This is an optimization exercise on Yosys and OpenROAD, whose aim is small area and a short achievable clock period, not a production implementation. Where RTL was checked, it was by simulation tests only, not by an equivalence proof against the original. Not every run is shown, and edits may drop behaviour that the tests do not exercise. The RTL of runs 2 to 7 and 13 to 20 was laid out without a check of its function. Power and IR drop assume default switching activity.

Fig. 1: run 1, the whole layout, all layers
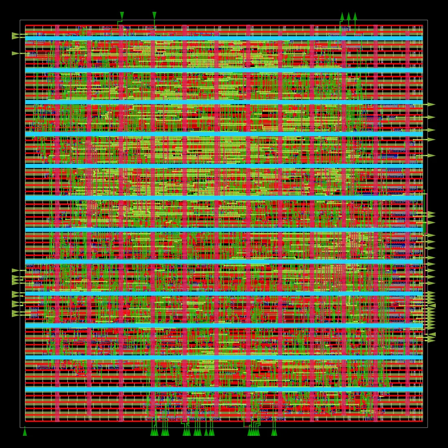
Fig. 2: run 1, I/O nets highlighted
The bar under the picture is 50 µm long.
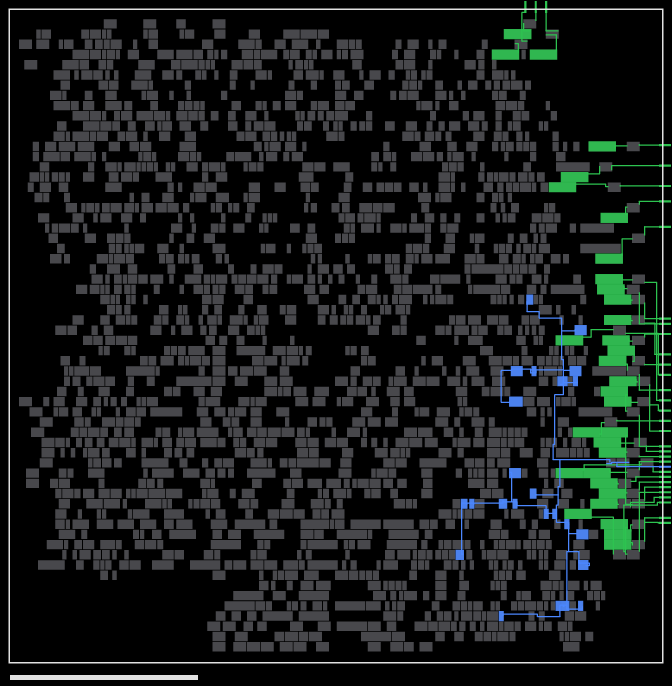
Fig. 3: run 1, local utilization
17 x 17 tiles, from white (low) to dark blue (high), 0 to 100% covered.
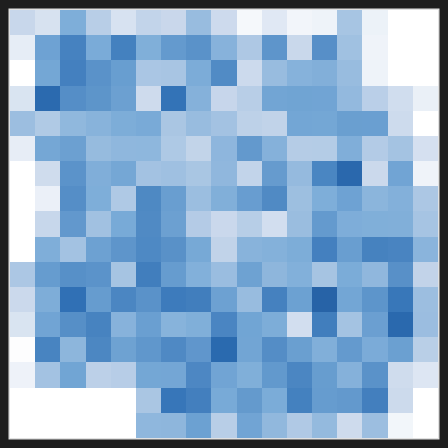
Fig. 4: run 1, routed metal, one color a layer
Two of the layers only.
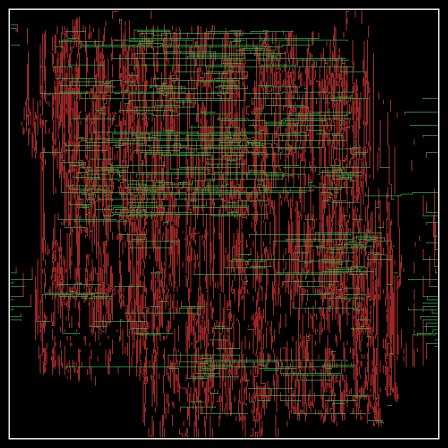
$ cat design/flow/design.v
`timescale 1ns / 1ps
module fixedFloatConversion(
  input wire clk, 
  input wire rst , 
  input wire[31:0] targetnumber, 
  input wire[4:0] fixpointpos , 
  input wire opcode , 
  output reg[31:0] result );
reg [31:0] floatresult ; 
reg [31:0] fixresult ; 
reg [1:0] signBit;
reg [31:0] targetnumberCopy;
reg[7:0] exponent; 
integer index;
integer first1Pos;
reg [22:0] fraction; 
integer foundFirstOne;
reg sign;
integer exp2;
reg [31:0] temp; 
always @(*) begin 
	floatresult= 32'h0;
	fixresult=32'h0;
	signBit = 2'b0;
	targetnumberCopy = 32'h0;
	exponent = 8'h0;
	index = 0;
	first1Pos = 0;
	fraction = 23'h0;
	foundFirstOne = 0;
	sign = 1'b0;
	exp2 = 0;
	temp = 32'h0;
	case (opcode) 
	1'b00: begin
		foundFirstOne = 0;
		first1Pos = 999;
		targetnumberCopy = targetnumber;
		signBit = targetnumberCopy[31];
		if (signBit == 1) begin
			targetnumberCopy = (~targetnumberCopy) + 1;
		end
		for(index = 30; index >= 0; index = index - 1) begin
			if (targetnumberCopy[index] == 1 && foundFirstOne == 0) begin
				exponent = index - fixpointpos + 127;
				first1Pos = index;
				foundFirstOne = 1;
			end
		end
		if(first1Pos == 999) begin
			signBit = 0;
			exponent = 0;
			fraction = 0;
		end
		else begin
			targetnumberCopy = targetnumberCopy << (31-first1Pos);
			fraction = targetnumberCopy[31:8];		
		end
		floatresult = {signBit, exponent, fraction};
	end
	1'b01: begin 
		sign = targetnumber[31];
		exp2 = targetnumber[30:23] - 127;
		temp = 1;
		temp[23] = 1;
		temp[22:0] = targetnumber[22:0];
		temp = temp >> (23 - (fixpointpos + exp2));
		if (sign == 1'b1) begin 
			temp=-temp;
		end
		fixresult= temp; 
  end 
  endcase
  end
always @ ( posedge clk ) begin 
    result <= opcode == 1 ?  fixresult : floatresult ;
end 
endmodule
$ cat design/flow/run.sh
#!/bin/bash
# synth_recipe.tcl (not shown) runs the flow's synth.tcl, then flattens the netlist and writes it again
# the make line also repeats each setting of config.mk as NAME=value (left out here)
make -C /OpenROAD-flow-scripts/flow DESIGN_CONFIG=/design/flow/config.mk WORK_HOME=/design/flow/orfs CLKGATE_MAP_FILE= SYNTH_SCRIPT=/design/flow/synth_recipe.tcl finish
$ cat design/flow/config.mk
export PLATFORM = sky130hd
export DESIGN_NAME = fixedFloatConversion
export DESIGN_NICKNAME = fixedFloatConversion
export VERILOG_FILES = /design/flow/design.v
export SDC_FILE = /design/flow/constraint.sdc
export NUM_CORES = 4
export LEC_CHECK = 0
export CAP_MARGIN = 20
export CORE_MARGIN = 2
export CORE_UTILIZATION = 40
export SLEW_MARGIN = 20
$ cat design/flow/constraint.sdc
create_clock -name core_clock -period 9.0 [get_ports {clk}]
set_input_delay 1.8000 -clock core_clock [delete_from_list [all_inputs] [get_ports {clk}]]
set_output_delay 1.8000 -clock core_clock [all_outputs]
set_load 0.01 [all_outputs]
==> results.sh, run 1 <==
export IMPL_status="complete, no violations"
export IMPL_power_leader="combinational logic"
export IMPL_gp_congestion=1.02
export IMPL_hold_violations=0
export IMPL_fmax_ghz=0.120
export IMPL_setup_worst_path_end="result[17]$_DFF_P_"
export IMPL_route_met3_wl_um=5910
export IMPL_antenna_found_initial=0
export IMPL_remaining_drc_errors=0
export IMPL_routedWlPerCell_um=24.6
export IMPL_clk_pin_slew_ns=0.05
export IMPL_die_area_um2=30200
export IMPL_async_reset_ff_frac=0
export IMPL_postRouteAntennaNets=0
export IMPL_synthTopCellsByArea="nand2_1 7.2%, xnor2_1 6.4%, mux2i_1 6.3%, dfxtp_1 5.6%, ha_1 5.0%"
export IMPL_diodes=0
export IMPL_power_frac_comb=0.751
export IMPL_startpoint="targetnumber[23]"
export IMPL_cts_setup_buffers=0
export IMPL_drt_iter0_drc=2134
export IMPL_total_power_w=0.00146
export IMPL_setup_ws_ns=0.668
export IMPL_use_met1=0.476
export IMPL_synth_top_area_share=0.0720
export IMPL_start_util=0.404
export IMPL_multiInputCombCellCount=1497
export IMPL_cts_root_buf="clkbuf_16"
export IMPL_syn_avg_cell_area_um2=6.78
export IMPL_worstSetupEndpointType="flip-flop"
export IMPL_wl_met2_um=21300
export IMPL_fp_dieW_um=174
export IMPL_cp_depth=28
export IMPL_p_clk_frac=0.129
export IMPL_tightest_slew_ns=1.06
export IMPL_cp_slowest_cell="clkdlybuf4s50_1"
export IMPL_maxCapViolCount=0
export IMPL_min_to="result[31]$_DFF_P_"
export IMPL_synth_edff_count=0
export IMPL_reg_top3="result x32"
export IMPL_cts_buffers_inserted=5
export IMPL_seq_area_frac_synth=0.0556
export IMPL_multi_input_area_share=0.790
export IMPL_seq_cell_power_w=0.000176
export IMPL_p_switching_w=0.000754
export IMPL_synth_top_family_by_area="simple AND/OR/NAND/NOR gates"
export IMPL_final_seq_area_um2=641
export IMPL_grt_ovfl_total=0
export IMPL_synth_cell_types=97
export IMPL_crit_arrival_ns=8.46
export IMPL_numPlacedInstances=2097
export IMPL_synthesis_nets=1787
export IMPL_multi_input_area_um2=10200
export IMPL_preCtsSetupSlack_ns=0.421
export IMPL_top_layer="met4"
export IMPL_hold_path_class="in2reg"
export IMPL_seq_share=0.0498
export IMPL_design_seq_count=32
## Picture notes: Fig. 1
final instance area: 12900 µm²
Finished Layout Cells: 2105
I/O Pins: 72

## Picture notes: Fig. 2
| port | color | direction | edge | end cells | buffers | wire |
|---|---|---|---|---|---|---|
| `opcode` | blue | input | right | 24 | 2 | 272 µm |
| `result` | green | output | 29 right, 3 top | 32 | 32 | 499 µm |
PortBufs: 70

## Picture notes: Fig. 3
densest ninth of the die: bottom center
mean over tiles: 41%
fullest tile: 79%
emptiest ninth of the die: upper right
nearly empty tiles: 8.7%
tiles over 75% full: 1.7%

## Picture notes: Fig. 4
| layer | color | wire length |
|---|---|---|
| metal 2 | red | 21.3 mm |
| metal 3 | green | 5910 µm |
via count: 14240
Routed WL: 51700 µm

Fig. 5: run 1, met4 routing
Supply wires on this layer in gray. Cells faint in the background.
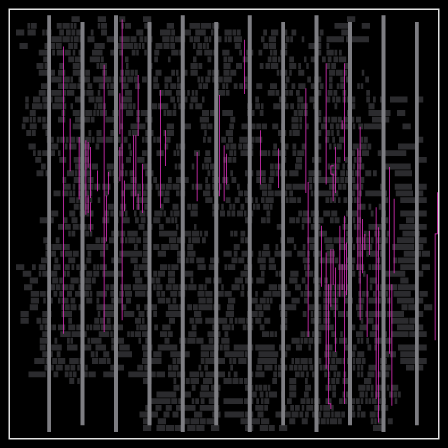

==> run 2, diff against run 1 <==
==> design/flow/design.v (replaced) <==
`timescale 1ns / 1ps
module fixedFloatConversion(
  input wire clk,
  input wire rst,
  input wire[31:0] targetnumber,
  input wire[4:0] fixpointpos,
  input wire opcode,
  output reg[31:0] result);
wire        s  = targetnumber[31];
wire [30:0] t  = targetnumber[30:0];
wire [30:0] mag = s ? (~t + 31'd1) : t;
wire        nz  = |t;
wire [9:0] d     = 10'd150 - {5'd0, fixpointpos} - {2'd0, targetnumber[30:23]};
wire       valid = (d[9:5] == 5'd0);
wire [4:0] amt   = d[4:0];
wire [23:0] m = {1'b1, targetnumber[22:0]};
wire [30:0] revm;
genvar g;
generate
  for (g = 0; g < 24; g = g + 1) begin : rv
    assign revm[30-g] = m[g];
  end
endgenerate
assign revm[6:0] = 7'd0;
wire [30:0] x0 = opcode ? revm : mag;
wire z16 = opcode ? amt[4] : ~|x0[30:15];
wire [30:0] x1 = z16 ? {x0[14:0], 16'd0} : x0;
wire z8  = opcode ? amt[3] : ~|x1[30:23];
wire [30:0] x2 = z8 ? {x1[22:0], 8'd0} : x1;
wire z4  = opcode ? amt[2] : ~|x2[30:27];
wire [30:0] x3 = z4 ? {x2[26:0], 4'd0} : x2;
wire z2  = opcode ? amt[1] : ~|x3[30:29];
wire [30:0] x4 = z2 ? {x3[28:0], 2'd0} : x3;
wire z1  = opcode ? amt[0] : ~x4[30];
wire [30:0] y  = z1 ? {x4[29:0], 1'd0} : x4;
wire [4:0]  lz = {z16, z8, z4, z2, z1};
wire [7:0]  e  = 8'd157 - {3'd0, lz} - {3'd0, fixpointpos};
wire [31:0] fres = nz ? {s, e, y[29:7]} : 32'd0;
wire [23:0] v;
generate
  for (g = 0; g < 24; g = g + 1) begin : rb
    assign v[g] = y[30-g] & valid;
  end
endgenerate
wire [31:0] xres = s ? -{8'd0, v} : {8'd0, v};
always @(posedge clk) begin
  result <= opcode ? xres : fres;
end
endmodule
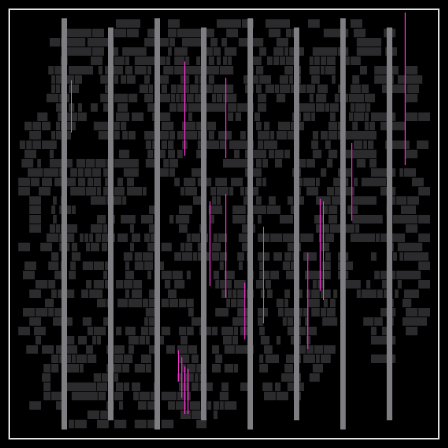
Fig. 6. Met4 routing (run 2).
Supply wires on this layer in gray. Cells faint in the background.
nets with wire on the layer: 15
longest straight run: 44.2 µm
wire length on this layer: 360 µm
Routed WL: 22800 µm
via count: 6861

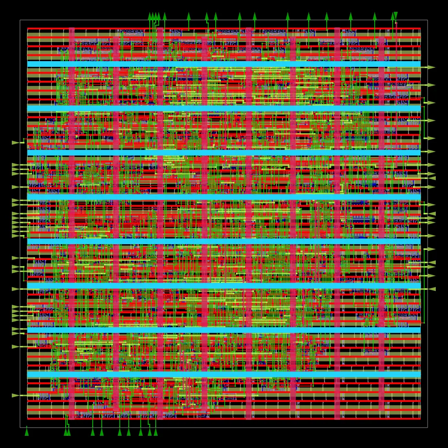
Fig. 7. The whole layout, all layers (run 2).
Die Span Y: 125 µm
Finished Layout Cells: 1059
Die X: 125 µm
final core occ: 0.489

==> run 2 against run 1 <==
Effect of this change:
- first-iteration DRC count down 65%
- combinational power down 11%
- sequential power up 19%
- worst setup slack worse by 0.059 ns
- via count down 52%
- highest routed layer unchanged
==> results.sh, run 2 <==
export IMPL_fmax_ghz=0.119
export IMPL_status="complete, no violations"
export IMPL_portBuffers=70
export IMPL_synth_top_family_by_area="compound AO/OA/AOI/OAI gates"
export IMPL_hold_violations=0
export IMPL_multiInputCombCellCount=691
export IMPL_use_met1=0.426
export IMPL_synth_cell_types=97
export IMPL_postRouteAntennaNets=0
export IMPL_hold_path_class="in2reg"
export IMPL_async_reset_ff_frac=0
export IMPL_cp_depth=23
export IMPL_power_frac_comb=0.707
export IMPL_antenna_found_initial=0
export IMPL_tightest_slew_ns=0.918
export IMPL_total_power_w=0.00139
export IMPL_drt_iter0_drc=747
export IMPL_routedWlPerCell_um=21.5
export IMPL_syn_avg_cell_area_um2=7.26
export IMPL_startpoint="targetnumber[15]"
export IMPL_synth_top_area_share=0.109
export IMPL_final_seq_area_um2=641
export IMPL_design_seq_count=32
export IMPL_cts_setup_buffers=0
export IMPL_num_io_pins=72
export IMPL_fin_area_um2=7060
export IMPL_top_layer="met4"
export IMPL_maxCapViolCount=0
export IMPL_reg_top3="result x32"
export IMPL_power_leader="combinational logic"
export IMPL_wl_met2_um=9970
export IMPL_die_area_um2=15600
export IMPL_min_to="result[31]$_DFF_P_"
export IMPL_p_switching_w=0.000636
export IMPL_seq_cell_power_w=0.000210
export IMPL_worstSetupEndpointType="flip-flop"
export IMPL_cts_buffers_inserted=5
export IMPL_seq_area_frac_synth=0.109
export IMPL_setup_worst_path_end="result[22]$_DFF_P_"
export IMPL_cp_slowest_cell="nor4_2"
export IMPL_remaining_drc_errors=0
export IMPL_numPlacedInstances=1051
export IMPL_diodes=0
export IMPL_p_clk_frac=0.141
export IMPL_multi_input_area_um2=4820
export IMPL_multi_input_area_share=0.683
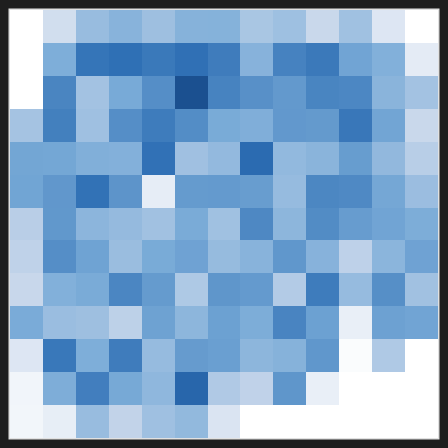
Fig. 8. Local utilization (run 2).
13 x 13 tiles, from white (low) to dark blue (high), 0 to 100% covered.
Initial Util: 0.406
Core Region: 14400 µm²

Fig. 9: run 2, I/O nets highlighted
The bar under the picture is 50 µm long.
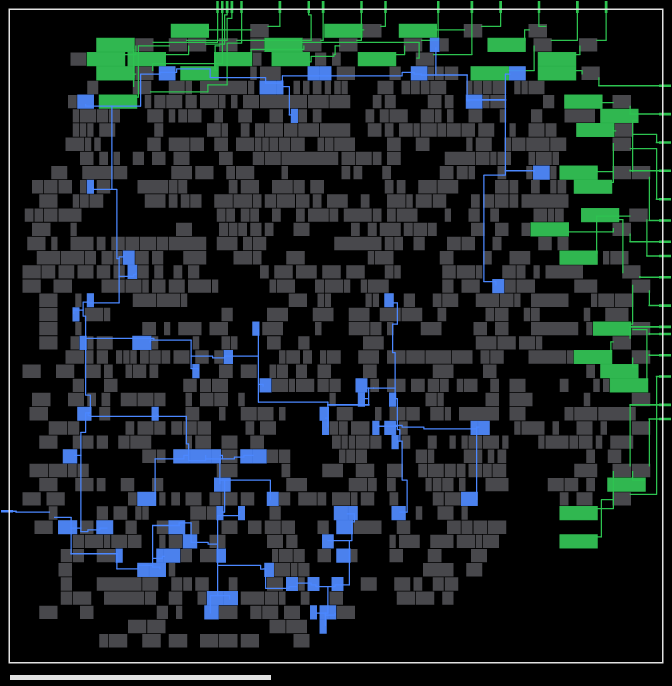

==> run 3, diff against run 2 <==
--- a/design/flow/config.mk
+++ b/design/flow/config.mk
@@ -6,6 +6,8 @@
 export NUM_CORES = 4
 export LEC_CHECK = 0
+export ABC_AREA = 1
 export CAP_MARGIN = 20
 export CORE_MARGIN = 2
 export CORE_UTILIZATION = 40
+export SETUP_SLACK_MARGIN = 4
 export SLEW_MARGIN = 20
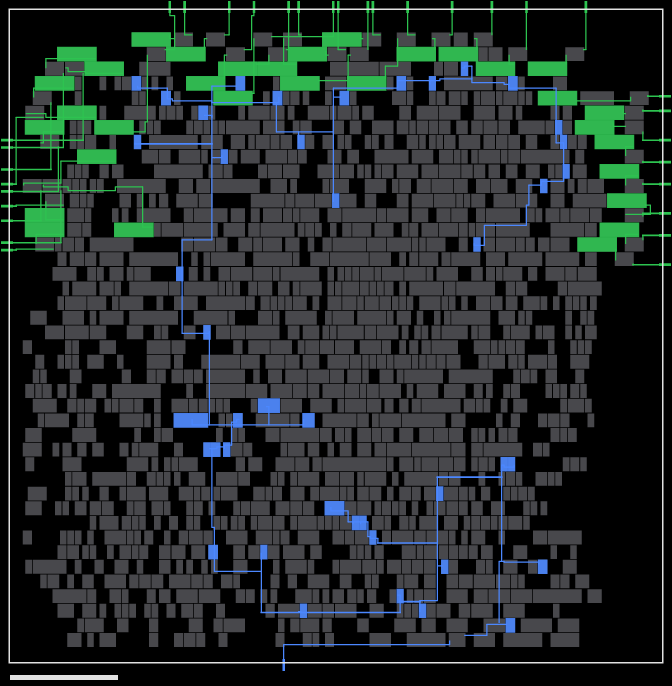
Fig. 10. I/O nets highlighted (run 3).
The bar under the picture is 20 µm long.

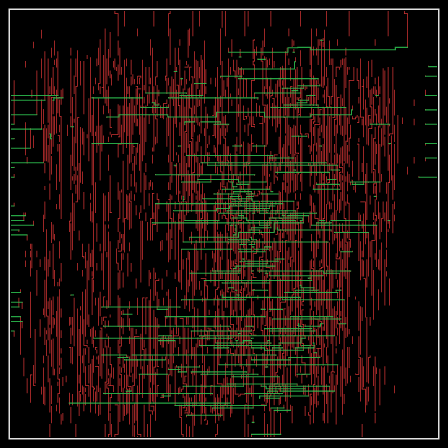
Fig. 11. Routed metal, one color a layer (run 3).
Two of the layers only.
| layer | color | wire length |
|---|---|---|
| metal 3 | green | 2190 µm |
| metal 2 | red | 10200 µm |

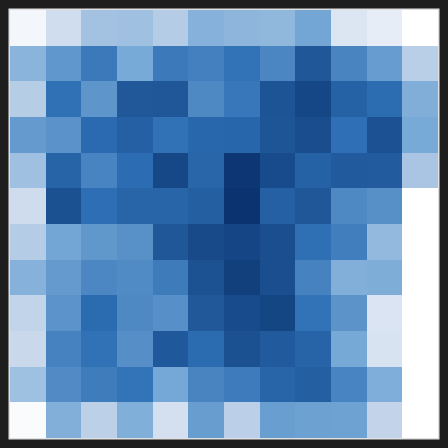
Fig. 12. Local utilization (run 3).
12 x 12 tiles, from white (low) to dark blue (high), 0 to 100% covered.
fullest tile: 99%
tiles over 75% full: 33%
mean over tiles: 59%

==> run 3 against run 2 <==
Effect of this change:
- still clean on timing, DRC and antenna
- sequential power about the same
- final cell count increased by 29%
- fmax increased by 29%
- critical path type unchanged
- highest routed layer unchanged
==> results.sh, run 3 <==
export IMPL_start_util=0.412
export IMPL_cp_depth=42
export IMPL_reg_top3="result x32"
export IMPL_cts_root_buf="clkbuf_16"
export IMPL_top_layer="met4"
export IMPL_core_um2=13300
export IMPL_p_switching_w=0.000892
export IMPL_fp_dieW_um=121
export IMPL_synthesis_nets=1089
export IMPL_fin_cells=1369
export IMPL_postRouteAntennaNets=0
export IMPL_cts_setup_buffers=74
export IMPL_gp_congestion=0.930
export IMPL_tightest_slew_ns=1.04
export IMPL_grt_ovfl_total=0
export IMPL_preCtsSetupSlack_ns=0.830
export IMPL_numPlacedInstances=1239
export IMPL_totalWireLength_um=23000
export IMPL_status="complete, no violations"
export IMPL_cts_buffers_inserted=5
export IMPL_fin_util=0.668
export IMPL_synth_cell_types=44
export IMPL_diodes=0
export IMPL_remaining_drc_errors=0
export IMPL_design_seq_count=32
export IMPL_num_io_pins=72
export IMPL_total_power_w=0.00174
export IMPL_power_leader="combinational logic"
Fig. 13: run 3, met4 routing
Supply wires on this layer in gray. Cells faint in the background.
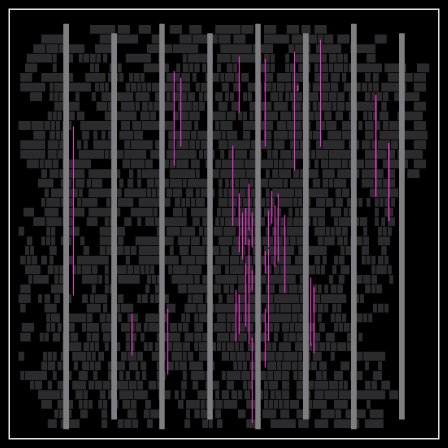

==> run 4, diff against run 3 <==
--- a/design/flow/config.mk
+++ b/design/flow/config.mk
@@ -10,4 +10,3 @@
 export CORE_MARGIN = 2
 export CORE_UTILIZATION = 40
-export SETUP_SLACK_MARGIN = 4
 export SLEW_MARGIN = 20
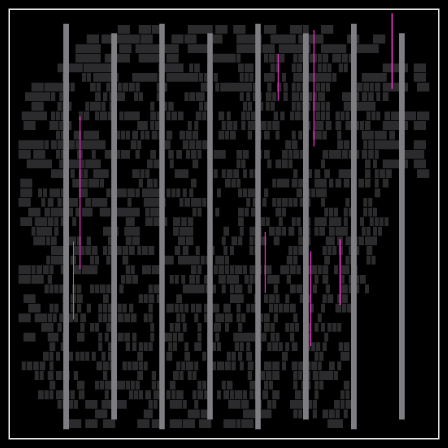
Fig. 14. Met4 routing (run 4).
Supply wires on this layer in gray. Cells faint in the background.
Routed WL: 17600 µm
via count: 6578

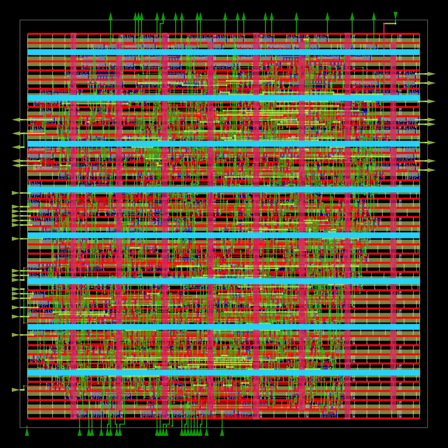
Fig. 15. The whole layout, all layers (run 4).
Die Span Y: 121 µm
Finished Layout Cells: 1248
Row Count: 42
final instance area: 6400 µm²

==> run 4 against run 3 <==
Effect of this change:
- sequential cell count is the same
- routed wire length is 24% lower
- count of clock-buffer cells in the layout unchanged
- die area is the same
- worst hold slack better by 0.39 ns
- final cell count down 8.8%
- final area down 28%
- largest cell class unchanged
- highest routed layer unchanged
==> results.sh, run 4 <==
export IMPL_setup_worst_path_end="result[28]$_DFF_P_"
export IMPL_antenna_found_initial=0
export IMPL_start_util=0.412
export IMPL_power_frac_comb=0.680
export IMPL_multi_input_area_um2=4250
export IMPL_fmax_ghz=0.123
export IMPL_total_power_w=0.00128
export IMPL_multi_input_area_share=0.664
export IMPL_tightest_slew_ns=0.761
export IMPL_setup_ws_ns=0.856
export IMPL_startpoint="targetnumber[0]"
export IMPL_maxCapViolCount=0
export IMPL_synth_top_area_share=0.248
export IMPL_grt_ovfl_total=0
export IMPL_cp_depth=41
export IMPL_hold_path_class="in2reg"
export IMPL_synthTopCellsByArea="nand2_1 25%, nand3_1 13%, dfxtp_1 12%, nor2_1 7.1%, o21ai_0 6.1%"
export IMPL_fp_dieW_um=121
export IMPL_synth_edff_count=0
export IMPL_async_reset_ff_frac=0
export IMPL_drt_iter0_drc=549
export IMPL_cts_setup_buffers=0
export IMPL_status="complete, no violations"
export IMPL_wl_met2_um=7490
export IMPL_final_seq_area_um2=641
export IMPL_synth_top_family_by_area="simple AND/OR/NAND/NOR gates"
export IMPL_synth_cell_types=44
export IMPL_use_met1=0.368
export IMPL_remaining_drc_errors=0
export IMPL_cts_root_buf="clkbuf_16"
export IMPL_numPlacedInstances=1240
export IMPL_min_to="result[31]$_DFF_P_"
export IMPL_gp_congestion=0.926
export IMPL_portBuffers=70
export IMPL_preCtsSetupSlack_ns=0.684
export IMPL_synthesis_nets=1089
export IMPL_seq_area_frac_synth=0.117
export IMPL_reg_top3="result x32"
export IMPL_power_leader="combinational logic"
export IMPL_seq_cell_power_w=0.000209
export IMPL_multiInputCombCellCount=861
export IMPL_clk_pin_slew_ns=0.05
export IMPL_cp_slowest_cell="clkdlybuf4s50_1"
export IMPL_cts_buffers_inserted=5
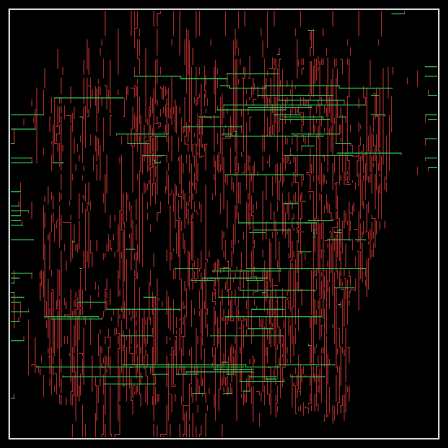
Fig. 16. Routed metal, one color a layer (run 4).
Two of the layers only.
GRT Total Usage: 0.245
Routed wire per std cell: 14.1 µm

Fig. 17: run 4, local utilization
12 x 12 tiles, from white (low) to dark blue (high), 0 to 100% covered.
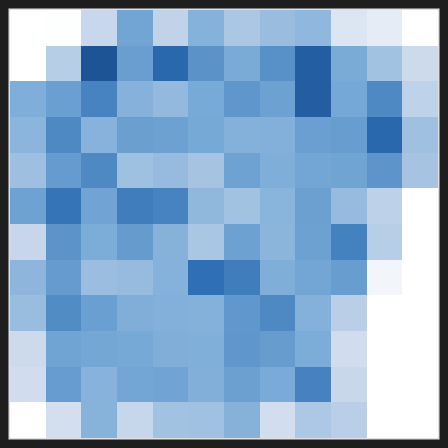

==> run 5, diff against run 4 <==
--- a/design/flow/config.mk
+++ b/design/flow/config.mk
@@ -10,3 +10,4 @@
 export CORE_MARGIN = 2
 export CORE_UTILIZATION = 40
+export SETUP_SLACK_MARGIN = 2
 export SLEW_MARGIN = 20
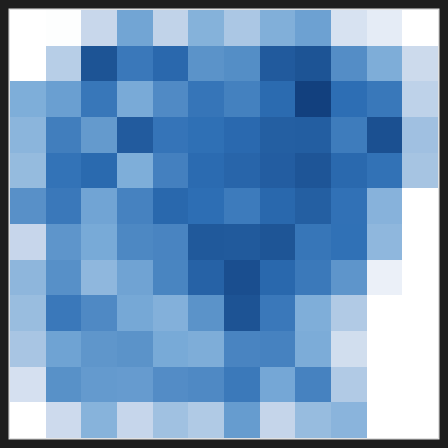
Fig. 18. Local utilization (run 5).
12 x 12 tiles, from white (low) to dark blue (high), 0 to 100% covered.
final core occ: 0.588
Core Region: 13300 µm²
Initial Util: 0.412

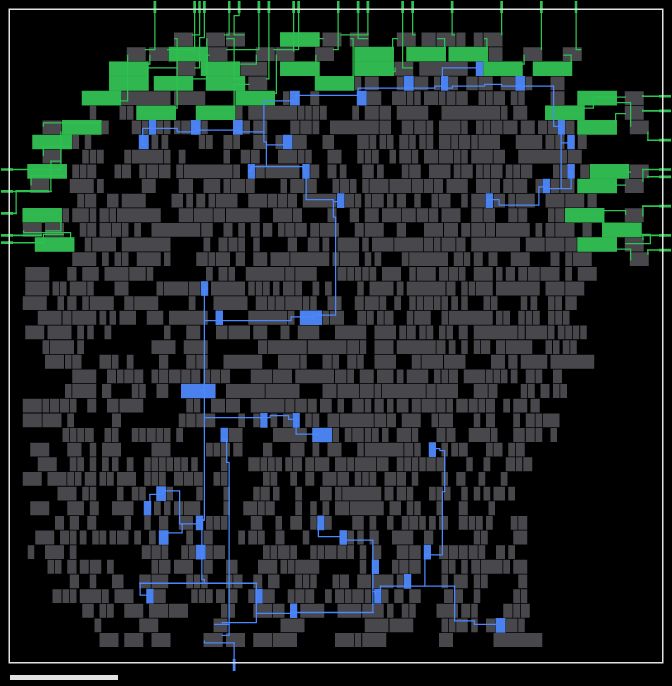
Fig. 19. I/O nets highlighted (run 5).
The bar under the picture is 20 µm long.
| port | color | direction | edge | end cells | buffers | wire |
|---|---|---|---|---|---|---|
| `opcode` | blue | input | bottom | 43 | 2 | 542 µm |
| `result` | green | output | 19 top, 8 right, 5 left | 32 | 32 | 433 µm |

==> run 5 against run 4 <==
Effect of this change:
- still clean
- fmax increased by 19%
- count of clock-buffer cells in the layout unchanged
- die area unchanged
- critical path depth increased by 1
- final area increased by 22%
- via count increased by 8.9%
- sequential share of layout area decreased by 1.8 points
- first-iteration DRC count increased by 34%
- non-clock buffer count increased by 57
- critical endpoint is now result[20]$_DFF_P_
- largest power group unchanged
==> results.sh, run 5 <==
export IMPL_p_clk_frac=0.128
export IMPL_synth_xor_xnor_area_share=0.00799
export IMPL_track_usage=0.252
export IMPL_multiInputCombCellCount=871
export IMPL_cp_slowest_cell="clkdlybuf4s50_1"
export IMPL_totalWireLength_um=20300
export IMPL_grt_ovfl_total=0
export IMPL_routedWlPerCell_um=15.4
export IMPL_rows=42
export IMPL_diodes=0
export IMPL_num_vias=7166
export IMPL_fp_dieW_um=121
export IMPL_tightest_slew_ns=1.01
export IMPL_cts_buffers_inserted=5
export IMPL_synth_top_area_cell="nand2_1"
export IMPL_wl_met2_um=9020
export IMPL_multi_input_area_share=0.653
export IMPL_syn_avg_cell_area_um2=5.33
export IMPL_cts_setup_buffers=11
export IMPL_remaining_drc_errors=0
export IMPL_gp_congestion=0.926
export IMPL_min_to="result[23]$_DFF_P_"
export IMPL_num_io_pins=72
export IMPL_seq_area_frac_synth=0.117
export IMPL_grt_pass1_wl_um=29800
export IMPL_status="complete, no violations"
export IMPL_startpoint="targetnumber[0]"
export IMPL_power_leader="combinational logic"
export IMPL_die_area_um2=14700
export IMPL_synth_top_area_share=0.248
export IMPL_drt_iter0_drc=735
export IMPL_power_frac_comb=0.741
export IMPL_design_seq_count=32
export IMPL_multi_input_area_um2=5100
export IMPL_hold_path_class="in2reg"
export IMPL_final_seq_area_um2=641
export IMPL_postRouteAntennaNets=0
export IMPL_setup_ws_ns=2.15
export IMPL_async_reset_ff_frac=0
export IMPL_synth_edff_count=0
export IMPL_synth_cell_types=44
export IMPL_synthesis_nets=1089
export IMPL_top_layer="met4"
export IMPL_antenna_found_initial=0
export IMPL_cp_depth=42
export IMPL_fin_cells=1315
export IMPL_p_switching_w=0.000770
export IMPL_seq_cell_power_w=0.000209
export IMPL_preCtsSetupSlack_ns=0.684
export IMPL_fin_area_um2=7820
export IMPL_synth_top_family_by_area="simple AND/OR/NAND/NOR gates"
export IMPL_crit_arrival_ns=7.02
export IMPL_maxCapViolCount=0
export IMPL_use_met1=0.383
export IMPL_seq_share=0.0819
export IMPL_setup_worst_path_end="result[20]$_DFF_P_"
export IMPL_worstSetupEndpointType="flip-flop"
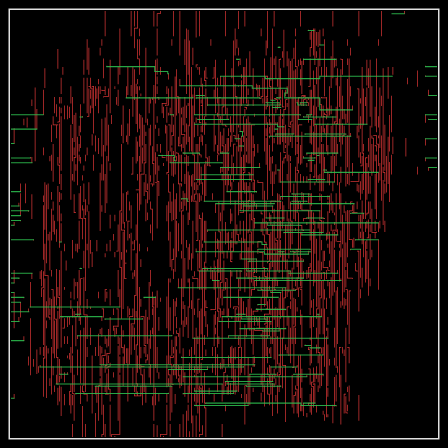
Fig. 20. Routed metal, one color a layer (run 5).
Two of the layers only.
| layer | color | wire length |
|---|---|---|
| metal 3 | green | 1700 µm |
| metal 2 | red | 9020 µm |

Fig. 21: run 5, the whole layout, all layers
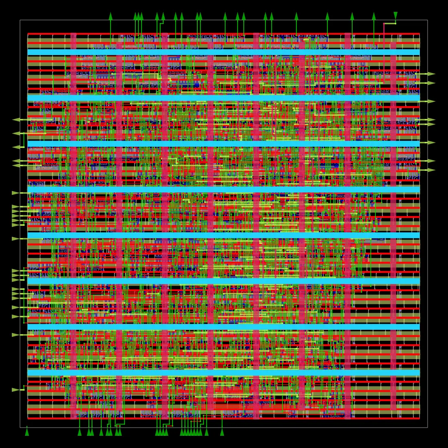

==> run 6, diff against run 5 <==
--- a/design/flow/config.mk
+++ b/design/flow/config.mk
@@ -9,5 +9,5 @@
 export CAP_MARGIN = 20
 export CORE_MARGIN = 2
-export CORE_UTILIZATION = 40
-export SETUP_SLACK_MARGIN = 2
+export CORE_UTILIZATION = 70
+export PLACE_DENSITY = 0.8
 export SLEW_MARGIN = 20
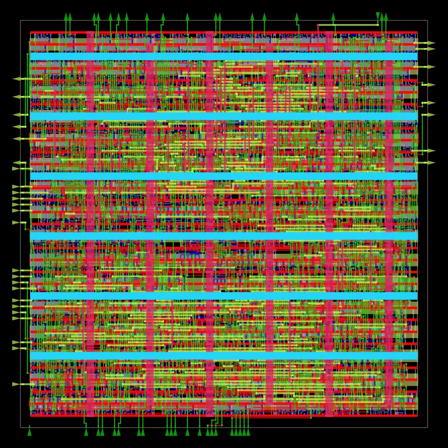
Fig. 22. The whole layout, all layers (run 6).
Die Area: 8560 µm²
Finished Layout Cells: 1172
Die Span Y: 92.5 µm

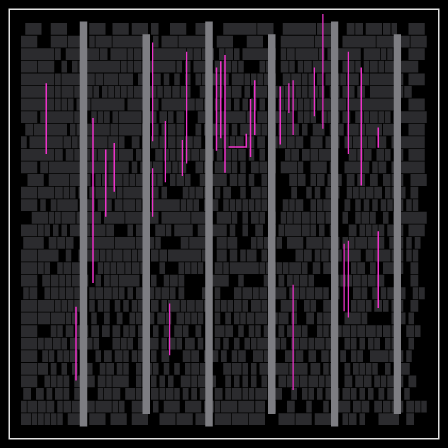
Fig. 23. Met4 routing (run 6).
Supply wires on this layer in gray. Cells faint in the background.
wire length on this layer: 451 µm
longest straight run: 35.4 µm
via count: 7017
Routed WL: 17200 µm

==> run 6 against run 5 <==
Effect of this change:
- die area down 42%
- largest cell class unchanged
- non-clock buffer count is 59 lower
- worst setup slack got worse by 1.4 ns
- count of clock-buffer cells in the layout unchanged
- final area is 20% lower
- final cell count down 11%
==> results.sh, run 6 <==
export IMPL_multi_input_area_share=0.680
export IMPL_design_seq_count=32
export IMPL_top_layer="met4"
export IMPL_fin_util=0.817
export IMPL_hold_violations=0
export IMPL_tightest_slew_ns=0.728
export IMPL_status="complete, no violations"
export IMPL_synth_cell_types=44
export IMPL_diodes=0
export IMPL_synth_top_area_cell="nand2_1"
export IMPL_start_util=0.717
export IMPL_seq_area_frac_synth=0.117
export IMPL_gp_congestion=1.02
export IMPL_cp_depth=41
export IMPL_power_frac_comb=0.712
export IMPL_crit_arrival_ns=8.40
export IMPL_route_met3_wl_um=2320
export IMPL_setup_ws_ns=0.761
export IMPL_portBuffers=70
export IMPL_drt_iter0_drc=977
export IMPL_min_to="result[31]$_DFF_P_"
export IMPL_fmax_ghz=0.121
export IMPL_routedWlPerCell_um=14.7
export IMPL_setup_worst_path_end="result[28]$_DFF_P_"
export IMPL_fin_area_um2=6250
export IMPL_numPlacedInstances=1164
export IMPL_async_reset_ff_frac=0
export IMPL_worstSetupEndpointType="flip-flop"
export IMPL_synthTopCellsByArea="nand2_1 25%, nand3_1 13%, dfxtp_1 12%, nor2_1 7.1%, o21ai_0 6.1%"
export IMPL_cp_slowest_cell="clkdlybuf4s50_1"
export IMPL_syn_avg_cell_area_um2=5.33
export IMPL_synth_xor_xnor_area_share=0.00799
export IMPL_multi_input_area_um2=4250
export IMPL_final_seq_area_um2=641
export IMPL_use_met1=0.559
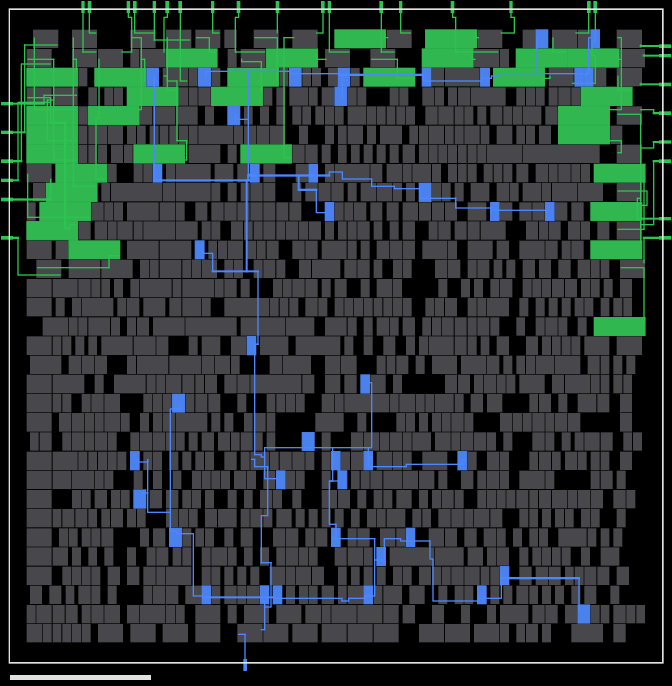
Fig. 24. I/O nets highlighted (run 6).
The bar under the picture is 20 µm long.

Fig. 25: run 6, local utilization
9 x 9 tiles, from white (low) to dark blue (high), 0 to 100% covered.
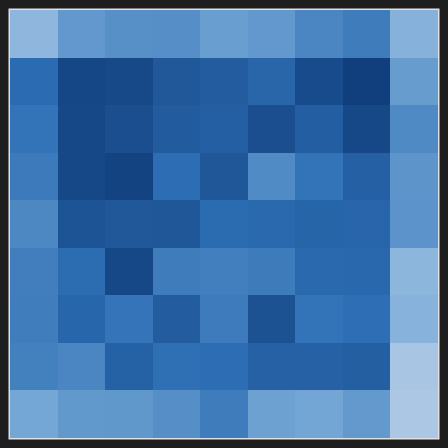

==> run 7, diff against run 6 <==
==> design/flow/design.v (replaced) <==
`timescale 1ns / 1ps
module fixedFloatConversion(
  input wire clk,
  input wire rst,
  input wire[31:0] targetnumber,
  input wire[4:0] fixpointpos,
  input wire opcode,
  output reg[31:0] result);
genvar g;
wire        s  = targetnumber[31];
wire [30:0] t  = targetnumber[30:0];
wire [30:0] mag = s ? (~t + 31'd1) : t;
wire        nz  = |t;
wire [4:0] lz;
lzc32 ulz (.w({mag, 1'b1}), .lz(lz));
wire [9:0] d     = 10'd150 - {5'd0, fixpointpos} - {2'd0, targetnumber[30:23]};
wire       valid = (d[9:5] == 5'd0);
wire [23:0] m = {1'b1, targetnumber[22:0]};
wire [30:0] revm;
generate
  for (g = 0; g < 24; g = g + 1) begin : rv
    assign revm[30-g] = m[g];
  end
endgenerate
assign revm[6:0] = 7'd0;
wire [30:0] x0 = opcode ? revm : mag;
wire [4:0]  sh = opcode ? d[4:0] : lz;
wire [30:0] x1 = sh[4] ? {x0[14:0], 16'd0} : x0;
wire [30:0] x2 = sh[3] ? {x1[22:0], 8'd0} : x1;
wire [30:0] x3 = sh[2] ? {x2[26:0], 4'd0} : x2;
wire [30:0] x4 = sh[1] ? {x3[28:0], 2'd0} : x3;
wire [30:0] y  = sh[0] ? {x4[29:0], 1'd0} : x4;
wire [7:0]  e  = 8'd157 - {3'd0, fixpointpos} - {3'd0, lz};
wire [31:0] fres = nz ? {s, e, y[29:7]} : 32'd0;
wire [23:0] v;
generate
  for (g = 0; g < 24; g = g + 1) begin : rb
    assign v[g] = y[30-g] & valid;
  end
endgenerate
wire [31:0] xres = s ? -{8'd0, v} : {8'd0, v};
always @(posedge clk) begin
  result <= opcode ? xres : fres;
end
endmodule
module lzc32 (
  input  wire [31:0] w,
  output wire [4:0]  lz);
  wire [15:0] z1; wire [15:0] c1;
  wire [7:0]  z2; wire [15:0] c2;
  wire [3:0]  z3; wire [11:0] c3;
  wire [1:0]  z4; wire [7:0]  c4;
  genvar i;
  generate
    for (i = 0; i < 16; i = i + 1) begin : l1
      assign z1[i] = ~(w[2*i+1] | w[2*i]);
      assign c1[i] = ~w[2*i+1];
    end
    for (i = 0; i < 8; i = i + 1) begin : l2
      assign z2[i] = z1[2*i+1] & z1[2*i];
      assign c2[2*i+1:2*i] = z1[2*i+1] ? {1'b1, c1[2*i]} : {1'b0, c1[2*i+1]};
    end
    for (i = 0; i < 4; i = i + 1) begin : l3
      assign z3[i] = z2[2*i+1] & z2[2*i];
      assign c3[3*i+2:3*i] = z2[2*i+1] ? {1'b1, c2[4*i+1:4*i]} : {1'b0, c2[4*i+3:4*i+2]};
    end
    for (i = 0; i < 2; i = i + 1) begin : l4
      assign z4[i] = z3[2*i+1] & z3[2*i];
      assign c4[4*i+3:4*i] = z3[2*i+1] ? {1'b1, c3[6*i+2:6*i]} : {1'b0, c3[6*i+5:6*i+3]};
    end
  endgenerate
  assign lz = z4[1] ? {1'b1, c4[3:0]} : {1'b0, c4[7:4]};
endmodule
--- a/design/flow/config.mk
+++ b/design/flow/config.mk
@@ -9,5 +9,4 @@
 export CAP_MARGIN = 20
 export CORE_MARGIN = 2
-export CORE_UTILIZATION = 70
-export PLACE_DENSITY = 0.8
+export CORE_UTILIZATION = 40
 export SLEW_MARGIN = 20
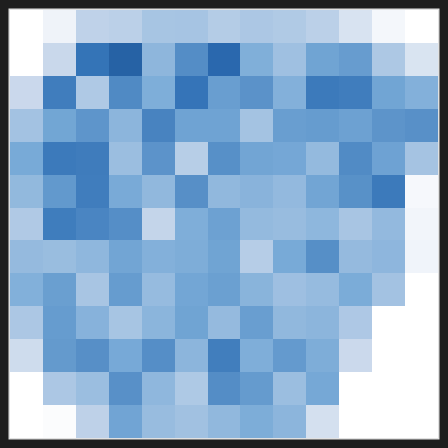
Fig. 26. Local utilization (run 7).
13 x 13 tiles, from white (low) to dark blue (high), 0 to 100% covered.
fullest tile: 80%
mean over tiles: 42%
nearly empty tiles: 10%
emptiest ninth of the die: lower right
Initial Util: 0.414
final core occ: 0.473
Core Region: 14600 µm²

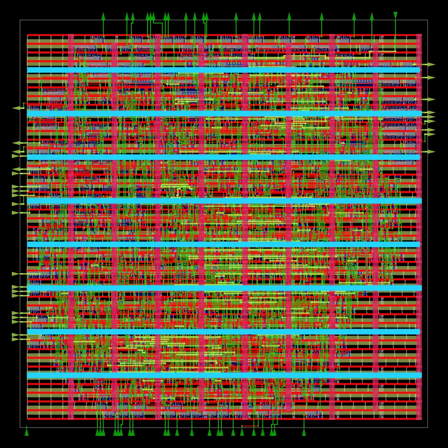
Fig. 27. The whole layout, all layers (run 7).
Die X: 127 µm
Die Span Y: 127 µm
Routed WL: 20100 µm
Die Area: 16200 µm²

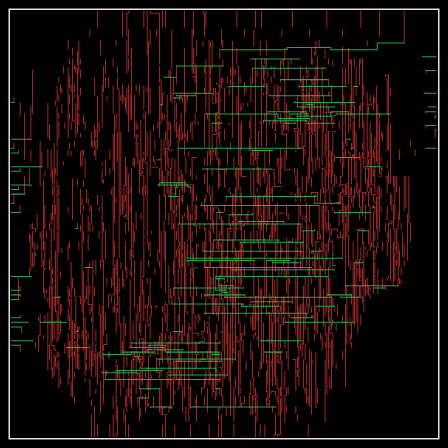
Fig. 28. Routed metal, one color a layer (run 7).
Two of the layers only.
| layer | color | wire length |
|---|---|---|
| metal 3 | green | 1430 µm |
| metal 2 | red | 8800 µm |
via count: 7265
Routed wire per std cell: 15.1 µm
GRT Total Usage: 0.253

==> run 7 against run 6 <==
Effect of this change:
- fmax grew 26%
- critical endpoint is now result[29]$_DFF_P_
- die area grew 89%
- global-route usage shrank 16 points
- count of clock-buffer cells in the layout shrank 2
- critical path depth shrank 13
- worst hold slack gained 0.030 ns
- sequential share of layout area shrank 1.0 points
- total power shrank 11%
- clock power grew 28%
==> results.sh, run 7 <==
export IMPL_fmax_ghz=0.152
export IMPL_seq_area_frac_synth=0.106
export IMPL_synth_top_area_share=0.211
export IMPL_synthTopCellsByArea="nand2_1 21%, nand3_1 19%, dfxtp_1 11%, inv_1 5.8%, nor2_1 5.0%"
export IMPL_cp_slowest_cell="nand2_1"
export IMPL_hold_path_class="in2reg"
export IMPL_clk_pin_slew_ns=0.06
export IMPL_cts_setup_buffers=0
export IMPL_wl_met2_um=8800
export IMPL_final_seq_area_um2=641
export IMPL_fin_cells=1330
export IMPL_status="complete, no violations"
export IMPL_cp_depth=28
export IMPL_reg_top3="result x32"
export IMPL_tightest_slew_ns=0.999
export IMPL_startpoint="targetnumber[0]"
export IMPL_multi_input_area_share=0.684
export IMPL_synth_edff_count=0
export IMPL_top_layer="met4"
export IMPL_drt_iter0_drc=815
export IMPL_p_switching_w=0.000526
export IMPL_design_seq_count=32
export IMPL_multi_input_area_um2=4740
export IMPL_p_clk_frac=0.173
export IMPL_seq_cell_power_w=0.000197
export IMPL_worstSetupEndpointType="flip-flop"
Fig. 29: run 7, I/O nets highlighted
The bar under the picture is 50 µm long.
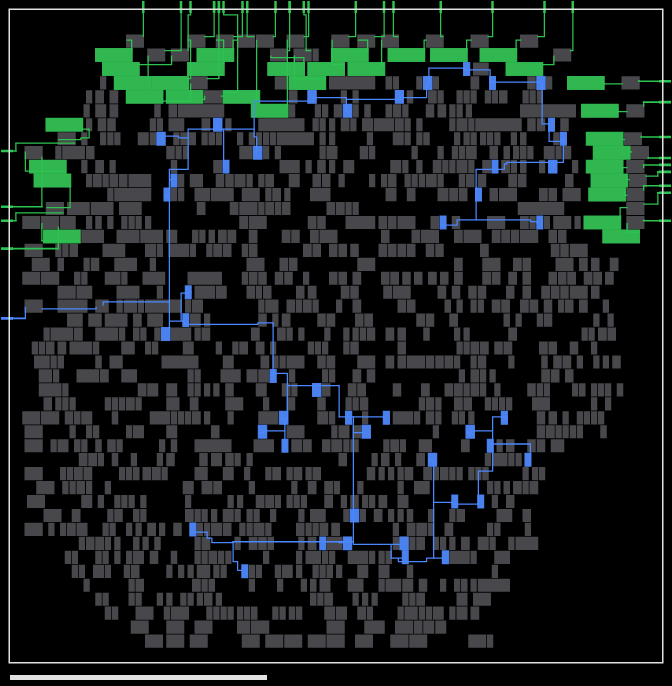

==> run 8, diff against run 7 <==
--- a/design/flow/design.v
+++ b/design/flow/design.v
@@ -36,8 +36,8 @@
 generate
   for (g = 0; g < 24; g = g + 1) begin : rb
-    assign v[g] = y[30-g] & valid;
+    assign v[g] = y[30-g];
   end
 endgenerate
-wire [31:0] xres = s ? -{8'd0, v} : {8'd0, v};
+wire [31:0] xres = valid ? (s ? -{8'd0, v} : {8'd0, v}) : 32'd0;
 always @(posedge clk) begin
   result <= opcode ? xres : fres;
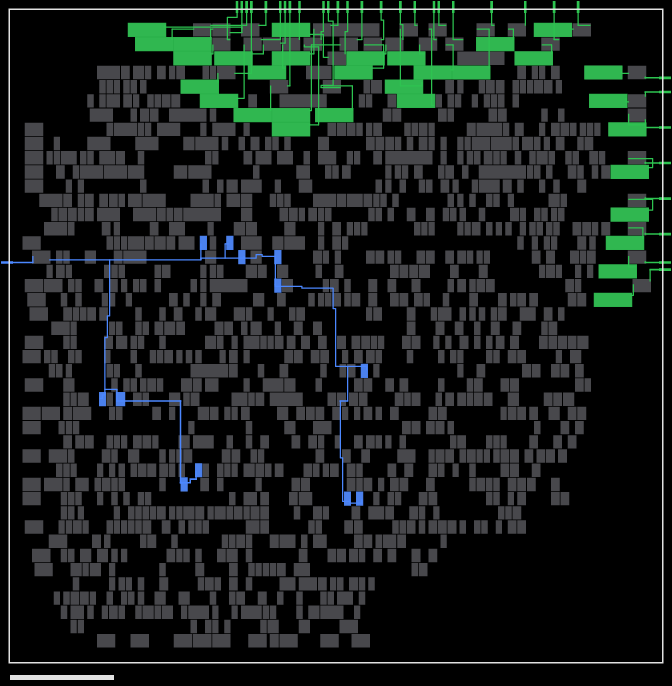
Fig. 30. I/O nets highlighted (run 8).
The bar under the picture is 20 µm long.
| port | color | direction | edge | end cells | buffers | wire |
|---|---|---|---|---|---|---|
| `opcode` | blue | input | left | 12 | 1 | 195 µm |
| `result` | green | output | 24 top, 8 right | 32 | 32 | 424 µm |

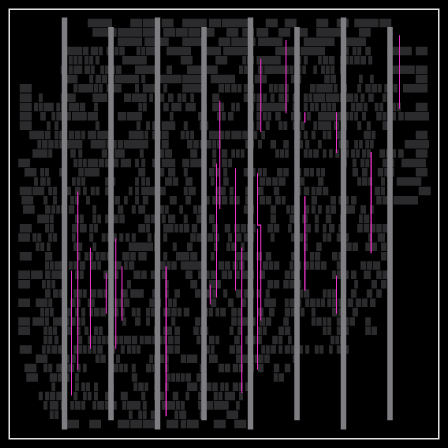
Fig. 31. Met4 routing (run 8).
Supply wires on this layer in gray. Cells faint in the background.
wire length on this layer: 602 µm
nets with wire on the layer: 21
main direction: vertical
via count: 7113
Routed WL: 19300 µm

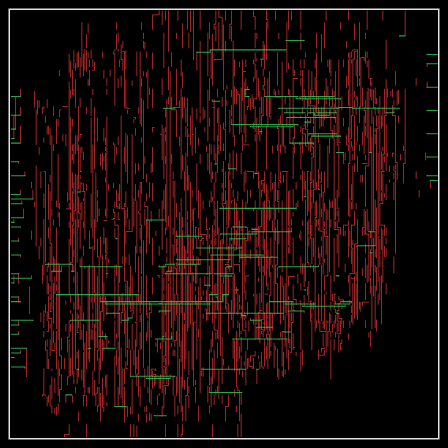
Fig. 32. Routed metal, one color a layer (run 8).
Two of the layers only.
| layer | color | wire length |
|---|---|---|
| metal 2 | red | 8900 µm |
| metal 3 | green | 777 µm |

==> run 8 against run 7 <==
Effect of this change:
- still clean on timing, DRC and antenna
- final area is 3.9% lower
- die area is 3.5% lower
- first-iteration DRC count is 29% lower
- synthesized area is 3.6% lower
- worst hold slack worse by 0.36 ns
- routed wire length is 4.1% lower
- sequential cell count stayed put
- final cell count is 0.83% lower
- combinational power is 12% lower
==> results.sh, run 8 <==
export IMPL_status="complete, no violations"
export IMPL_die_area_um2=15600
export IMPL_synth_top_area_cell="nand2_1"
export IMPL_hold_path_class="in2reg"
export IMPL_gp_congestion=0.950
export IMPL_worstSetupEndpointType="flip-flop"
export IMPL_seq_area_frac_synth=0.110
export IMPL_core_um2=14400
export IMPL_wl_met2_um=8890
export IMPL_p_clk_frac=0.172
export IMPL_startpoint="targetnumber[0]"
export IMPL_setup_worst_path_end="result[6]$_DFF_P_"
export IMPL_die_h_um=125
export IMPL_multi_input_area_share=0.684
export IMPL_remaining_drc_errors=0
export IMPL_use_met1=0.332
export IMPL_fin_area_um2=6660
export IMPL_tightest_slew_ns=1.03
export IMPL_seq_cell_power_w=0.000181
export IMPL_multi_input_area_um2=4550
export IMPL_async_reset_ff_frac=0
export IMPL_hold_violations=0
export IMPL_cp_depth=29
export IMPL_seq_share=0.0962
export IMPL_fmax_ghz=0.151
export IMPL_synthTopCellsByArea="nand2_1 22%, nand3_1 21%, dfxtp_1 11%, nor2_1 6.6%, inv_1 5.8%"
export IMPL_synth_edff_count=0
export IMPL_cp_slowest_cell="nand2_1"
export IMPL_multiInputCombCellCount=928
export IMPL_min_to="result[23]$_DFF_P_"
export IMPL_syn_avg_cell_area_um2=5.32
export IMPL_synth_top_area_share=0.224
export IMPL_final_seq_area_um2=641
export IMPL_cts_buffers_inserted=5
export IMPL_synth_xor_xnor_area_share=0.0165
export IMPL_postRouteAntennaNets=0
export IMPL_diodes=0
export IMPL_fin_cells=1319
export IMPL_total_power_w=0.000991
export IMPL_preCtsSetupSlack_ns=2.22
export IMPL_grt_pass1_wl_um=31700
export IMPL_power_frac_comb=0.646
export IMPL_fin_util=0.462
export IMPL_p_switching_w=0.000480
export IMPL_antenna_found_initial=0
export IMPL_num_io_pins=72
export IMPL_internal_power_w=0.000511
export IMPL_crit_arrival_ns=6.73
export IMPL_portBuffers=70
export IMPL_track_usage=0.244
export IMPL_rows=44
export IMPL_clk_pin_slew_ns=0.05
export IMPL_routedWlPerCell_um=14.6
export IMPL_top_layer="met4"
export IMPL_reg_top3="result x32"
export IMPL_synthesis_nets=1160
export IMPL_drt_iter0_drc=578
export IMPL_cts_root_buf="clkbuf_16"
export IMPL_synth_cell_types=42
Fig. 33: run 8, the whole layout, all layers
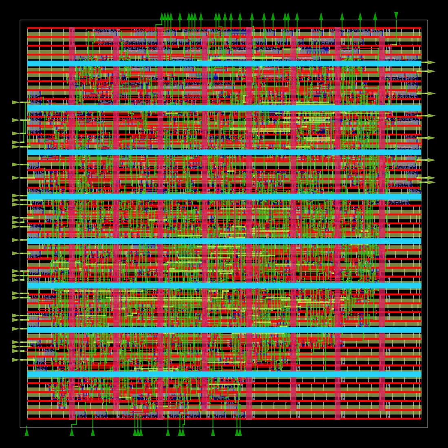

==> run 9, diff against run 8 <==
--- a/design/flow/config.mk
+++ b/design/flow/config.mk
@@ -10,3 +10,5 @@
 export CORE_MARGIN = 2
 export CORE_UTILIZATION = 40
+export SETUP_SLACK_MARGIN = 3
 export SLEW_MARGIN = 20
+export TNS_END_PERCENT = 0
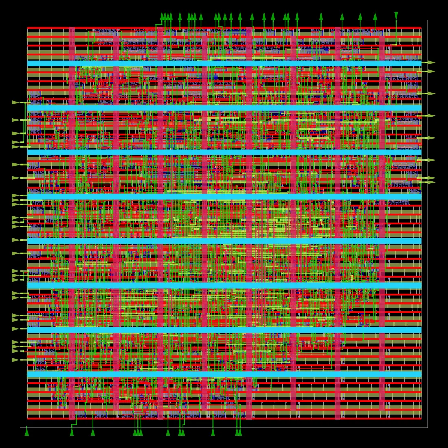
Fig. 34. The whole layout, all layers (run 9).
Row Count: 44
Die Span Y: 125 µm
Routed WL: 21400 µm

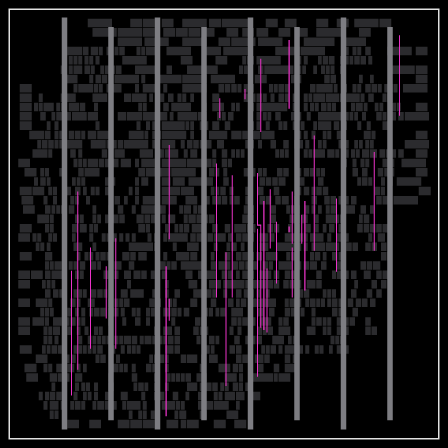
Fig. 35. Met4 routing (run 9).
Supply wires on this layer in gray. Cells faint in the background.
via count: 7446

==> run 9 against run 8 <==
Effect of this change:
- die area unchanged
- fmax is 13% higher
- global-route usage is essentially flat
- critical path depth decreased by 13
- critical path type unchanged
- largest power group unchanged
- synthesized area is the same
- core utilization rose by 3.8 points
- combinational power is 11% higher
- routed wire length grew 11%
- total power increased by 6.9%
==> results.sh, run 9 <==
export IMPL_fmax_ghz=0.171
export IMPL_async_reset_ff_frac=0
export IMPL_synthesis_nets=1160
export IMPL_total_power_w=0.00106
export IMPL_power_leader="combinational logic"
export IMPL_seq_area_frac_synth=0.110
export IMPL_reg_top3="result x32"
export IMPL_fin_cells=1338
export IMPL_p_clk_frac=0.160
export IMPL_wl_met2_um=9720
export IMPL_grt_pass1_wl_um=31700
export IMPL_status="complete, no violations"
export IMPL_fp_dieW_um=125
export IMPL_route_met3_wl_um=1420
export IMPL_hold_path_class="in2reg"
export IMPL_gp_congestion=0.950
export IMPL_cts_root_buf="clkbuf_16"
export IMPL_tightest_slew_ns=0.788
export IMPL_seq_cell_power_w=0.000181
export IMPL_synth_xor_xnor_area_share=0.0165
export IMPL_antenna_found_initial=0
export IMPL_synth_edff_count=0
export IMPL_top_layer="met4"
export IMPL_num_io_pins=72
export IMPL_numPlacedInstances=1312
export IMPL_startpoint="opcode"
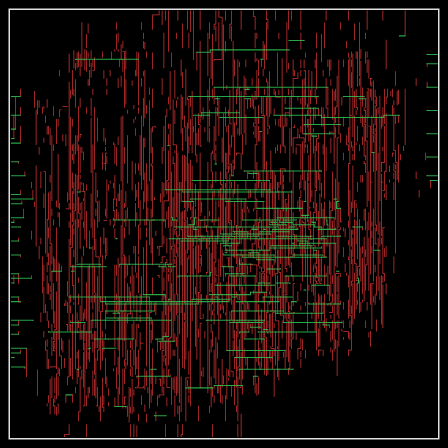
Fig. 36. Routed metal, one color a layer (run 9).
Two of the layers only.
| layer | color | wire length |
|---|---|---|
| metal 2 | red | 9720 µm |
| metal 3 | green | 1420 µm |
Routed wire per std cell: 16.0 µm
GRT Total Usage: 0.245

Fig. 37: run 9, local utilization
12 x 12 tiles, from white (low) to dark blue (high), 0 to 100% covered.
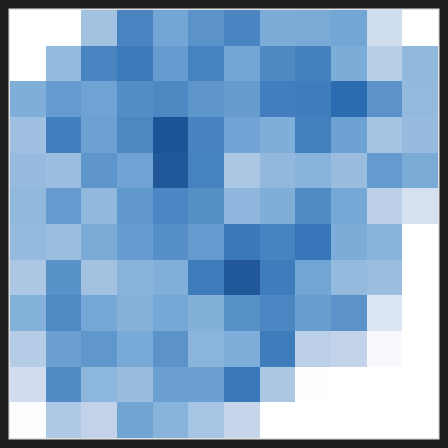

==> run 10, diff against run 9 <==
--- a/design/flow/config.mk
+++ b/design/flow/config.mk
@@ -10,5 +10,5 @@
 export CORE_MARGIN = 2
 export CORE_UTILIZATION = 40
-export SETUP_SLACK_MARGIN = 3
+export SETUP_SLACK_MARGIN = 4
 export SLEW_MARGIN = 20
 export TNS_END_PERCENT = 0
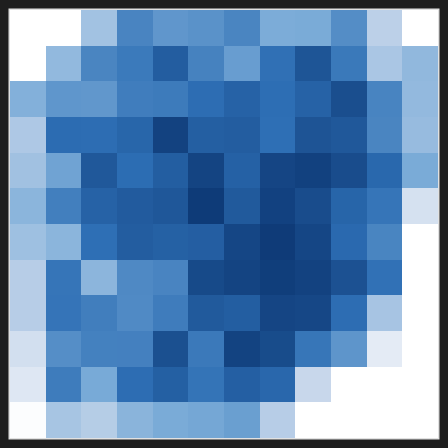
Fig. 38. Local utilization (run 10).
12 x 12 tiles, from white (low) to dark blue (high), 0 to 100% covered.
tiles over 75% full: 39%
emptiest ninth of the die: lower right
mean over tiles: 59%
nearly empty tiles: 11%
fullest tile: 96%

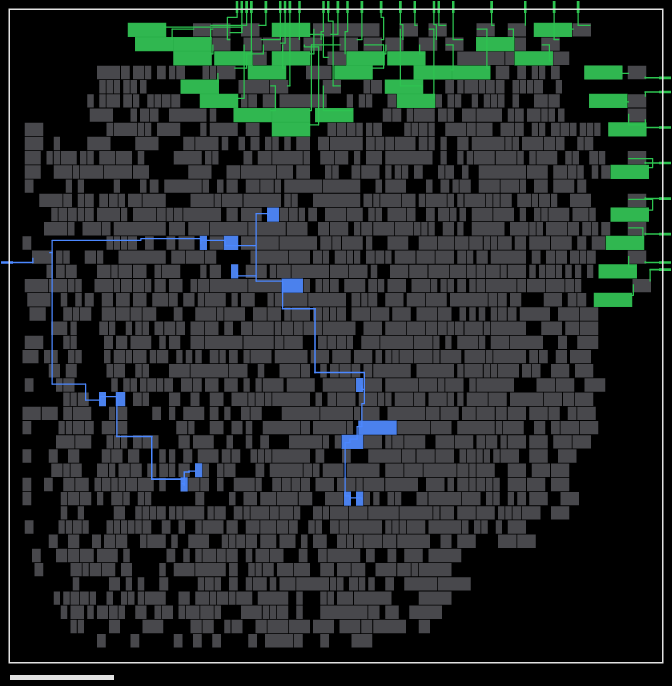
Fig. 39. I/O nets highlighted (run 10).
The bar under the picture is 20 µm long.

==> run 10 against run 9 <==
Effect of this change:
- worst hold slack worse by 0.12 ns
- fmax up 12%
- final area grew 32%
- first-iteration DRC count is 14% higher
- non-clock buffer count grew 69
==> results.sh, run 10 <==
export IMPL_power_frac_comb=0.750
export IMPL_start_util=0.405
export IMPL_cts_buffers_inserted=5
export IMPL_num_io_pins=72
export IMPL_synth_edff_count=0
export IMPL_use_met1=0.382
export IMPL_portBuffers=70
export IMPL_async_reset_ff_frac=0
export IMPL_synth_top_area_cell="nand2_1"
export IMPL_seq_share=0.0675
export IMPL_synth_top_area_share=0.224
export IMPL_track_usage=0.302
export IMPL_worstSetupEndpointType="flip-flop"
export IMPL_cts_root_buf="clkbuf_16"
export IMPL_power_leader="combinational logic"
export IMPL_syn_avg_cell_area_um2=5.32
export IMPL_design_seq_count=32
export IMPL_seq_cell_power_w=0.000181
export IMPL_drt_iter0_drc=900
export IMPL_total_power_w=0.00141
export IMPL_preCtsSetupSlack_ns=2.22
export IMPL_synth_top_family_by_area="simple AND/OR/NAND/NOR gates"
export IMPL_synthesis_nets=1160
export IMPL_synthTopCellsByArea="nand2_1 22%, nand3_1 21%, dfxtp_1 11%, nor2_1 6.6%, inv_1 5.8%"
export IMPL_multi_input_area_um2=6770
export IMPL_status="complete, no violations"
export IMPL_rows=44
export IMPL_fin_util=0.658
export IMPL_clk_pin_slew_ns=0.05
export IMPL_postRouteAntennaNets=0
export IMPL_die_area_um2=15600
export IMPL_antenna_found_initial=0
export IMPL_fp_dieW_um=125
export IMPL_setup_worst_path_end="result[29]$_DFF_P_"
export IMPL_final_seq_area_um2=641
export IMPL_remaining_drc_errors=0
export IMPL_routedWlPerCell_um=18.4
export IMPL_multi_input_area_share=0.713
export IMPL_min_to="result[23]$_DFF_P_"
export IMPL_reg_top3="result x32"
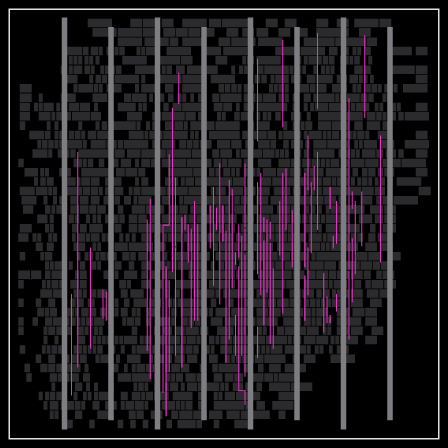
Fig. 40. Met4 routing (run 10).
Supply wires on this layer in gray. Cells faint in the background.
nets with wire on the layer: 68
longest straight run: 62.6 µm
wire length on this layer: 1700 µm
Routed WL: 26100 µm
via count: 8434

Fig. 41: run 10, routed metal, one color a layer
Two of the layers only.
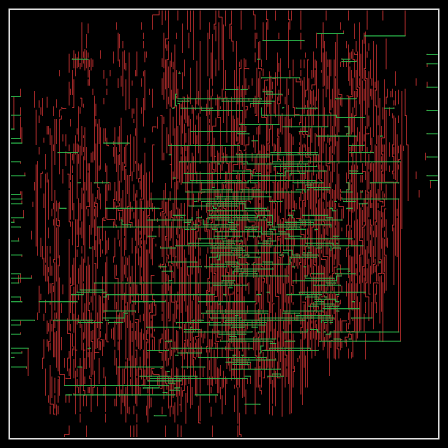

==> run 11, diff against run 10 <==
==> design/flow/flow/run.sh (new file) <==
#!/bin/bash
# Standard layout, with the port buffers made of the smallest buffer cell.
set -euo pipefail
export BUFFER_PORTS_ARGS="-buffer_cell sky130_fd_sc_hd__buf_1"
bash standard.sh > standard.log 2>&1
==> design/flow/standard.sh (new file) <==
#!/bin/bash
# synth_recipe.tcl (not shown) runs the flow's synth.tcl, then flattens the netlist and writes it again
# the make line also repeats each setting of config.mk as NAME=value (left out here)
make -C /OpenROAD-flow-scripts/flow DESIGN_CONFIG=/design/flow/config.mk WORK_HOME=/design/flow/orfs CLKGATE_MAP_FILE= SYNTH_SCRIPT=/design/flow/synth_recipe.tcl "${@:-finish}"
--- a/design/flow/config.mk
+++ b/design/flow/config.mk
@@ -10,5 +10,3 @@
 export CORE_MARGIN = 2
 export CORE_UTILIZATION = 40
-export SETUP_SLACK_MARGIN = 4
 export SLEW_MARGIN = 20
-export TNS_END_PERCENT = 0
removed: design/flow/run.sh
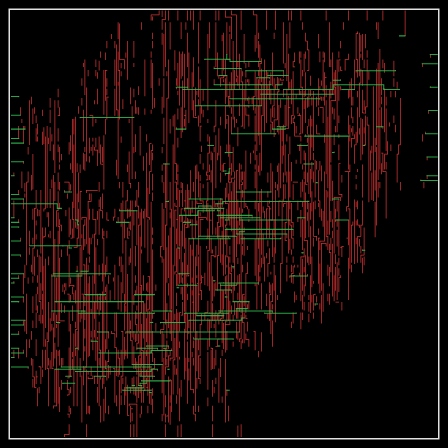
Fig. 42. Routed metal, one color a layer (run 11).
Two of the layers only.
GRT Total Usage: 0.241
Routed wire per std cell: 14.4 µm
Routed WL: 19000 µm

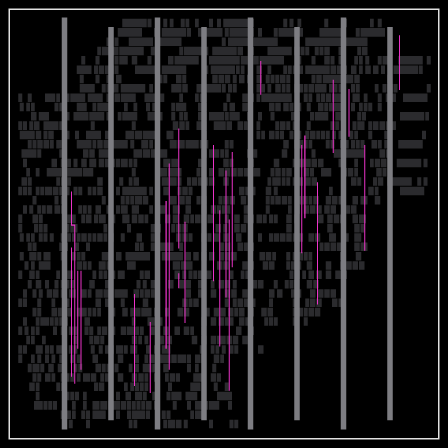
Fig. 43. Met4 routing (run 11).
Supply wires on this layer in gray. Cells faint in the background.
share of all routed wire: 3.9%
main direction: vertical
nets with wire on the layer: 22
via count: 7134

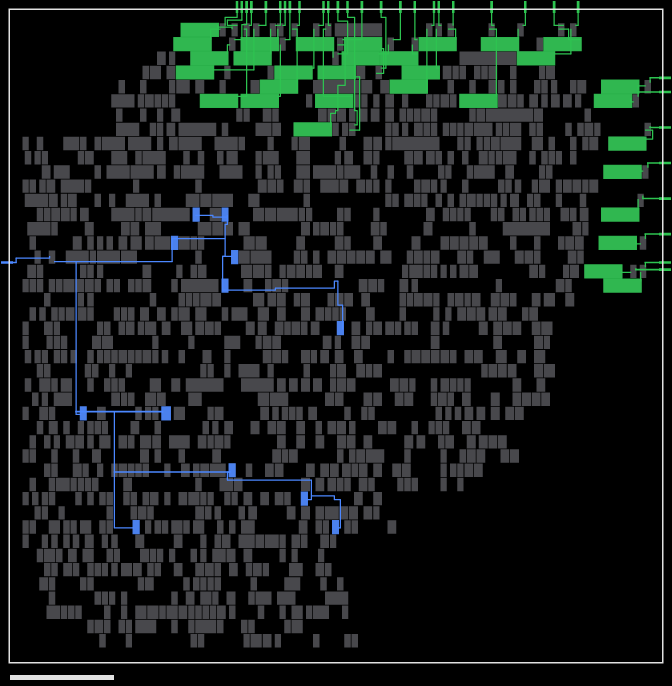
Fig. 44. I/O nets highlighted (run 11).
The bar under the picture is 20 µm long.
| port | color | direction | edge | end cells | buffers | wire |
|---|---|---|---|---|---|---|
| `opcode` | blue | input | left | 12 | 1 | 233 µm |
| `result` | green | output | 24 top, 8 right | 32 | 32 | 389 µm |

==> run 11 against run 10 <==
Effect of this change:
- synthesized cell count unchanged
- routed wire length down 27%
- still clean
- clock power up 11%
- non-clock buffer count down 77
- critical path depth up 2
- sequential share of layout area up 3.5 points
- core utilization down 23 points
- synthesized area unchanged
- highest routed layer unchanged
- critical path type unchanged
==> results.sh, run 11 <==
export IMPL_syn_avg_cell_area_um2=5.32
export IMPL_core_um2=14400
export IMPL_cts_root_buf="clkbuf_16"
export IMPL_use_met1=0.322
export IMPL_synth_xor_xnor_area_share=0.0165
export IMPL_cts_setup_buffers=0
export IMPL_p_switching_w=0.000484
export IMPL_min_to="result[23]$_DFF_P_"
export IMPL_synth_top_area_cell="nand2_1"
export IMPL_hold_path_class="in2reg"
export IMPL_fin_cells=1320
export IMPL_clk_pin_slew_ns=0.05
export IMPL_multi_input_area_um2=4550
export IMPL_worstSetupEndpointType="flip-flop"
export IMPL_numPlacedInstances=1312
export IMPL_status="complete, no violations"
export IMPL_fin_area_um2=6240
export IMPL_final_seq_area_um2=641
export IMPL_gp_congestion=0.959
export IMPL_route_met3_wl_um=1030
export IMPL_crit_arrival_ns=7.02
export IMPL_power_frac_comb=0.615
export IMPL_total_power_w=0.000961
export IMPL_diodes=0
export IMPL_synthTopCellsByArea="nand2_1 22%, nand3_1 21%, dfxtp_1 11%, nor2_1 6.6%, inv_1 5.8%"
export IMPL_num_io_pins=72
export IMPL_start_util=0.405
export IMPL_fmax_ghz=0.145
export IMPL_setup_ws_ns=2.12
export IMPL_wl_met2_um=8670
export IMPL_seq_cell_power_w=0.000180
Fig. 45: run 11, local utilization
12 x 12 tiles, from white (low) to dark blue (high), 0 to 100% covered.
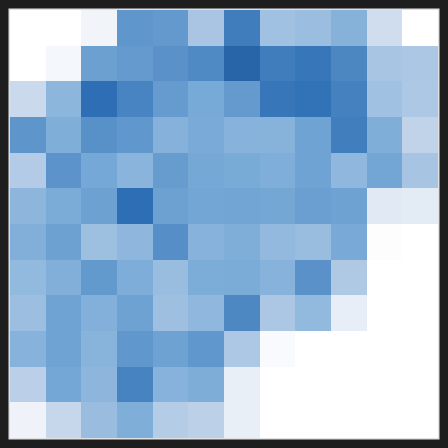

==> run 12, diff against run 11 <==
--- a/design/flow/config.mk
+++ b/design/flow/config.mk
@@ -10,3 +10,5 @@
 export CORE_MARGIN = 2
 export CORE_UTILIZATION = 40
+export SETUP_SLACK_MARGIN = 3
 export SLEW_MARGIN = 20
+export TNS_END_PERCENT = 0
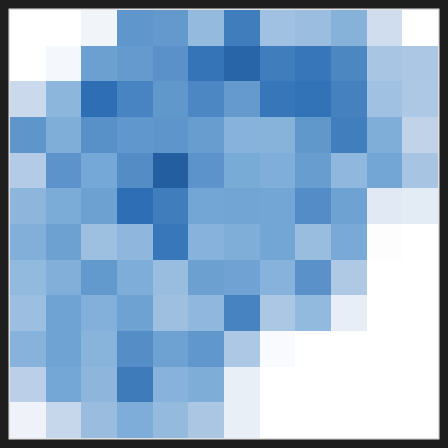
Fig. 46. Local utilization (run 12).
12 x 12 tiles, from white (low) to dark blue (high), 0 to 100% covered.
Initial Util: 0.405
Core Region: 14400 µm²

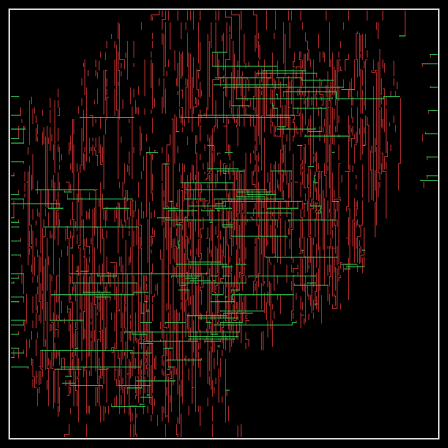
Fig. 47. Routed metal, one color a layer (run 12).
Two of the layers only.
| layer | color | wire length |
|---|---|---|
| metal 2 | red | 8810 µm |
| metal 3 | green | 1410 µm |

==> run 12 against run 11 <==
Effect of this change:
- synthesized cell count stayed put
- still clean on timing, DRC and antenna
- worst hold slack worse by 0.084 ns
- sequential cell count stayed put
==> results.sh, run 12 <==
export IMPL_status="complete, no violations"
export IMPL_worstSetupEndpointType="flip-flop"
export IMPL_multiInputCombCellCount=931
export IMPL_seq_share=0.0994
export IMPL_p_clk_frac=0.194
export IMPL_antenna_found_initial=0
export IMPL_cp_depth=27
export IMPL_synthTopCellsByArea="nand2_1 22%, nand3_1 21%, dfxtp_1 11%, nor2_1 6.6%, inv_1 5.8%"
export IMPL_design_seq_count=32
export IMPL_top_layer="met4"
export IMPL_postRouteAntennaNets=0
export IMPL_reg_top3="result x32"
export IMPL_grt_pass1_wl_um=31400
export IMPL_p_switching_w=0.000494
export IMPL_route_met3_wl_um=1410
export IMPL_maxCapViolCount=0
export IMPL_routedWlPerCell_um=14.7
export IMPL_num_vias=7249
export IMPL_synth_cell_types=42
export IMPL_cp_slowest_cell="nor2_8"
export IMPL_hold_path_class="in2reg"
export IMPL_drt_iter0_drc=607
export IMPL_hold_violations=0
export IMPL_fmax_ghz=0.178
export IMPL_fin_cells=1330
export IMPL_cts_setup_buffers=5
export IMPL_cts_buffers_inserted=5
export IMPL_synth_top_area_share=0.224
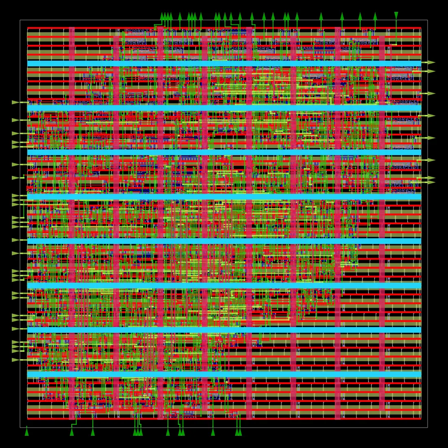
Fig. 48. The whole layout, all layers (run 12).
final instance area: 6440 µm²
Die X: 125 µm
final core occ: 0.447

Fig. 49: run 12, I/O nets highlighted
The bar under the picture is 20 µm long.
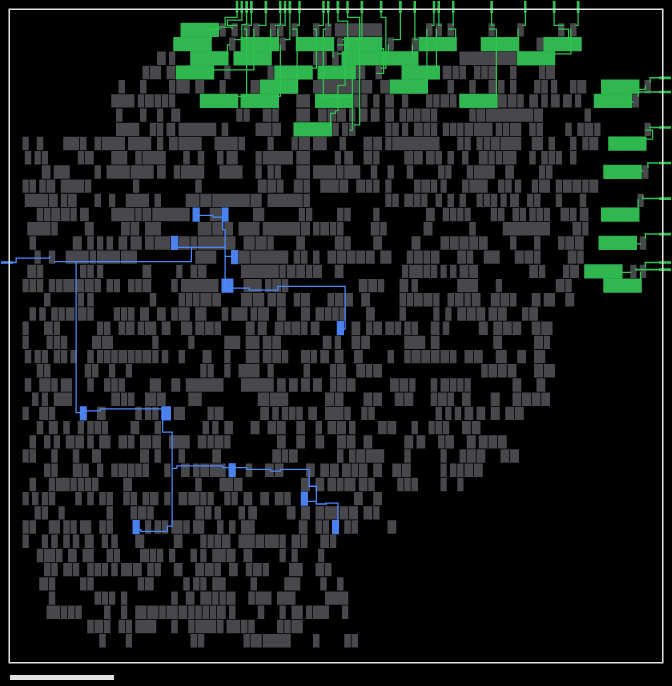

==> run 13, diff against run 12 <==
--- a/design/flow/design.v
+++ b/design/flow/design.v
@@ -7,39 +7,32 @@
   input wire opcode,
   output reg[31:0] result);
-genvar g;
 wire        s  = targetnumber[31];
 wire [30:0] t  = targetnumber[30:0];
-wire [30:0] mag = s ? (~t + 31'd1) : t;
-wire        nz  = |t;
+wire [30:0] tp;                  
+prefix_or #(.N(31)) pa (.a(t), .y(tp));
+wire [30:0] mag = t ^ ({31{s}} & {tp[29:0], 1'b0});
+wire        nz  = tp[30];
 wire [4:0] lz;
 lzc32 ulz (.w({mag, 1'b1}), .lz(lz));
 wire [9:0] d     = 10'd150 - {5'd0, fixpointpos} - {2'd0, targetnumber[30:23]};
 wire       valid = (d[9:5] == 5'd0);
-wire [23:0] m = {1'b1, targetnumber[22:0]};
-wire [30:0] revm;
-generate
-  for (g = 0; g < 24; g = g + 1) begin : rv
-    assign revm[30-g] = m[g];
-  end
-endgenerate
-assign revm[6:0] = 7'd0;
-wire [30:0] x0 = opcode ? revm : mag;
-wire [4:0]  sh = opcode ? d[4:0] : lz;
-wire [30:0] x1 = sh[4] ? {x0[14:0], 16'd0} : x0;
-wire [30:0] x2 = sh[3] ? {x1[22:0], 8'd0} : x1;
-wire [30:0] x3 = sh[2] ? {x2[26:0], 4'd0} : x2;
-wire [30:0] x4 = sh[1] ? {x3[28:0], 2'd0} : x3;
-wire [30:0] y  = sh[0] ? {x4[29:0], 1'd0} : x4;
+wire [4:0] bsh   = ~d[4:0];
+wire [54:0] x0 = opcode ? {31'd0, 1'b1, t[22:0]} : {mag, 24'd0};
+wire [4:0]  sh = opcode ? bsh : lz;
+wire [54:16] x1 = sh[4] ? x0[38:0]  : x0[54:16];
+wire [54:24] x2 = sh[3] ? x1[46:16] : x1[54:24];
+wire [54:28] x3 = sh[2] ? x2[50:24] : x2[54:28];
+wire [54:30] x4 = sh[1] ? x3[52:28] : x3[54:30];
+wire [54:31] y  = sh[0] ? x4[53:30] : x4[54:31];
+wire [23:0] vp;                  
+prefix_or #(.N(24)) pb (.a(y[54:31]), .y(vp));
+wire        sb = opcode & s;
+wire        keep = opcode ? valid : nz;
+wire [23:0] low = y[54:31] ^ ({24{sb}} & {vp[22:0], 1'b0});
 wire [7:0]  e  = 8'd157 - {3'd0, fixpointpos} - {3'd0, lz};
-wire [31:0] fres = nz ? {s, e, y[29:7]} : 32'd0;
-wire [23:0] v;
-generate
-  for (g = 0; g < 24; g = g + 1) begin : rb
-    assign v[g] = y[30-g];
-  end
-endgenerate
-wire [31:0] xres = valid ? (s ? -{8'd0, v} : {8'd0, v}) : 32'd0;
 always @(posedge clk) begin
-  result <= opcode ? xres : fres;
+  result[22:0]  <= keep ? low[22:0] : 23'd0;
+  result[30:23] <= keep ? (opcode ? {{7{sb & vp[23]}}, low[23]} : e) : 8'd0;
+  result[31]    <= keep & s & (~opcode | vp[23]);
 end
 endmodule
@@ -72,2 +65,21 @@
   assign lz = z4[1] ? {1'b1, c4[3:0]} : {1'b0, c4[7:4]};
 endmodule
+module prefix_or #(parameter N = 32) (
+  input  wire [N-1:0] a,
+  output wire [N-1:0] y);
+  localparam L = $clog2(N);
+  wire [N-1:0] p [0:L];
+  assign p[0] = a;
+  genvar k, i;
+  generate
+    for (k = 0; k < L; k = k + 1) begin : lv
+      for (i = 0; i < N; i = i + 1) begin : bt
+        if ((i >> k) & 1)
+          assign p[k+1][i] = p[k][i] | p[k][((i >> k) << k) - 1];
+        else
+          assign p[k+1][i] = p[k][i];
+      end
+    end
+  endgenerate
+  assign y = p[L];
+endmodule
==> design/flow/flow/run.sh (replaced) <==
#!/bin/bash
# Standard layout with two changes:
#  - synthesis maps with the ABC script flow/map.abc (registers untouched:
#    abc runs without -dff, so the standard synthesis's flip-flops remain);
#  - the port buffers are the smallest buffer cell.
set -euo pipefail
W=$(pwd)
export BUFFER_PORTS_ARGS="-buffer_cell sky130_fd_sc_hd__buf_1"
{
  echo 'proc abc {args} {'
  echo '  set i [lsearch $args -script]'
  echo "  if {\$i >= 0} { lset args [expr {\$i+1}] $W/flow/map.abc }"
  echo '  yosys abc {*}$args'
  echo '}'
  cat "$W/synth_recipe.tcl"
} > "$W/my_synth.tcl"
sed -E "s#'?SYNTH_SCRIPT=[^ ']*'?#SYNTH_SCRIPT=$W/my_synth.tcl#" "$W/standard.sh" > "$W/my_standard.sh"
grep -q "SYNTH_SCRIPT=$W/my_synth.tcl" "$W/my_standard.sh"
bash "$W/my_standard.sh" > "$W/standard.log" 2>&1
==> design/flow/flow/map.abc (new file) <==
strash
dch -f
map -B 0.9
topo
stime -c
buffer -c
upsize -c
dnsize -c
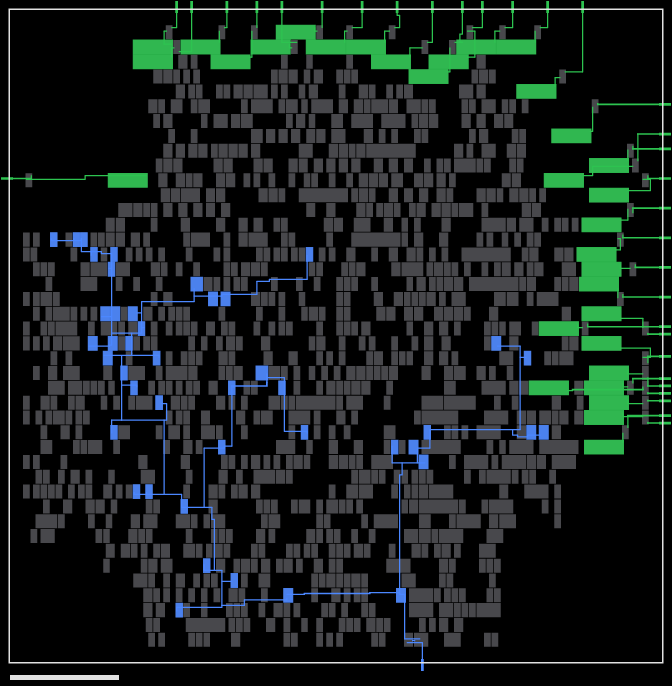
Fig. 50. I/O nets highlighted (run 13).
The bar under the picture is 20 µm long.
| port | color | direction | edge | end cells | buffers | wire |
|---|---|---|---|---|---|---|
| `result` | green | output | 17 right, 14 top, 1 left | 32 | 32 | 332 µm |
| `opcode` | blue | input | bottom | 44 | 2 | 396 µm |

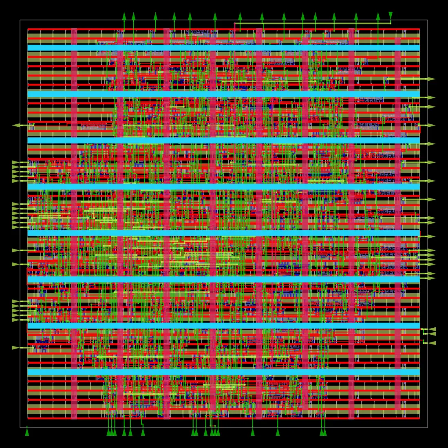
Fig. 51. The whole layout, all layers (run 13).
Die Span Y: 120 µm
Die X: 120 µm
Routed WL: 15900 µm

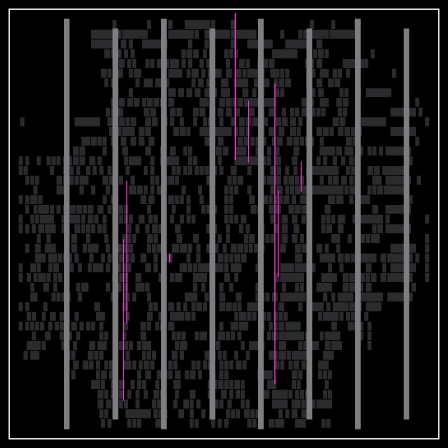
Fig. 52. Met4 routing (run 13).
Supply wires on this layer in gray. Cells faint in the background.
wire length on this layer: 260 µm
nets with wire on the layer: 7
longest straight run: 83.6 µm

==> run 13 against run 12 <==
Effect of this change:
- still clean
- synthesized cell count is 6.8% lower
- routed wire length is 18% lower
- worst setup slack better by 0.087 ns
- final cell count is 5.9% lower
- sequential power is 3% lower
- clock power is about 10% lower
- largest cell class unchanged
- largest power group unchanged
- highest routed layer unchanged
==> results.sh, run 13 <==
export IMPL_status="complete, no violations"
export IMPL_cts_setup_buffers=1
export IMPL_diodes=0
export IMPL_startpoint="targetnumber[0]"
export IMPL_cp_depth=27
export IMPL_cts_buffers_inserted=5
export IMPL_wl_met2_um=7210
export IMPL_maxCapViolCount=0
export IMPL_p_clk_frac=0.209
export IMPL_use_met1=0.302
export IMPL_async_reset_ff_frac=0
export IMPL_drt_iter0_drc=382
export IMPL_multi_input_area_share=0.696
export IMPL_die_area_um2=14300
export IMPL_synth_xor_xnor_area_share=0.0196
export IMPL_antenna_found_initial=0
export IMPL_grt_pass1_wl_um=26300
export IMPL_reg_top3="result x32"
export IMPL_synth_cell_types=42
export IMPL_grt_ovfl_total=0
export IMPL_rows=42
export IMPL_top_layer="met4"
export IMPL_synth_top_area_share=0.253
export IMPL_numPlacedInstances=1231
export IMPL_design_seq_count=32
export IMPL_final_seq_area_um2=641
export IMPL_start_util=0.407
export IMPL_seq_cell_power_w=0.000174
export IMPL_seq_share=0.108
export IMPL_p_switching_w=0.000398
export IMPL_cts_root_buf="clkbuf_16"
export IMPL_cp_slowest_cell="nor2_2"
export IMPL_syn_avg_cell_area_um2=5.23
Fig. 53: run 13, local utilization
12 x 12 tiles, from white (low) to dark blue (high), 0 to 100% covered.
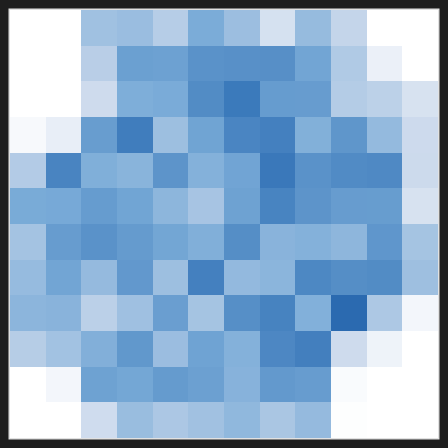

==> run 14, diff against run 13 <==
==> design/flow/flow/map.abc (replaced) <==
strash
dch -f
map -A 0.5 -B 0.9
topo
stime -c
buffer -c
upsize -c
dnsize -c
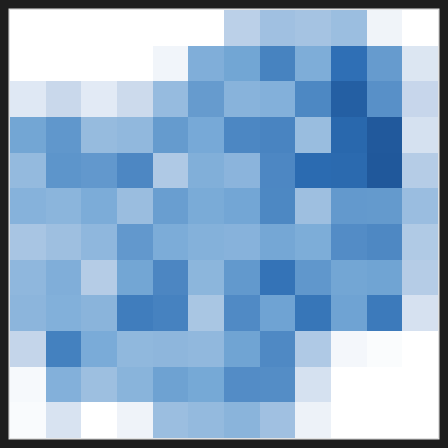
Fig. 54. Local utilization (run 14).
12 x 12 tiles, from white (low) to dark blue (high), 0 to 100% covered.
nearly empty tiles: 13%
fullest tile: 84%
tiles over 75% full: 4.2%
mean over tiles: 40%

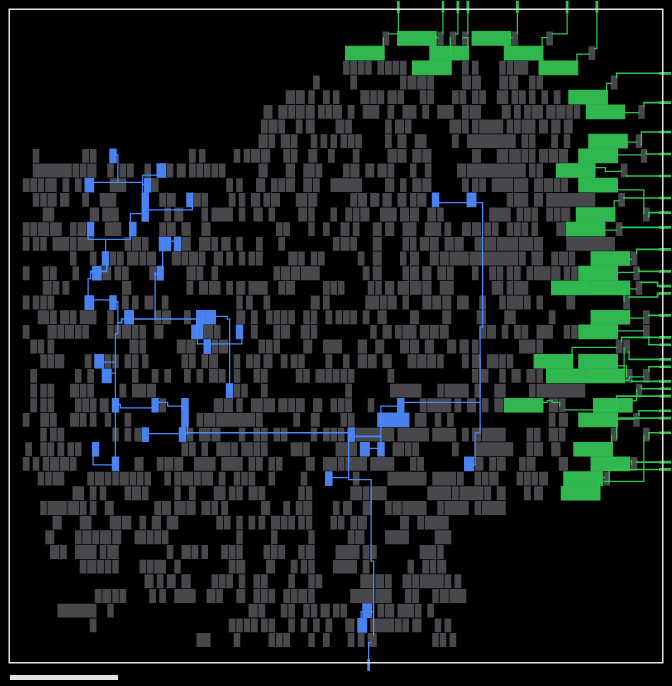
Fig. 55. I/O nets highlighted (run 14).
The bar under the picture is 20 µm long.
| port | color | direction | edge | end cells | buffers | wire |
|---|---|---|---|---|---|---|
| `opcode` | blue | input | bottom | 44 | 1 | 407 µm |
| `result` | green | output | 25 right, 7 top | 32 | 32 | 335 µm |

==> run 14 against run 13 <==
Effect of this change:
- die area up 2.0%
- worst setup slack worse by 0.026 ns
- routed wire length up 3.4%
- largest cell class unchanged
- count of clock-buffer cells in the layout up 1
- still clean
- combinational power up 5.9%
- non-clock buffer count down 1
- sequential share of layout area down 0.22 points
- worst hold slack better by 0.030 ns
- synthesized area up 2.1%
- final cell count up 1.9%
- first-iteration DRC count up 38%
==> results.sh, run 14 <==
export IMPL_status="complete, no violations"
export IMPL_totalWireLength_um=16500
export IMPL_worstSetupEndpointType="flip-flop"
export IMPL_hold_path_class="in2reg"
export IMPL_top_layer="met4"
export IMPL_cp_depth=29
export IMPL_tightest_slew_ns=0.959
export IMPL_cp_slowest_cell="nor2_4"
export IMPL_seq_cell_power_w=0.000177
export IMPL_rows=42
export IMPL_synthTopCellsByArea="nand2_1 26%, nand3_1 17%, dfxtp_1 12%, inv_1 7.6%, nor2_1 6.5%"
export IMPL_remaining_drc_errors=0
export IMPL_hold_violations=0
export IMPL_multi_input_area_um2=4220
export IMPL_cts_buffers_inserted=5
export IMPL_p_clk_frac=0.214
export IMPL_portBuffers=70
export IMPL_grt_pass1_wl_um=26500
export IMPL_cts_setup_buffers=0
export IMPL_diodes=0
export IMPL_synth_cell_types=38
export IMPL_drt_iter0_drc=527
export IMPL_synth_top_area_cell="nand2_1"
export IMPL_seq_share=0.106
export IMPL_power_frac_comb=0.580
export IMPL_core_um2=13300
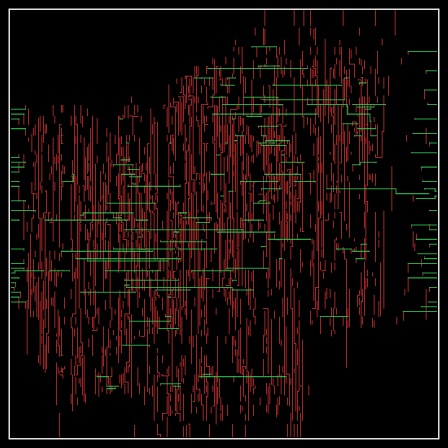
Fig. 56. Routed metal, one color a layer (run 14).
Two of the layers only.
| layer | color | wire length |
|---|---|---|
| metal 3 | green | 1040 µm |
| metal 2 | red | 7120 µm |
Routed wire per std cell: 12.9 µm
GRT Total Usage: 0.219

Fig. 57: run 14, the whole layout, all layers
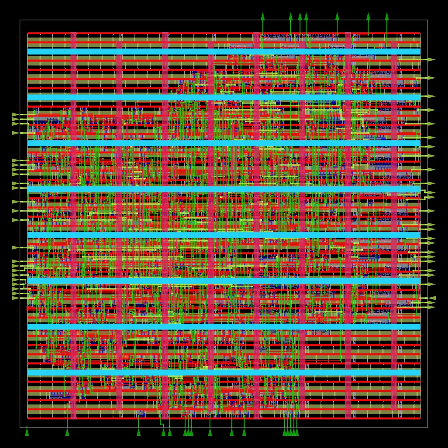

==> run 15, diff against run 14 <==
==> design/flow/flow/map.abc (replaced) <==
strash
dch -f
amap
topo
stime -c
buffer -c
upsize -c
dnsize -c
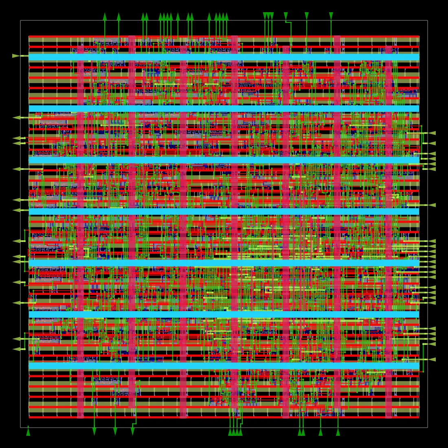
Fig. 58. The whole layout, all layers (run 15).
Row Count: 37
Finished Layout Cells: 877

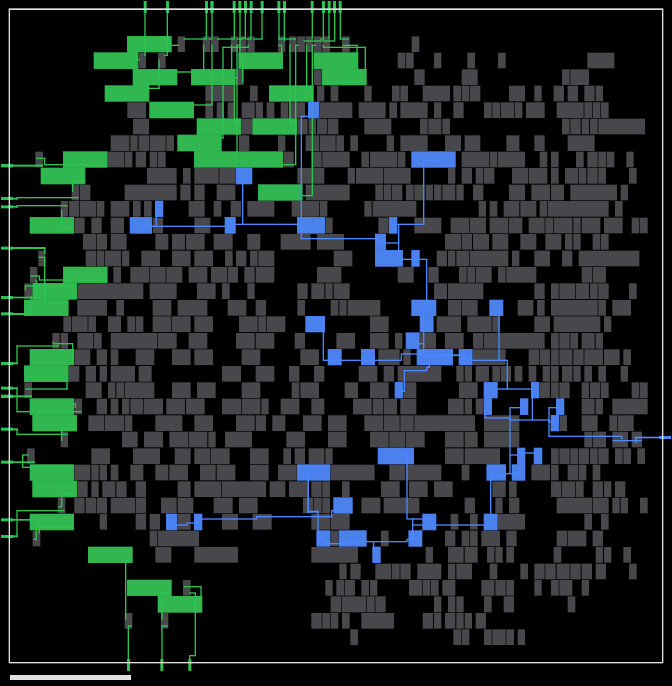
Fig. 59. I/O nets highlighted (run 15).
The bar under the picture is 20 µm long.
| port | color | direction | edge | end cells | buffers | wire |
|---|---|---|---|---|---|---|
| `opcode` | blue | input | right | 43 | 2 | 365 µm |
| `result` | green | output | 16 top, 13 left, 3 bottom | 32 | 32 | 533 µm |

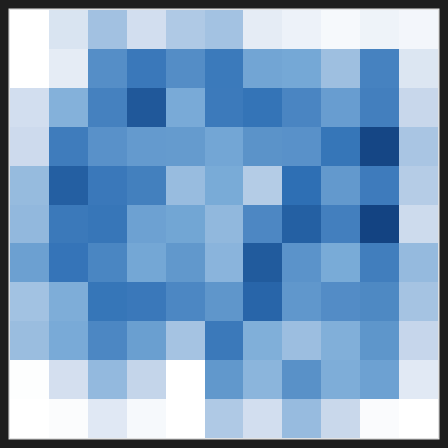
Fig. 60. Local utilization (run 15).
11 x 11 tiles, from white (low) to dark blue (high), 0 to 100% covered.
Core Region: 10400 µm²
final core occ: 0.529
Initial Util: 0.414

==> run 15 against run 14 <==
Effect of this change:
- fmax shrank 19%
- worst setup slack got worse by 1.3 ns
- final area fell by 9.4%
- combinational power is 5.0% lower
- core utilization up 7.4 points
- still clean on timing, DRC and antenna
- highest routed layer unchanged
- routed wire length fell by 12%
- sequential power barely moved
- critical path type unchanged
- global-route usage increased by 3.0 points
- final cell count decreased by 31%
==> results.sh, run 15 <==
export IMPL_hold_path_class="in2reg"
export IMPL_clk_pin_slew_ns=0.07
export IMPL_reg_top3="result x32"
export IMPL_hold_violations=0
export IMPL_setup_worst_path_end="result[29]$_SDFF_PP0_"
export IMPL_fmax_ghz=0.146
export IMPL_synth_top_area_cell="dfxtp_1"
export IMPL_routedWlPerCell_um=16.6
export IMPL_status="complete, no violations"
export IMPL_antenna_found_initial=0
export IMPL_startpoint="targetnumber[16]"
export IMPL_syn_avg_cell_area_um2=6.59
export IMPL_total_power_w=0.000789
export IMPL_synth_cell_types=63
export IMPL_postRouteAntennaNets=0
export IMPL_design_seq_count=32
export IMPL_route_met3_wl_um=649
export IMPL_wl_met2_um=6750
export IMPL_top_layer="met4"
export IMPL_multiInputCombCellCount=498
export IMPL_grt_pass1_wl_um=23400
export IMPL_synth_top_area_share=0.149
export IMPL_power_frac_comb=0.602
export IMPL_power_leader="combinational logic"
export IMPL_numPlacedInstances=829
export IMPL_cts_root_buf="clkbuf_8"
export IMPL_maxCapViolCount=0
export IMPL_num_io_pins=72
export IMPL_seq_share=0.117
export IMPL_cp_depth=31
export IMPL_gp_congestion=0.952
export IMPL_setup_ws_ns=2.13
export IMPL_tightest_slew_ns=0.730
export IMPL_num_vias=5250
export IMPL_portBuffers=70
export IMPL_fin_area_um2=5480
export IMPL_seq_cell_power_w=0.000177
export IMPL_use_met1=0.330
export IMPL_cp_slowest_cell="nor4_4"
export IMPL_diodes=0
export IMPL_internal_power_w=0.000442
export IMPL_track_usage=0.249
export IMPL_drt_iter0_drc=464
export IMPL_multi_input_area_um2=3540
export IMPL_die_h_um=108
Fig. 61: run 15, met4 routing
Supply wires on this layer in gray. Cells faint in the background.
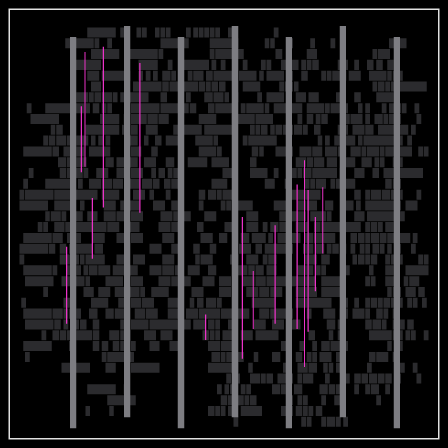

==> run 16, diff against run 15 <==
==> design/flow/flow/map.abc (replaced) <==
strash
dch -f
map -B 0.9
topo
stime -c
buffer -c
upsize -c
dnsize -c
--- a/design/flow/config.mk
+++ b/design/flow/config.mk
@@ -10,5 +10,5 @@
 export CORE_MARGIN = 2
 export CORE_UTILIZATION = 40
-export SETUP_SLACK_MARGIN = 3
+export SETUP_SLACK_MARGIN = 3.5
 export SLEW_MARGIN = 20
 export TNS_END_PERCENT = 0
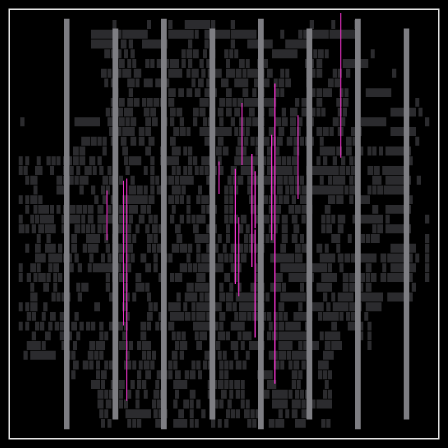
Fig. 62. Met4 routing (run 16).
Supply wires on this layer in gray. Cells faint in the background.
Routed WL: 17100 µm
via count: 6718

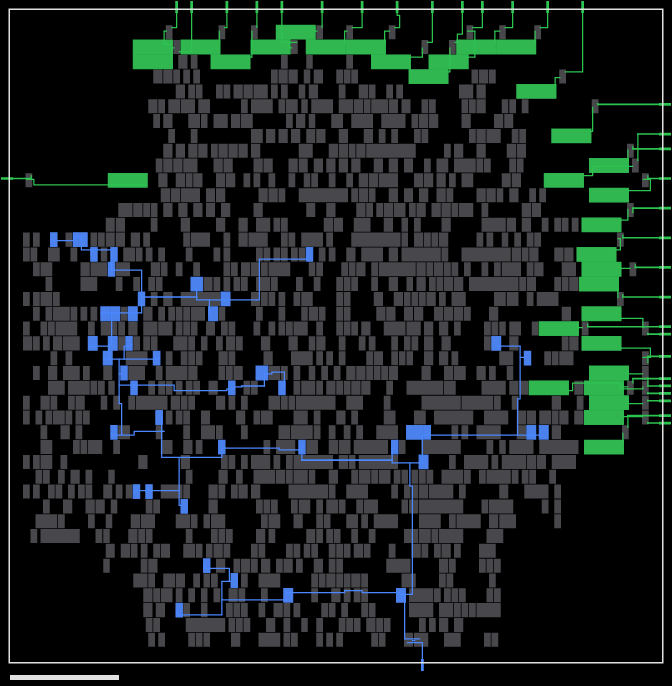
Fig. 63. I/O nets highlighted (run 16).
The bar under the picture is 20 µm long.
| port | color | direction | edge | end cells | buffers | wire |
|---|---|---|---|---|---|---|
| `result` | green | output | 17 right, 14 top, 1 left | 32 | 32 | 333 µm |
| `opcode` | blue | input | bottom | 44 | 2 | 412 µm |

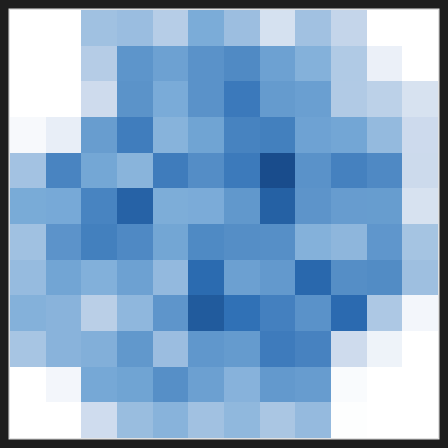
Fig. 64. Local utilization (run 16).
12 x 12 tiles, from white (low) to dark blue (high), 0 to 100% covered.
densest ninth of the die: center
tiles over 75% full: 4.9%
fullest tile: 89%
nearly empty tiles: 13%
mean over tiles: 43%
Core Region: 13100 µm²
Initial Util: 0.407

==> run 16 against run 15 <==
Effect of this change:
- clock power up 26%
- via count up 28%
- non-clock buffer count down 20
- synthesized area up 25%
- routed wire length up 18%
- synthesized cell count up 57%
- highest routed layer unchanged
- largest cell class unchanged
- final cell count up 45%
- first-iteration DRC count up 18%
- sequential cell count unchanged
- count of clock-buffer cells in the layout unchanged
- still clean
==> results.sh, run 16 <==
export IMPL_synthesis_nets=1083
export IMPL_setup_worst_path_end="result[24]$_SDFF_PP0_"
export IMPL_synth_xor_xnor_area_share=0.0196
export IMPL_async_reset_ff_frac=0
export IMPL_diodes=0
export IMPL_fin_util=0.481
export IMPL_die_area_um2=14300
export IMPL_hold_path_class="in2reg"
export IMPL_synthTopCellsByArea="nand2_1 25%, nand3_1 18%, dfxtp_1 12%, inv_1 7.5%, nor2_1 6.3%"
export IMPL_fin_cells=1269
export IMPL_min_to="result[23]$_SDFF_PP0_"
export IMPL_startpoint="fixpointpos[0]"
export IMPL_total_power_w=0.000861
export IMPL_cts_root_buf="clkbuf_16"
export IMPL_num_io_pins=72
export IMPL_grt_pass1_wl_um=26800
export IMPL_gp_congestion=0.991
export IMPL_crit_arrival_ns=5.31
export IMPL_postRouteAntennaNets=0
export IMPL_antenna_found_initial=0
export IMPL_status="complete, no violations"
export IMPL_preCtsSetupSlack_ns=2.34
export IMPL_p_clk_frac=0.199
export IMPL_synth_top_area_share=0.253
export IMPL_seq_cell_power_w=0.000174
export IMPL_seq_share=0.101
export IMPL_drt_iter0_drc=547
export IMPL_tightest_slew_ns=0.635
export IMPL_power_frac_comb=0.598
export IMPL_remaining_drc_errors=0
export IMPL_reg_top3="result x32"
export IMPL_synth_top_family_by_area="simple AND/OR/NAND/NOR gates"
export IMPL_internal_power_w=0.000442
export IMPL_track_usage=0.224
export IMPL_clk_pin_slew_ns=0.05
export IMPL_setup_ws_ns=3.82
export IMPL_power_leader="combinational logic"
export IMPL_cp_depth=24
export IMPL_syn_avg_cell_area_um2=5.23
Fig. 65: run 16, routed metal, one color a layer
Two of the layers only.
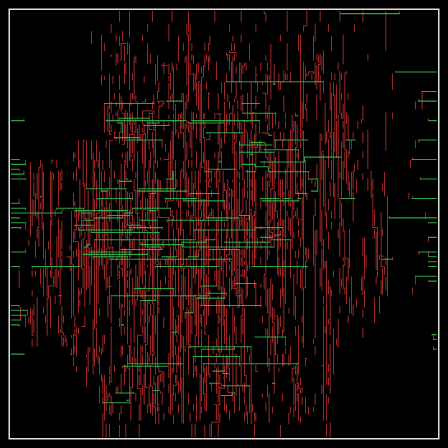

==> run 17, diff against run 16 <==
--- a/design/flow/design.v
+++ b/design/flow/design.v
@@ -9,14 +9,11 @@
 wire        s  = targetnumber[31];
 wire [30:0] t  = targetnumber[30:0];
-wire [30:0] tp;                  
-prefix_or #(.N(31)) pa (.a(t), .y(tp));
-wire [30:0] mag = t ^ ({31{s}} & {tp[29:0], 1'b0});
-wire        nz  = tp[30];
+wire        nz = |t;
 wire [4:0] lz;
-lzc32 ulz (.w({mag, 1'b1}), .lz(lz));
+lzc32 ulz (.w({t ^ {31{s}}, 1'b1}), .lz(lz));
 wire [9:0] d     = 10'd150 - {5'd0, fixpointpos} - {2'd0, targetnumber[30:23]};
 wire       valid = (d[9:5] == 5'd0);
 wire [4:0] bsh   = ~d[4:0];
-wire [54:0] x0 = opcode ? {31'd0, 1'b1, t[22:0]} : {mag, 24'd0};
+wire [54:0] x0 = opcode ? {31'd0, 1'b1, t[22:0]} : {t, 24'd0};
 wire [4:0]  sh = opcode ? bsh : lz;
 wire [54:16] x1 = sh[4] ? x0[38:0]  : x0[54:16];
@@ -25,14 +22,17 @@
 wire [54:30] x4 = sh[1] ? x3[52:28] : x3[54:30];
 wire [54:31] y  = sh[0] ? x4[53:30] : x4[54:31];
-wire [23:0] vp;                  
-prefix_or #(.N(24)) pb (.a(y[54:31]), .y(vp));
-wire        sb = opcode & s;
-wire        keep = opcode ? valid : nz;
-wire [23:0] low = y[54:31] ^ ({24{sb}} & {vp[22:0], 1'b0});
-wire [7:0]  e  = 8'd157 - {3'd0, fixpointpos} - {3'd0, lz};
+wire st = (~sh[4] & |x0[15:0]) | (~sh[3] & |x1[23:16]) | (~sh[2] & |x2[27:24])
+        | (~sh[1] & |x3[29:28]) | (~sh[0] & x4[30]);
+wire        cin = ~opcode & st;
+wire [24:0] vp;                  
+prefix_or #(.N(25)) pb (.a({y[54:31], cin}), .y(vp));
+wire [23:0] low = y[54:31] ^ ({24{s}} & vp[23:0]);
+wire [7:0]  e0 = 8'd157 - {3'd0, fixpointpos} - {3'd0, lz};
+wire [7:0]  e  = (s & ~vp[24]) ? e0 + 8'd1 : e0;
+wire keep = opcode ? valid : nz;
 always @(posedge clk) begin
   result[22:0]  <= keep ? low[22:0] : 23'd0;
-  result[30:23] <= keep ? (opcode ? {{7{sb & vp[23]}}, low[23]} : e) : 8'd0;
-  result[31]    <= keep & s & (~opcode | vp[23]);
+  result[30:23] <= keep ? (opcode ? {{7{s & vp[24]}}, low[23]} : e) : 8'd0;
+  result[31]    <= keep & s & (~opcode | vp[24]);
 end
 endmodule
--- a/design/flow/config.mk
+++ b/design/flow/config.mk
@@ -10,5 +10,5 @@
 export CORE_MARGIN = 2
 export CORE_UTILIZATION = 40
-export SETUP_SLACK_MARGIN = 3.5
+export SETUP_SLACK_MARGIN = 3
 export SLEW_MARGIN = 20
 export TNS_END_PERCENT = 0
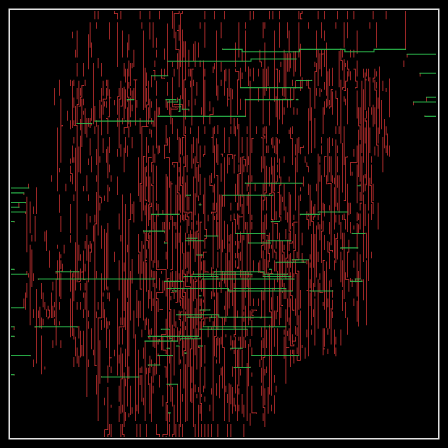
Fig. 66. Routed metal, one color a layer (run 17).
Two of the layers only.
| layer | color | wire length |
|---|---|---|
| metal 2 | red | 7950 µm |
| metal 3 | green | 719 µm |
Routed wire per std cell: 13.2 µm
GRT Total Usage: 0.223
via count: 6517

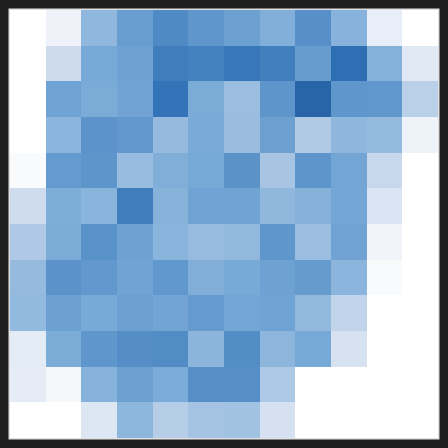
Fig. 67. Local utilization (run 17).
12 x 12 tiles, from white (low) to dark blue (high), 0 to 100% covered.
Initial Util: 0.404
final core occ: 0.431
Core Region: 13700 µm²

==> run 17 against run 16 <==
Effect of this change:
- critical path depth is 2 lower
- synthesized cell count is 1.2% lower
- routed wire length decreased by 5.6%
- sequential cell count stayed put
- final cell count is 3.6% lower
- largest cell class unchanged
- via count down 3.0%
- non-clock buffer count is 20 lower
- sequential power about the same
- global-route usage down 0.11 points
==> results.sh, run 17 <==
export IMPL_status="complete, no violations"
export IMPL_synthTopCellsByArea="nand2_1 22%, nand3_1 21%, dfxtp_1 12%, inv_1 6.4%, ha_1 4.3%"
export IMPL_remaining_drc_errors=0
export IMPL_use_met1=0.295
export IMPL_seq_area_frac_synth=0.116
export IMPL_die_h_um=122
export IMPL_cts_root_buf="clkbuf_16"
export IMPL_async_reset_ff_frac=0
export IMPL_synth_top_family_by_area="simple AND/OR/NAND/NOR gates"
export IMPL_antenna_found_initial=0
export IMPL_maxCapViolCount=0
export IMPL_seq_share=0.108
export IMPL_p_clk_frac=0.204
export IMPL_cts_setup_buffers=0
export IMPL_design_seq_count=32
export IMPL_multiInputCombCellCount=823
export IMPL_seq_cell_power_w=0.000176
export IMPL_cp_depth=22
export IMPL_synth_top_area_cell="nand2_1"
export IMPL_top_layer="met4"
export IMPL_synth_top_area_share=0.216
export IMPL_fin_area_um2=5920
export IMPL_setup_ws_ns=3.48
export IMPL_layout_commonest_cell="nand2_1"
export IMPL_cts_buffers_inserted=5
export IMPL_min_to="result[31]$_DFF_P_"
export IMPL_postCtsHoldBufs=0
export IMPL_multi_input_area_um2=4170
export IMPL_postRouteAntennaNets=0
export IMPL_multi_input_area_share=0.704
export IMPL_worstSetupPathType="in2reg"
export IMPL_hold_violations=0
export IMPL_clk_pin_slew_ns=0.05
export IMPL_totalWireLength_um=16200
export IMPL_fin_cells=1223
export IMPL_portBuffers=70
export IMPL_wl_met2_um=7950
export IMPL_p_switching_w=0.000397
export IMPL_internal_power_w=0.000444
export IMPL_grt_pass1_wl_um=27300
export IMPL_power_leader="combinational logic"
export IMPL_hold_path_class="in2reg"
export IMPL_startpoint="fixpointpos[0]"
export IMPL_die_area_um2=14800
export IMPL_setup_worst_path_end="result[25]$_SDFF_PP0_"
export IMPL_numPlacedInstances=1215
export IMPL_num_io_pins=72
export IMPL_rows=43
export IMPL_synthesis_nets=1072
export IMPL_tightest_slew_ns=0.578
export IMPL_grt_ovfl_total=0
export IMPL_power_frac_comb=0.586
export IMPL_synth_xor_xnor_area_share=0.0190
export IMPL_total_power_w=0.000841
export IMPL_route_met3_wl_um=718
export IMPL_synth_cell_types=45
export IMPL_syn_avg_cell_area_um2=5.48
export IMPL_largest_reg_flops=32
export IMPL_fmax_ghz=0.181
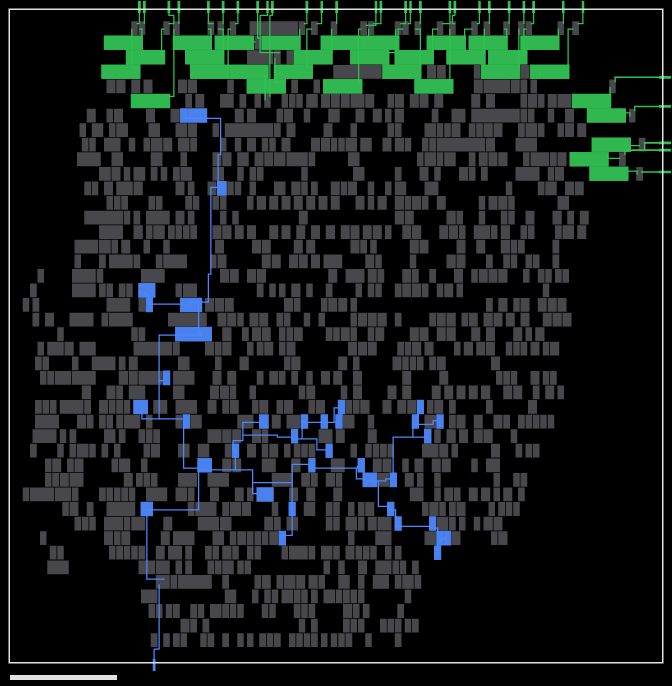
Fig. 68. I/O nets highlighted (run 17).
The bar under the picture is 20 µm long.
| port | color | direction | edge | end cells | buffers | wire |
|---|---|---|---|---|---|---|
| `opcode` | blue | input | bottom | 38 | 1 | 324 µm |
| `result` | green | output | 27 top, 5 right | 32 | 32 | 292 µm |

Fig. 69: run 17, met4 routing
Supply wires on this layer in gray. Cells faint in the background.
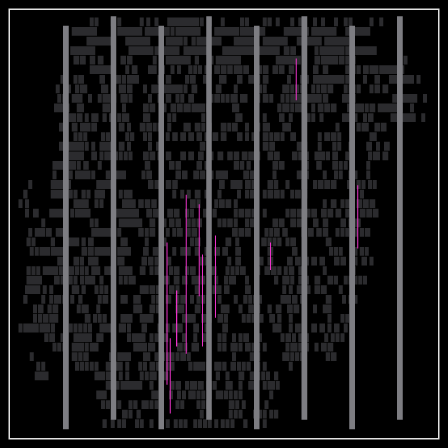

==> run 18, diff against run 17 <==
==> design/flow/flow/map.abc (replaced) <==
strash
dch -f
map -B 0.9
strash
dch -f
map -B 0.9
topo
stime -c
buffer -c
upsize -c
dnsize -c
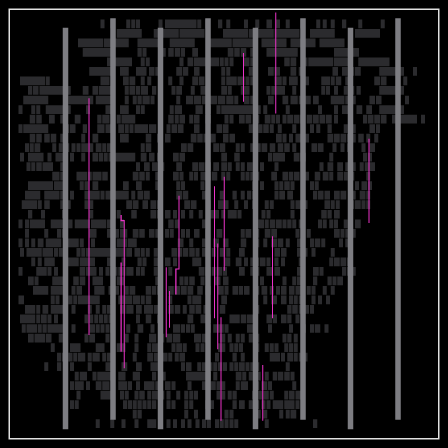
Fig. 70. Met4 routing (run 18).
Supply wires on this layer in gray. Cells faint in the background.
share of all routed wire: 2.5%
nets with wire on the layer: 15
wire length on this layer: 423 µm
longest straight run: 67.3 µm
main direction: vertical
via count: 6759
Routed WL: 16800 µm

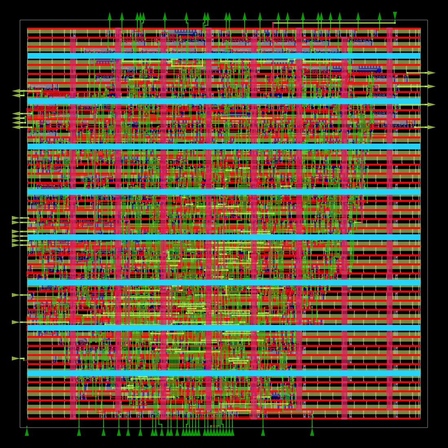
Fig. 71. The whole layout, all layers (run 18).
Die Area: 15000 µm²
Row Count: 43
final instance area: 6040 µm²

==> run 18 against run 17 <==
Effect of this change:
- still clean on timing, DRC and antenna
- final cell count grew 3.5%
- routed wire length is 3.7% higher
- sequential share of layout area shrank 0.22 points
- global-route usage up 0.70 points
- sequential cell count is the same
- count of clock-buffer cells in the layout decreased by 1
- total power grew 1.1%
- critical path depth grew 4
- synthesized area rose by 0.97%
- critical path type unchanged
- highest routed layer unchanged
==> results.sh, run 18 <==
export IMPL_status="complete, no violations"
export IMPL_route_met3_wl_um=827
export IMPL_seq_share=0.106
export IMPL_synth_top_area_cell="nand2_1"
export IMPL_track_usage=0.230
export IMPL_tightest_slew_ns=0.929
export IMPL_num_io_pins=72
export IMPL_seq_cell_power_w=0.000177
export IMPL_hold_violations=0
export IMPL_start_util=0.406
export IMPL_cp_depth=26
export IMPL_final_seq_area_um2=641
export IMPL_gp_congestion=0.973
export IMPL_design_seq_count=32
export IMPL_grt_ovfl_total=0
export IMPL_power_leader="combinational logic"
export IMPL_largest_reg_flops=32
export IMPL_remaining_drc_errors=0
export IMPL_use_met1=0.303
export IMPL_drt_iter0_drc=672
export IMPL_cts_setup_buffers=0
export IMPL_multi_input_area_um2=4270
export IMPL_synthTopCellsByArea="nand2_1 25%, nand3_1 22%, dfxtp_1 11%, inv_1 6.4%, ha_1 4.2%"
export IMPL_syn_avg_cell_area_um2=5.32
export IMPL_power_frac_comb=0.596
export IMPL_fmax_ghz=0.182
export IMPL_p_switching_w=0.000409
export IMPL_synth_cell_types=44
export IMPL_cts_buffers_inserted=5
export IMPL_preCtsSetupSlack_ns=2.47
export IMPL_clk_pin_slew_ns=0.05
export IMPL_top_layer="met4"
export IMPL_synth_top_area_share=0.247
export IMPL_reg_top3="result x32"
export IMPL_layout_commonest_cell="nand2_1"
export IMPL_startpoint="targetnumber[31]"
export IMPL_async_reset_ff_frac=0
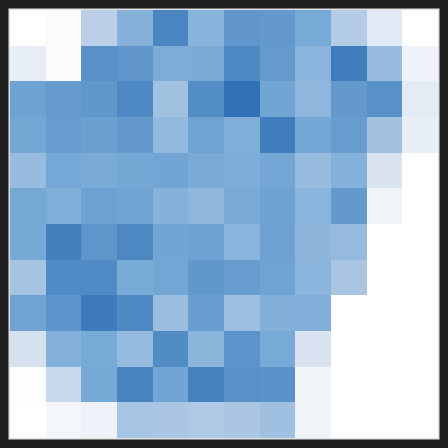
Fig. 72. Local utilization (run 18).
12 x 12 tiles, from white (low) to dark blue (high), 0 to 100% covered.
emptiest ninth of the die: lower right
nearly empty tiles: 15%
fullest tile: 74%
mean over tiles: 39%

Fig. 73: run 18, routed metal, one color a layer
Two of the layers only.
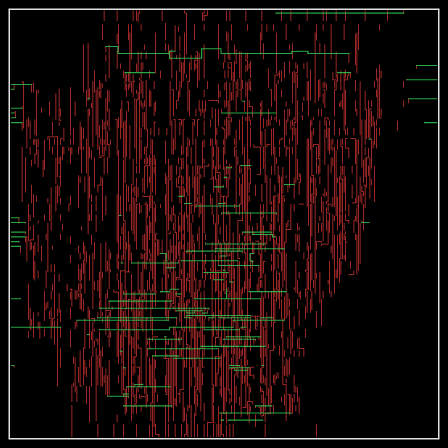

==> run 19, diff against run 18 <==
==> design/flow/flow/map.abc (replaced) <==
strash
dch -f
map -B 0.9
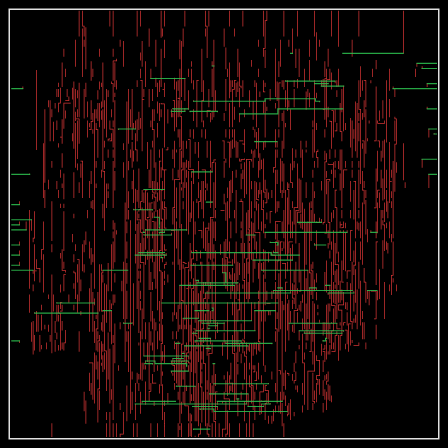
Fig. 74. Routed metal, one color a layer (run 19).
Two of the layers only.
| layer | color | wire length |
|---|---|---|
| metal 2 | red | 7350 µm |
| metal 3 | green | 832 µm |

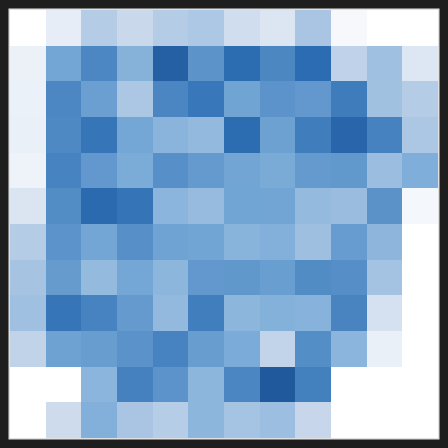
Fig. 75. Local utilization (run 19).
12 x 12 tiles, from white (low) to dark blue (high), 0 to 100% covered.
Core Region: 12100 µm²
final core occ: 0.486
Initial Util: 0.411

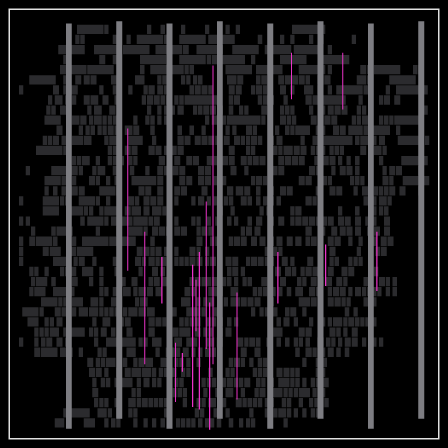
Fig. 76. Met4 routing (run 19).
Supply wires on this layer in gray. Cells faint in the background.
via count: 6576
Routed WL: 16100 µm

==> run 19 against run 18 <==
Effect of this change:
- critical path type unchanged
- synthesized area is 11% lower
- total power is 0.64% lower
- fmax is 1.7% lower
- sequential cell count stayed put
==> results.sh, run 19 <==
export IMPL_status="complete, no violations"
export IMPL_maxCapViolCount=0
export IMPL_hold_path_class="in2reg"
export IMPL_startpoint="targetnumber[31]"
export IMPL_fmax_ghz=0.179
export IMPL_numPlacedInstances=1206
export IMPL_syn_avg_cell_area_um2=5.17
export IMPL_tightest_slew_ns=0.584
export IMPL_antenna_found_initial=0
export IMPL_clk_pin_slew_ns=0.05
export IMPL_grt_pass1_wl_um=26900
export IMPL_cts_root_buf="clkbuf_16"
export IMPL_postRouteAntennaNets=0
export IMPL_reg_top3="result x32"
export IMPL_internal_power_w=0.000455
export IMPL_track_usage=0.243
export IMPL_portBuffers=70
export IMPL_fp_dieW_um=115
export IMPL_synth_top_area_share=0.259
export IMPL_synth_top_area_cell="nand2_1"
export IMPL_top_layer="met4"
export IMPL_total_power_w=0.000844
export IMPL_final_seq_area_um2=641
export IMPL_async_reset_ff_frac=0
export IMPL_synth_cell_types=24
export IMPL_routedWlPerCell_um=13.2
export IMPL_num_io_pins=72
export IMPL_cts_buffers_inserted=5
export IMPL_cp_depth=31
export IMPL_seq_cell_power_w=0.000176
export IMPL_synthesis_nets=1021
export IMPL_synth_edff_count=0
export IMPL_multiInputCombCellCount=824
export IMPL_layout_commonest_cell="nand2_1"
export IMPL_worstSetupEndpointType="flip-flop"
export IMPL_synth_top_family_by_area="simple AND/OR/NAND/NOR gates"
Fig. 77: run 19, I/O nets highlighted
The bar under the picture is 20 µm long.
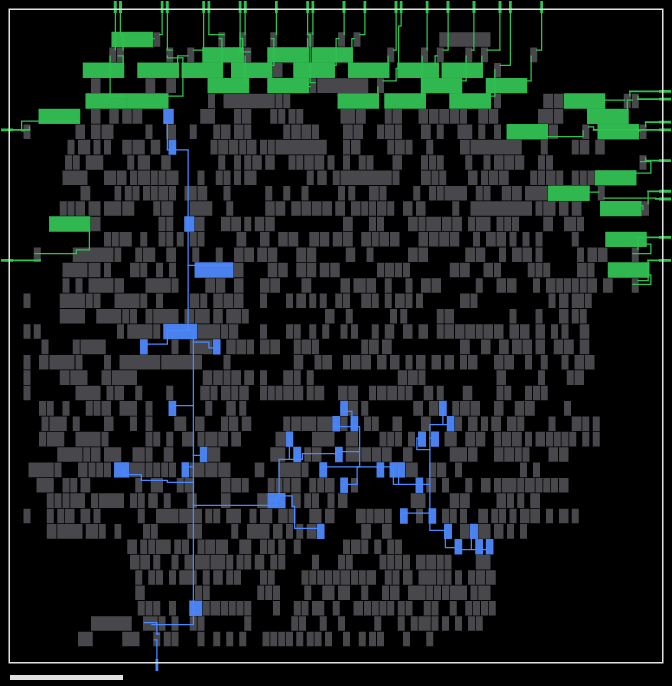

==> run 20, diff against run 19 <==
==> design/flow/flow/map.abc (replaced) <==
strash
dch -f
map -a
topo
stime -c
buffer -c
upsize -c
dnsize -c
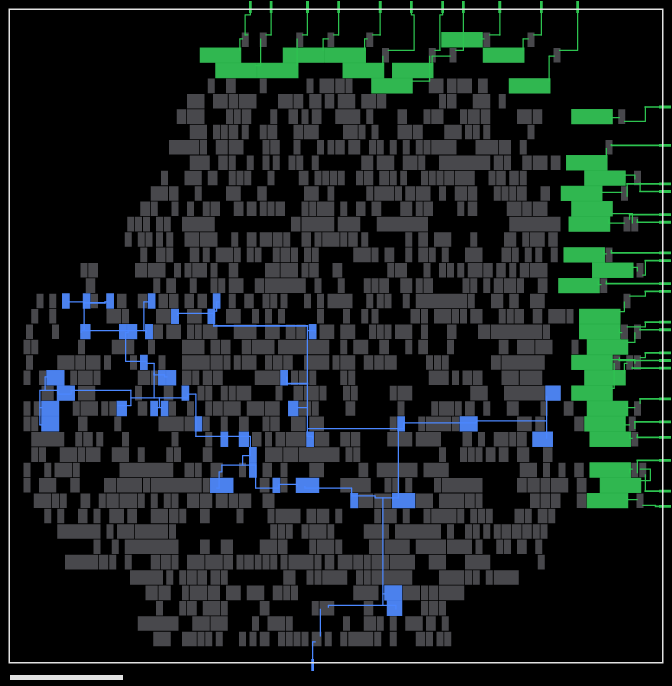
Fig. 78. I/O nets highlighted (run 20).
The bar under the picture is 20 µm long.
| port | color | direction | edge | end cells | buffers | wire |
|---|---|---|---|---|---|---|
| `result` | green | output | 21 right, 11 top | 32 | 32 | 304 µm |
| `opcode` | blue | input | bottom | 42 | 2 | 327 µm |

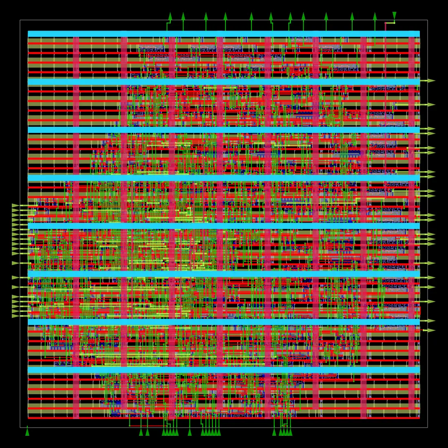
Fig. 79. The whole layout, all layers (run 20).
Die Span Y: 115 µm
Finished Layout Cells: 1062

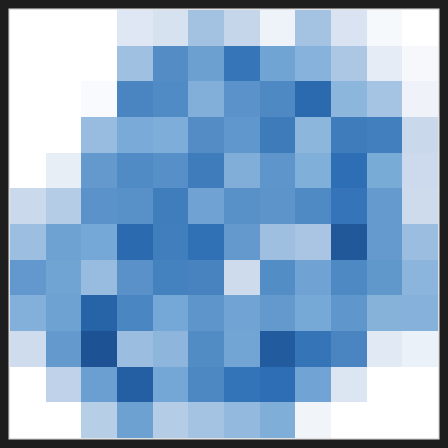
Fig. 80. Local utilization (run 20).
12 x 12 tiles, from white (low) to dark blue (high), 0 to 100% covered.
Initial Util: 0.412
final core occ: 0.482

==> run 20 against run 19 <==
Effect of this change:
- synthesized area rose by 0.10%
- critical path depth fell by 2
- still clean on timing, DRC and antenna
- global-route usage fell by 3.3 points
- final cell count fell by 13%
- critical path type unchanged
==> results.sh, run 20 <==
export IMPL_status="complete, no violations"
export IMPL_seq_area_frac_synth=0.129
export IMPL_diodes=0
export IMPL_syn_avg_cell_area_um2=6.01
export IMPL_hold_path_class="in2reg"
export IMPL_synth_xor_xnor_area_share=0.0612
export IMPL_final_seq_area_um2=641
export IMPL_wl_met2_um=6540
export IMPL_antenna_found_initial=0
export IMPL_num_io_pins=72
export IMPL_reg_top3="result x32"
export IMPL_multiInputCombCellCount=650
export IMPL_tightest_slew_ns=0.657
export IMPL_p_switching_w=0.000395
export IMPL_seq_share=0.110
export IMPL_rows=40
export IMPL_routedWlPerCell_um=13.7
export IMPL_postRouteAntennaNets=0
export IMPL_synthTopCellsByArea="nand2_1 14%, dfxtp_1 13%, nor2_1 6.6%, inv_1 6.1%, o21ai_1 5.8%"
export IMPL_power_leader="combinational logic"
export IMPL_gp_congestion=0.912
export IMPL_multi_input_area_um2=3840
export IMPL_seq_cell_power_w=0.000178
export IMPL_cts_buffers_inserted=5
export IMPL_num_vias=5568
export IMPL_fmax_ghz=0.174
export IMPL_min_to="result[31]$_DFF_P_"
export IMPL_maxCapViolCount=0
export IMPL_p_clk_frac=0.180
export IMPL_grt_pass1_wl_um=22800
export IMPL_setup_ws_ns=3.24
export IMPL_multi_input_area_share=0.660
export IMPL_synthesis_nets=888
export IMPL_synth_cell_types=65
export IMPL_track_usage=0.210
export IMPL_crit_arrival_ns=5.88
export IMPL_synth_top_area_cell="nand2_1"
export IMPL_internal_power_w=0.000453
export IMPL_die_area_um2=13300
export IMPL_setup_worst_path_end="result[24]$_SDFF_PP0_"
export IMPL_clk_pin_slew_ns=0.05
export IMPL_drt_iter0_drc=490
export IMPL_async_reset_ff_frac=0
export IMPL_design_seq_count=32
export IMPL_postCtsHoldBufs=0
export IMPL_power_frac_comb=0.610
export IMPL_portBuffers=70
export IMPL_top_layer="met4"
export IMPL_worstSetupPathType="in2reg"
export IMPL_synth_top_area_share=0.138
export IMPL_fp_dieW_um=115
export IMPL_core_um2=12100
export IMPL_remaining_drc_errors=0
export IMPL_route_met3_wl_um=851
export IMPL_cts_root_buf="clkbuf_16"
export IMPL_total_power_w=0.000848
export IMPL_cp_slowest_cell="fa_2"
export IMPL_preCtsSetupSlack_ns=2.28

-- afterwards: timing with drivers on the ports --
In the flow no input, the clock included, has a driving cell. The finished layouts below were timed again as built, in two steps. Step 1, drivers: a clkbuf_16 drives clk and a buf_2 each remaining input, both assumed. Step 2 moves the port delays by t, midway between the first and last clock arrival at a register: inputs arrive t later, outputs are due t later. That takes back most of the time a late clock gives input paths. a / b / c = ideal / step 1 / step 2; a / b = the first two.
run	shift t [ns]	setup WS [ns]	worst setup path after step 2	worst register clock-pin slew, ns
run 1	0.308	0.668 / 0.682 / 0.374	input to register	0.05 / 0.05
run 2	0.325	0.609 / 0.624 / 0.300	input to register	0.05 / 0.05
run 3	0.315	2.499 / 2.485 / 2.170	input to register	0.06 / 0.06
run 4	0.309	0.856 / 0.871 / 0.561	input to register	0.05 / 0.05
run 5	0.310	2.145 / 2.159 / 1.849	input to register	0.05 / 0.05
run 6	0.310	0.761 / 0.768 / 0.457	input to register	0.07 / 0.07
run 7	0.310	2.441 / 2.448 / 2.138	input to register	0.06 / 0.06
run 8	0.306	2.392 / 2.406 / 2.100	input to register	0.05 / 0.05
run 9	0.305	3.163 / 3.176 / 2.871	input to register	0.05 / 0.05
run 10	0.309	3.765 / 3.753 / 3.444	input to register	0.05 / 0.05
run 11	0.311	2.122 / 2.137 / 1.826	input to register	0.05 / 0.05
run 12	0.309	3.366 / 3.376 / 3.067	input to register	0.05 / 0.05
run 13	0.312	3.453 / 3.463 / 3.151	input to register	0.06 / 0.06
run 14	0.304	3.427 / 3.440 / 3.136	input to register	0.05 / 0.05
run 15	0.315	2.130 / 2.138 / 1.823	input to register	0.07 / 0.07
run 16	0.315	3.825 / 3.830 / 3.515	input to register	0.06 / 0.06
run 17	0.302	3.478 / 3.474 / 3.172	input to register	0.05 / 0.05
run 18	0.309	3.518 / 3.530 / 3.221	input to register	0.05 / 0.05
run 19	0.305	3.422 / 3.433 / 3.128	input to register	0.05 / 0.05
run 20	0.300	3.240 / 3.255 / 2.954	input to register	0.05 / 0.05
After both steps every run listed still meets setup and hold. For run 3, which loses most, drivers alone change the setup slack by -0.014 ns; drivers and shift together by -0.329 ns.
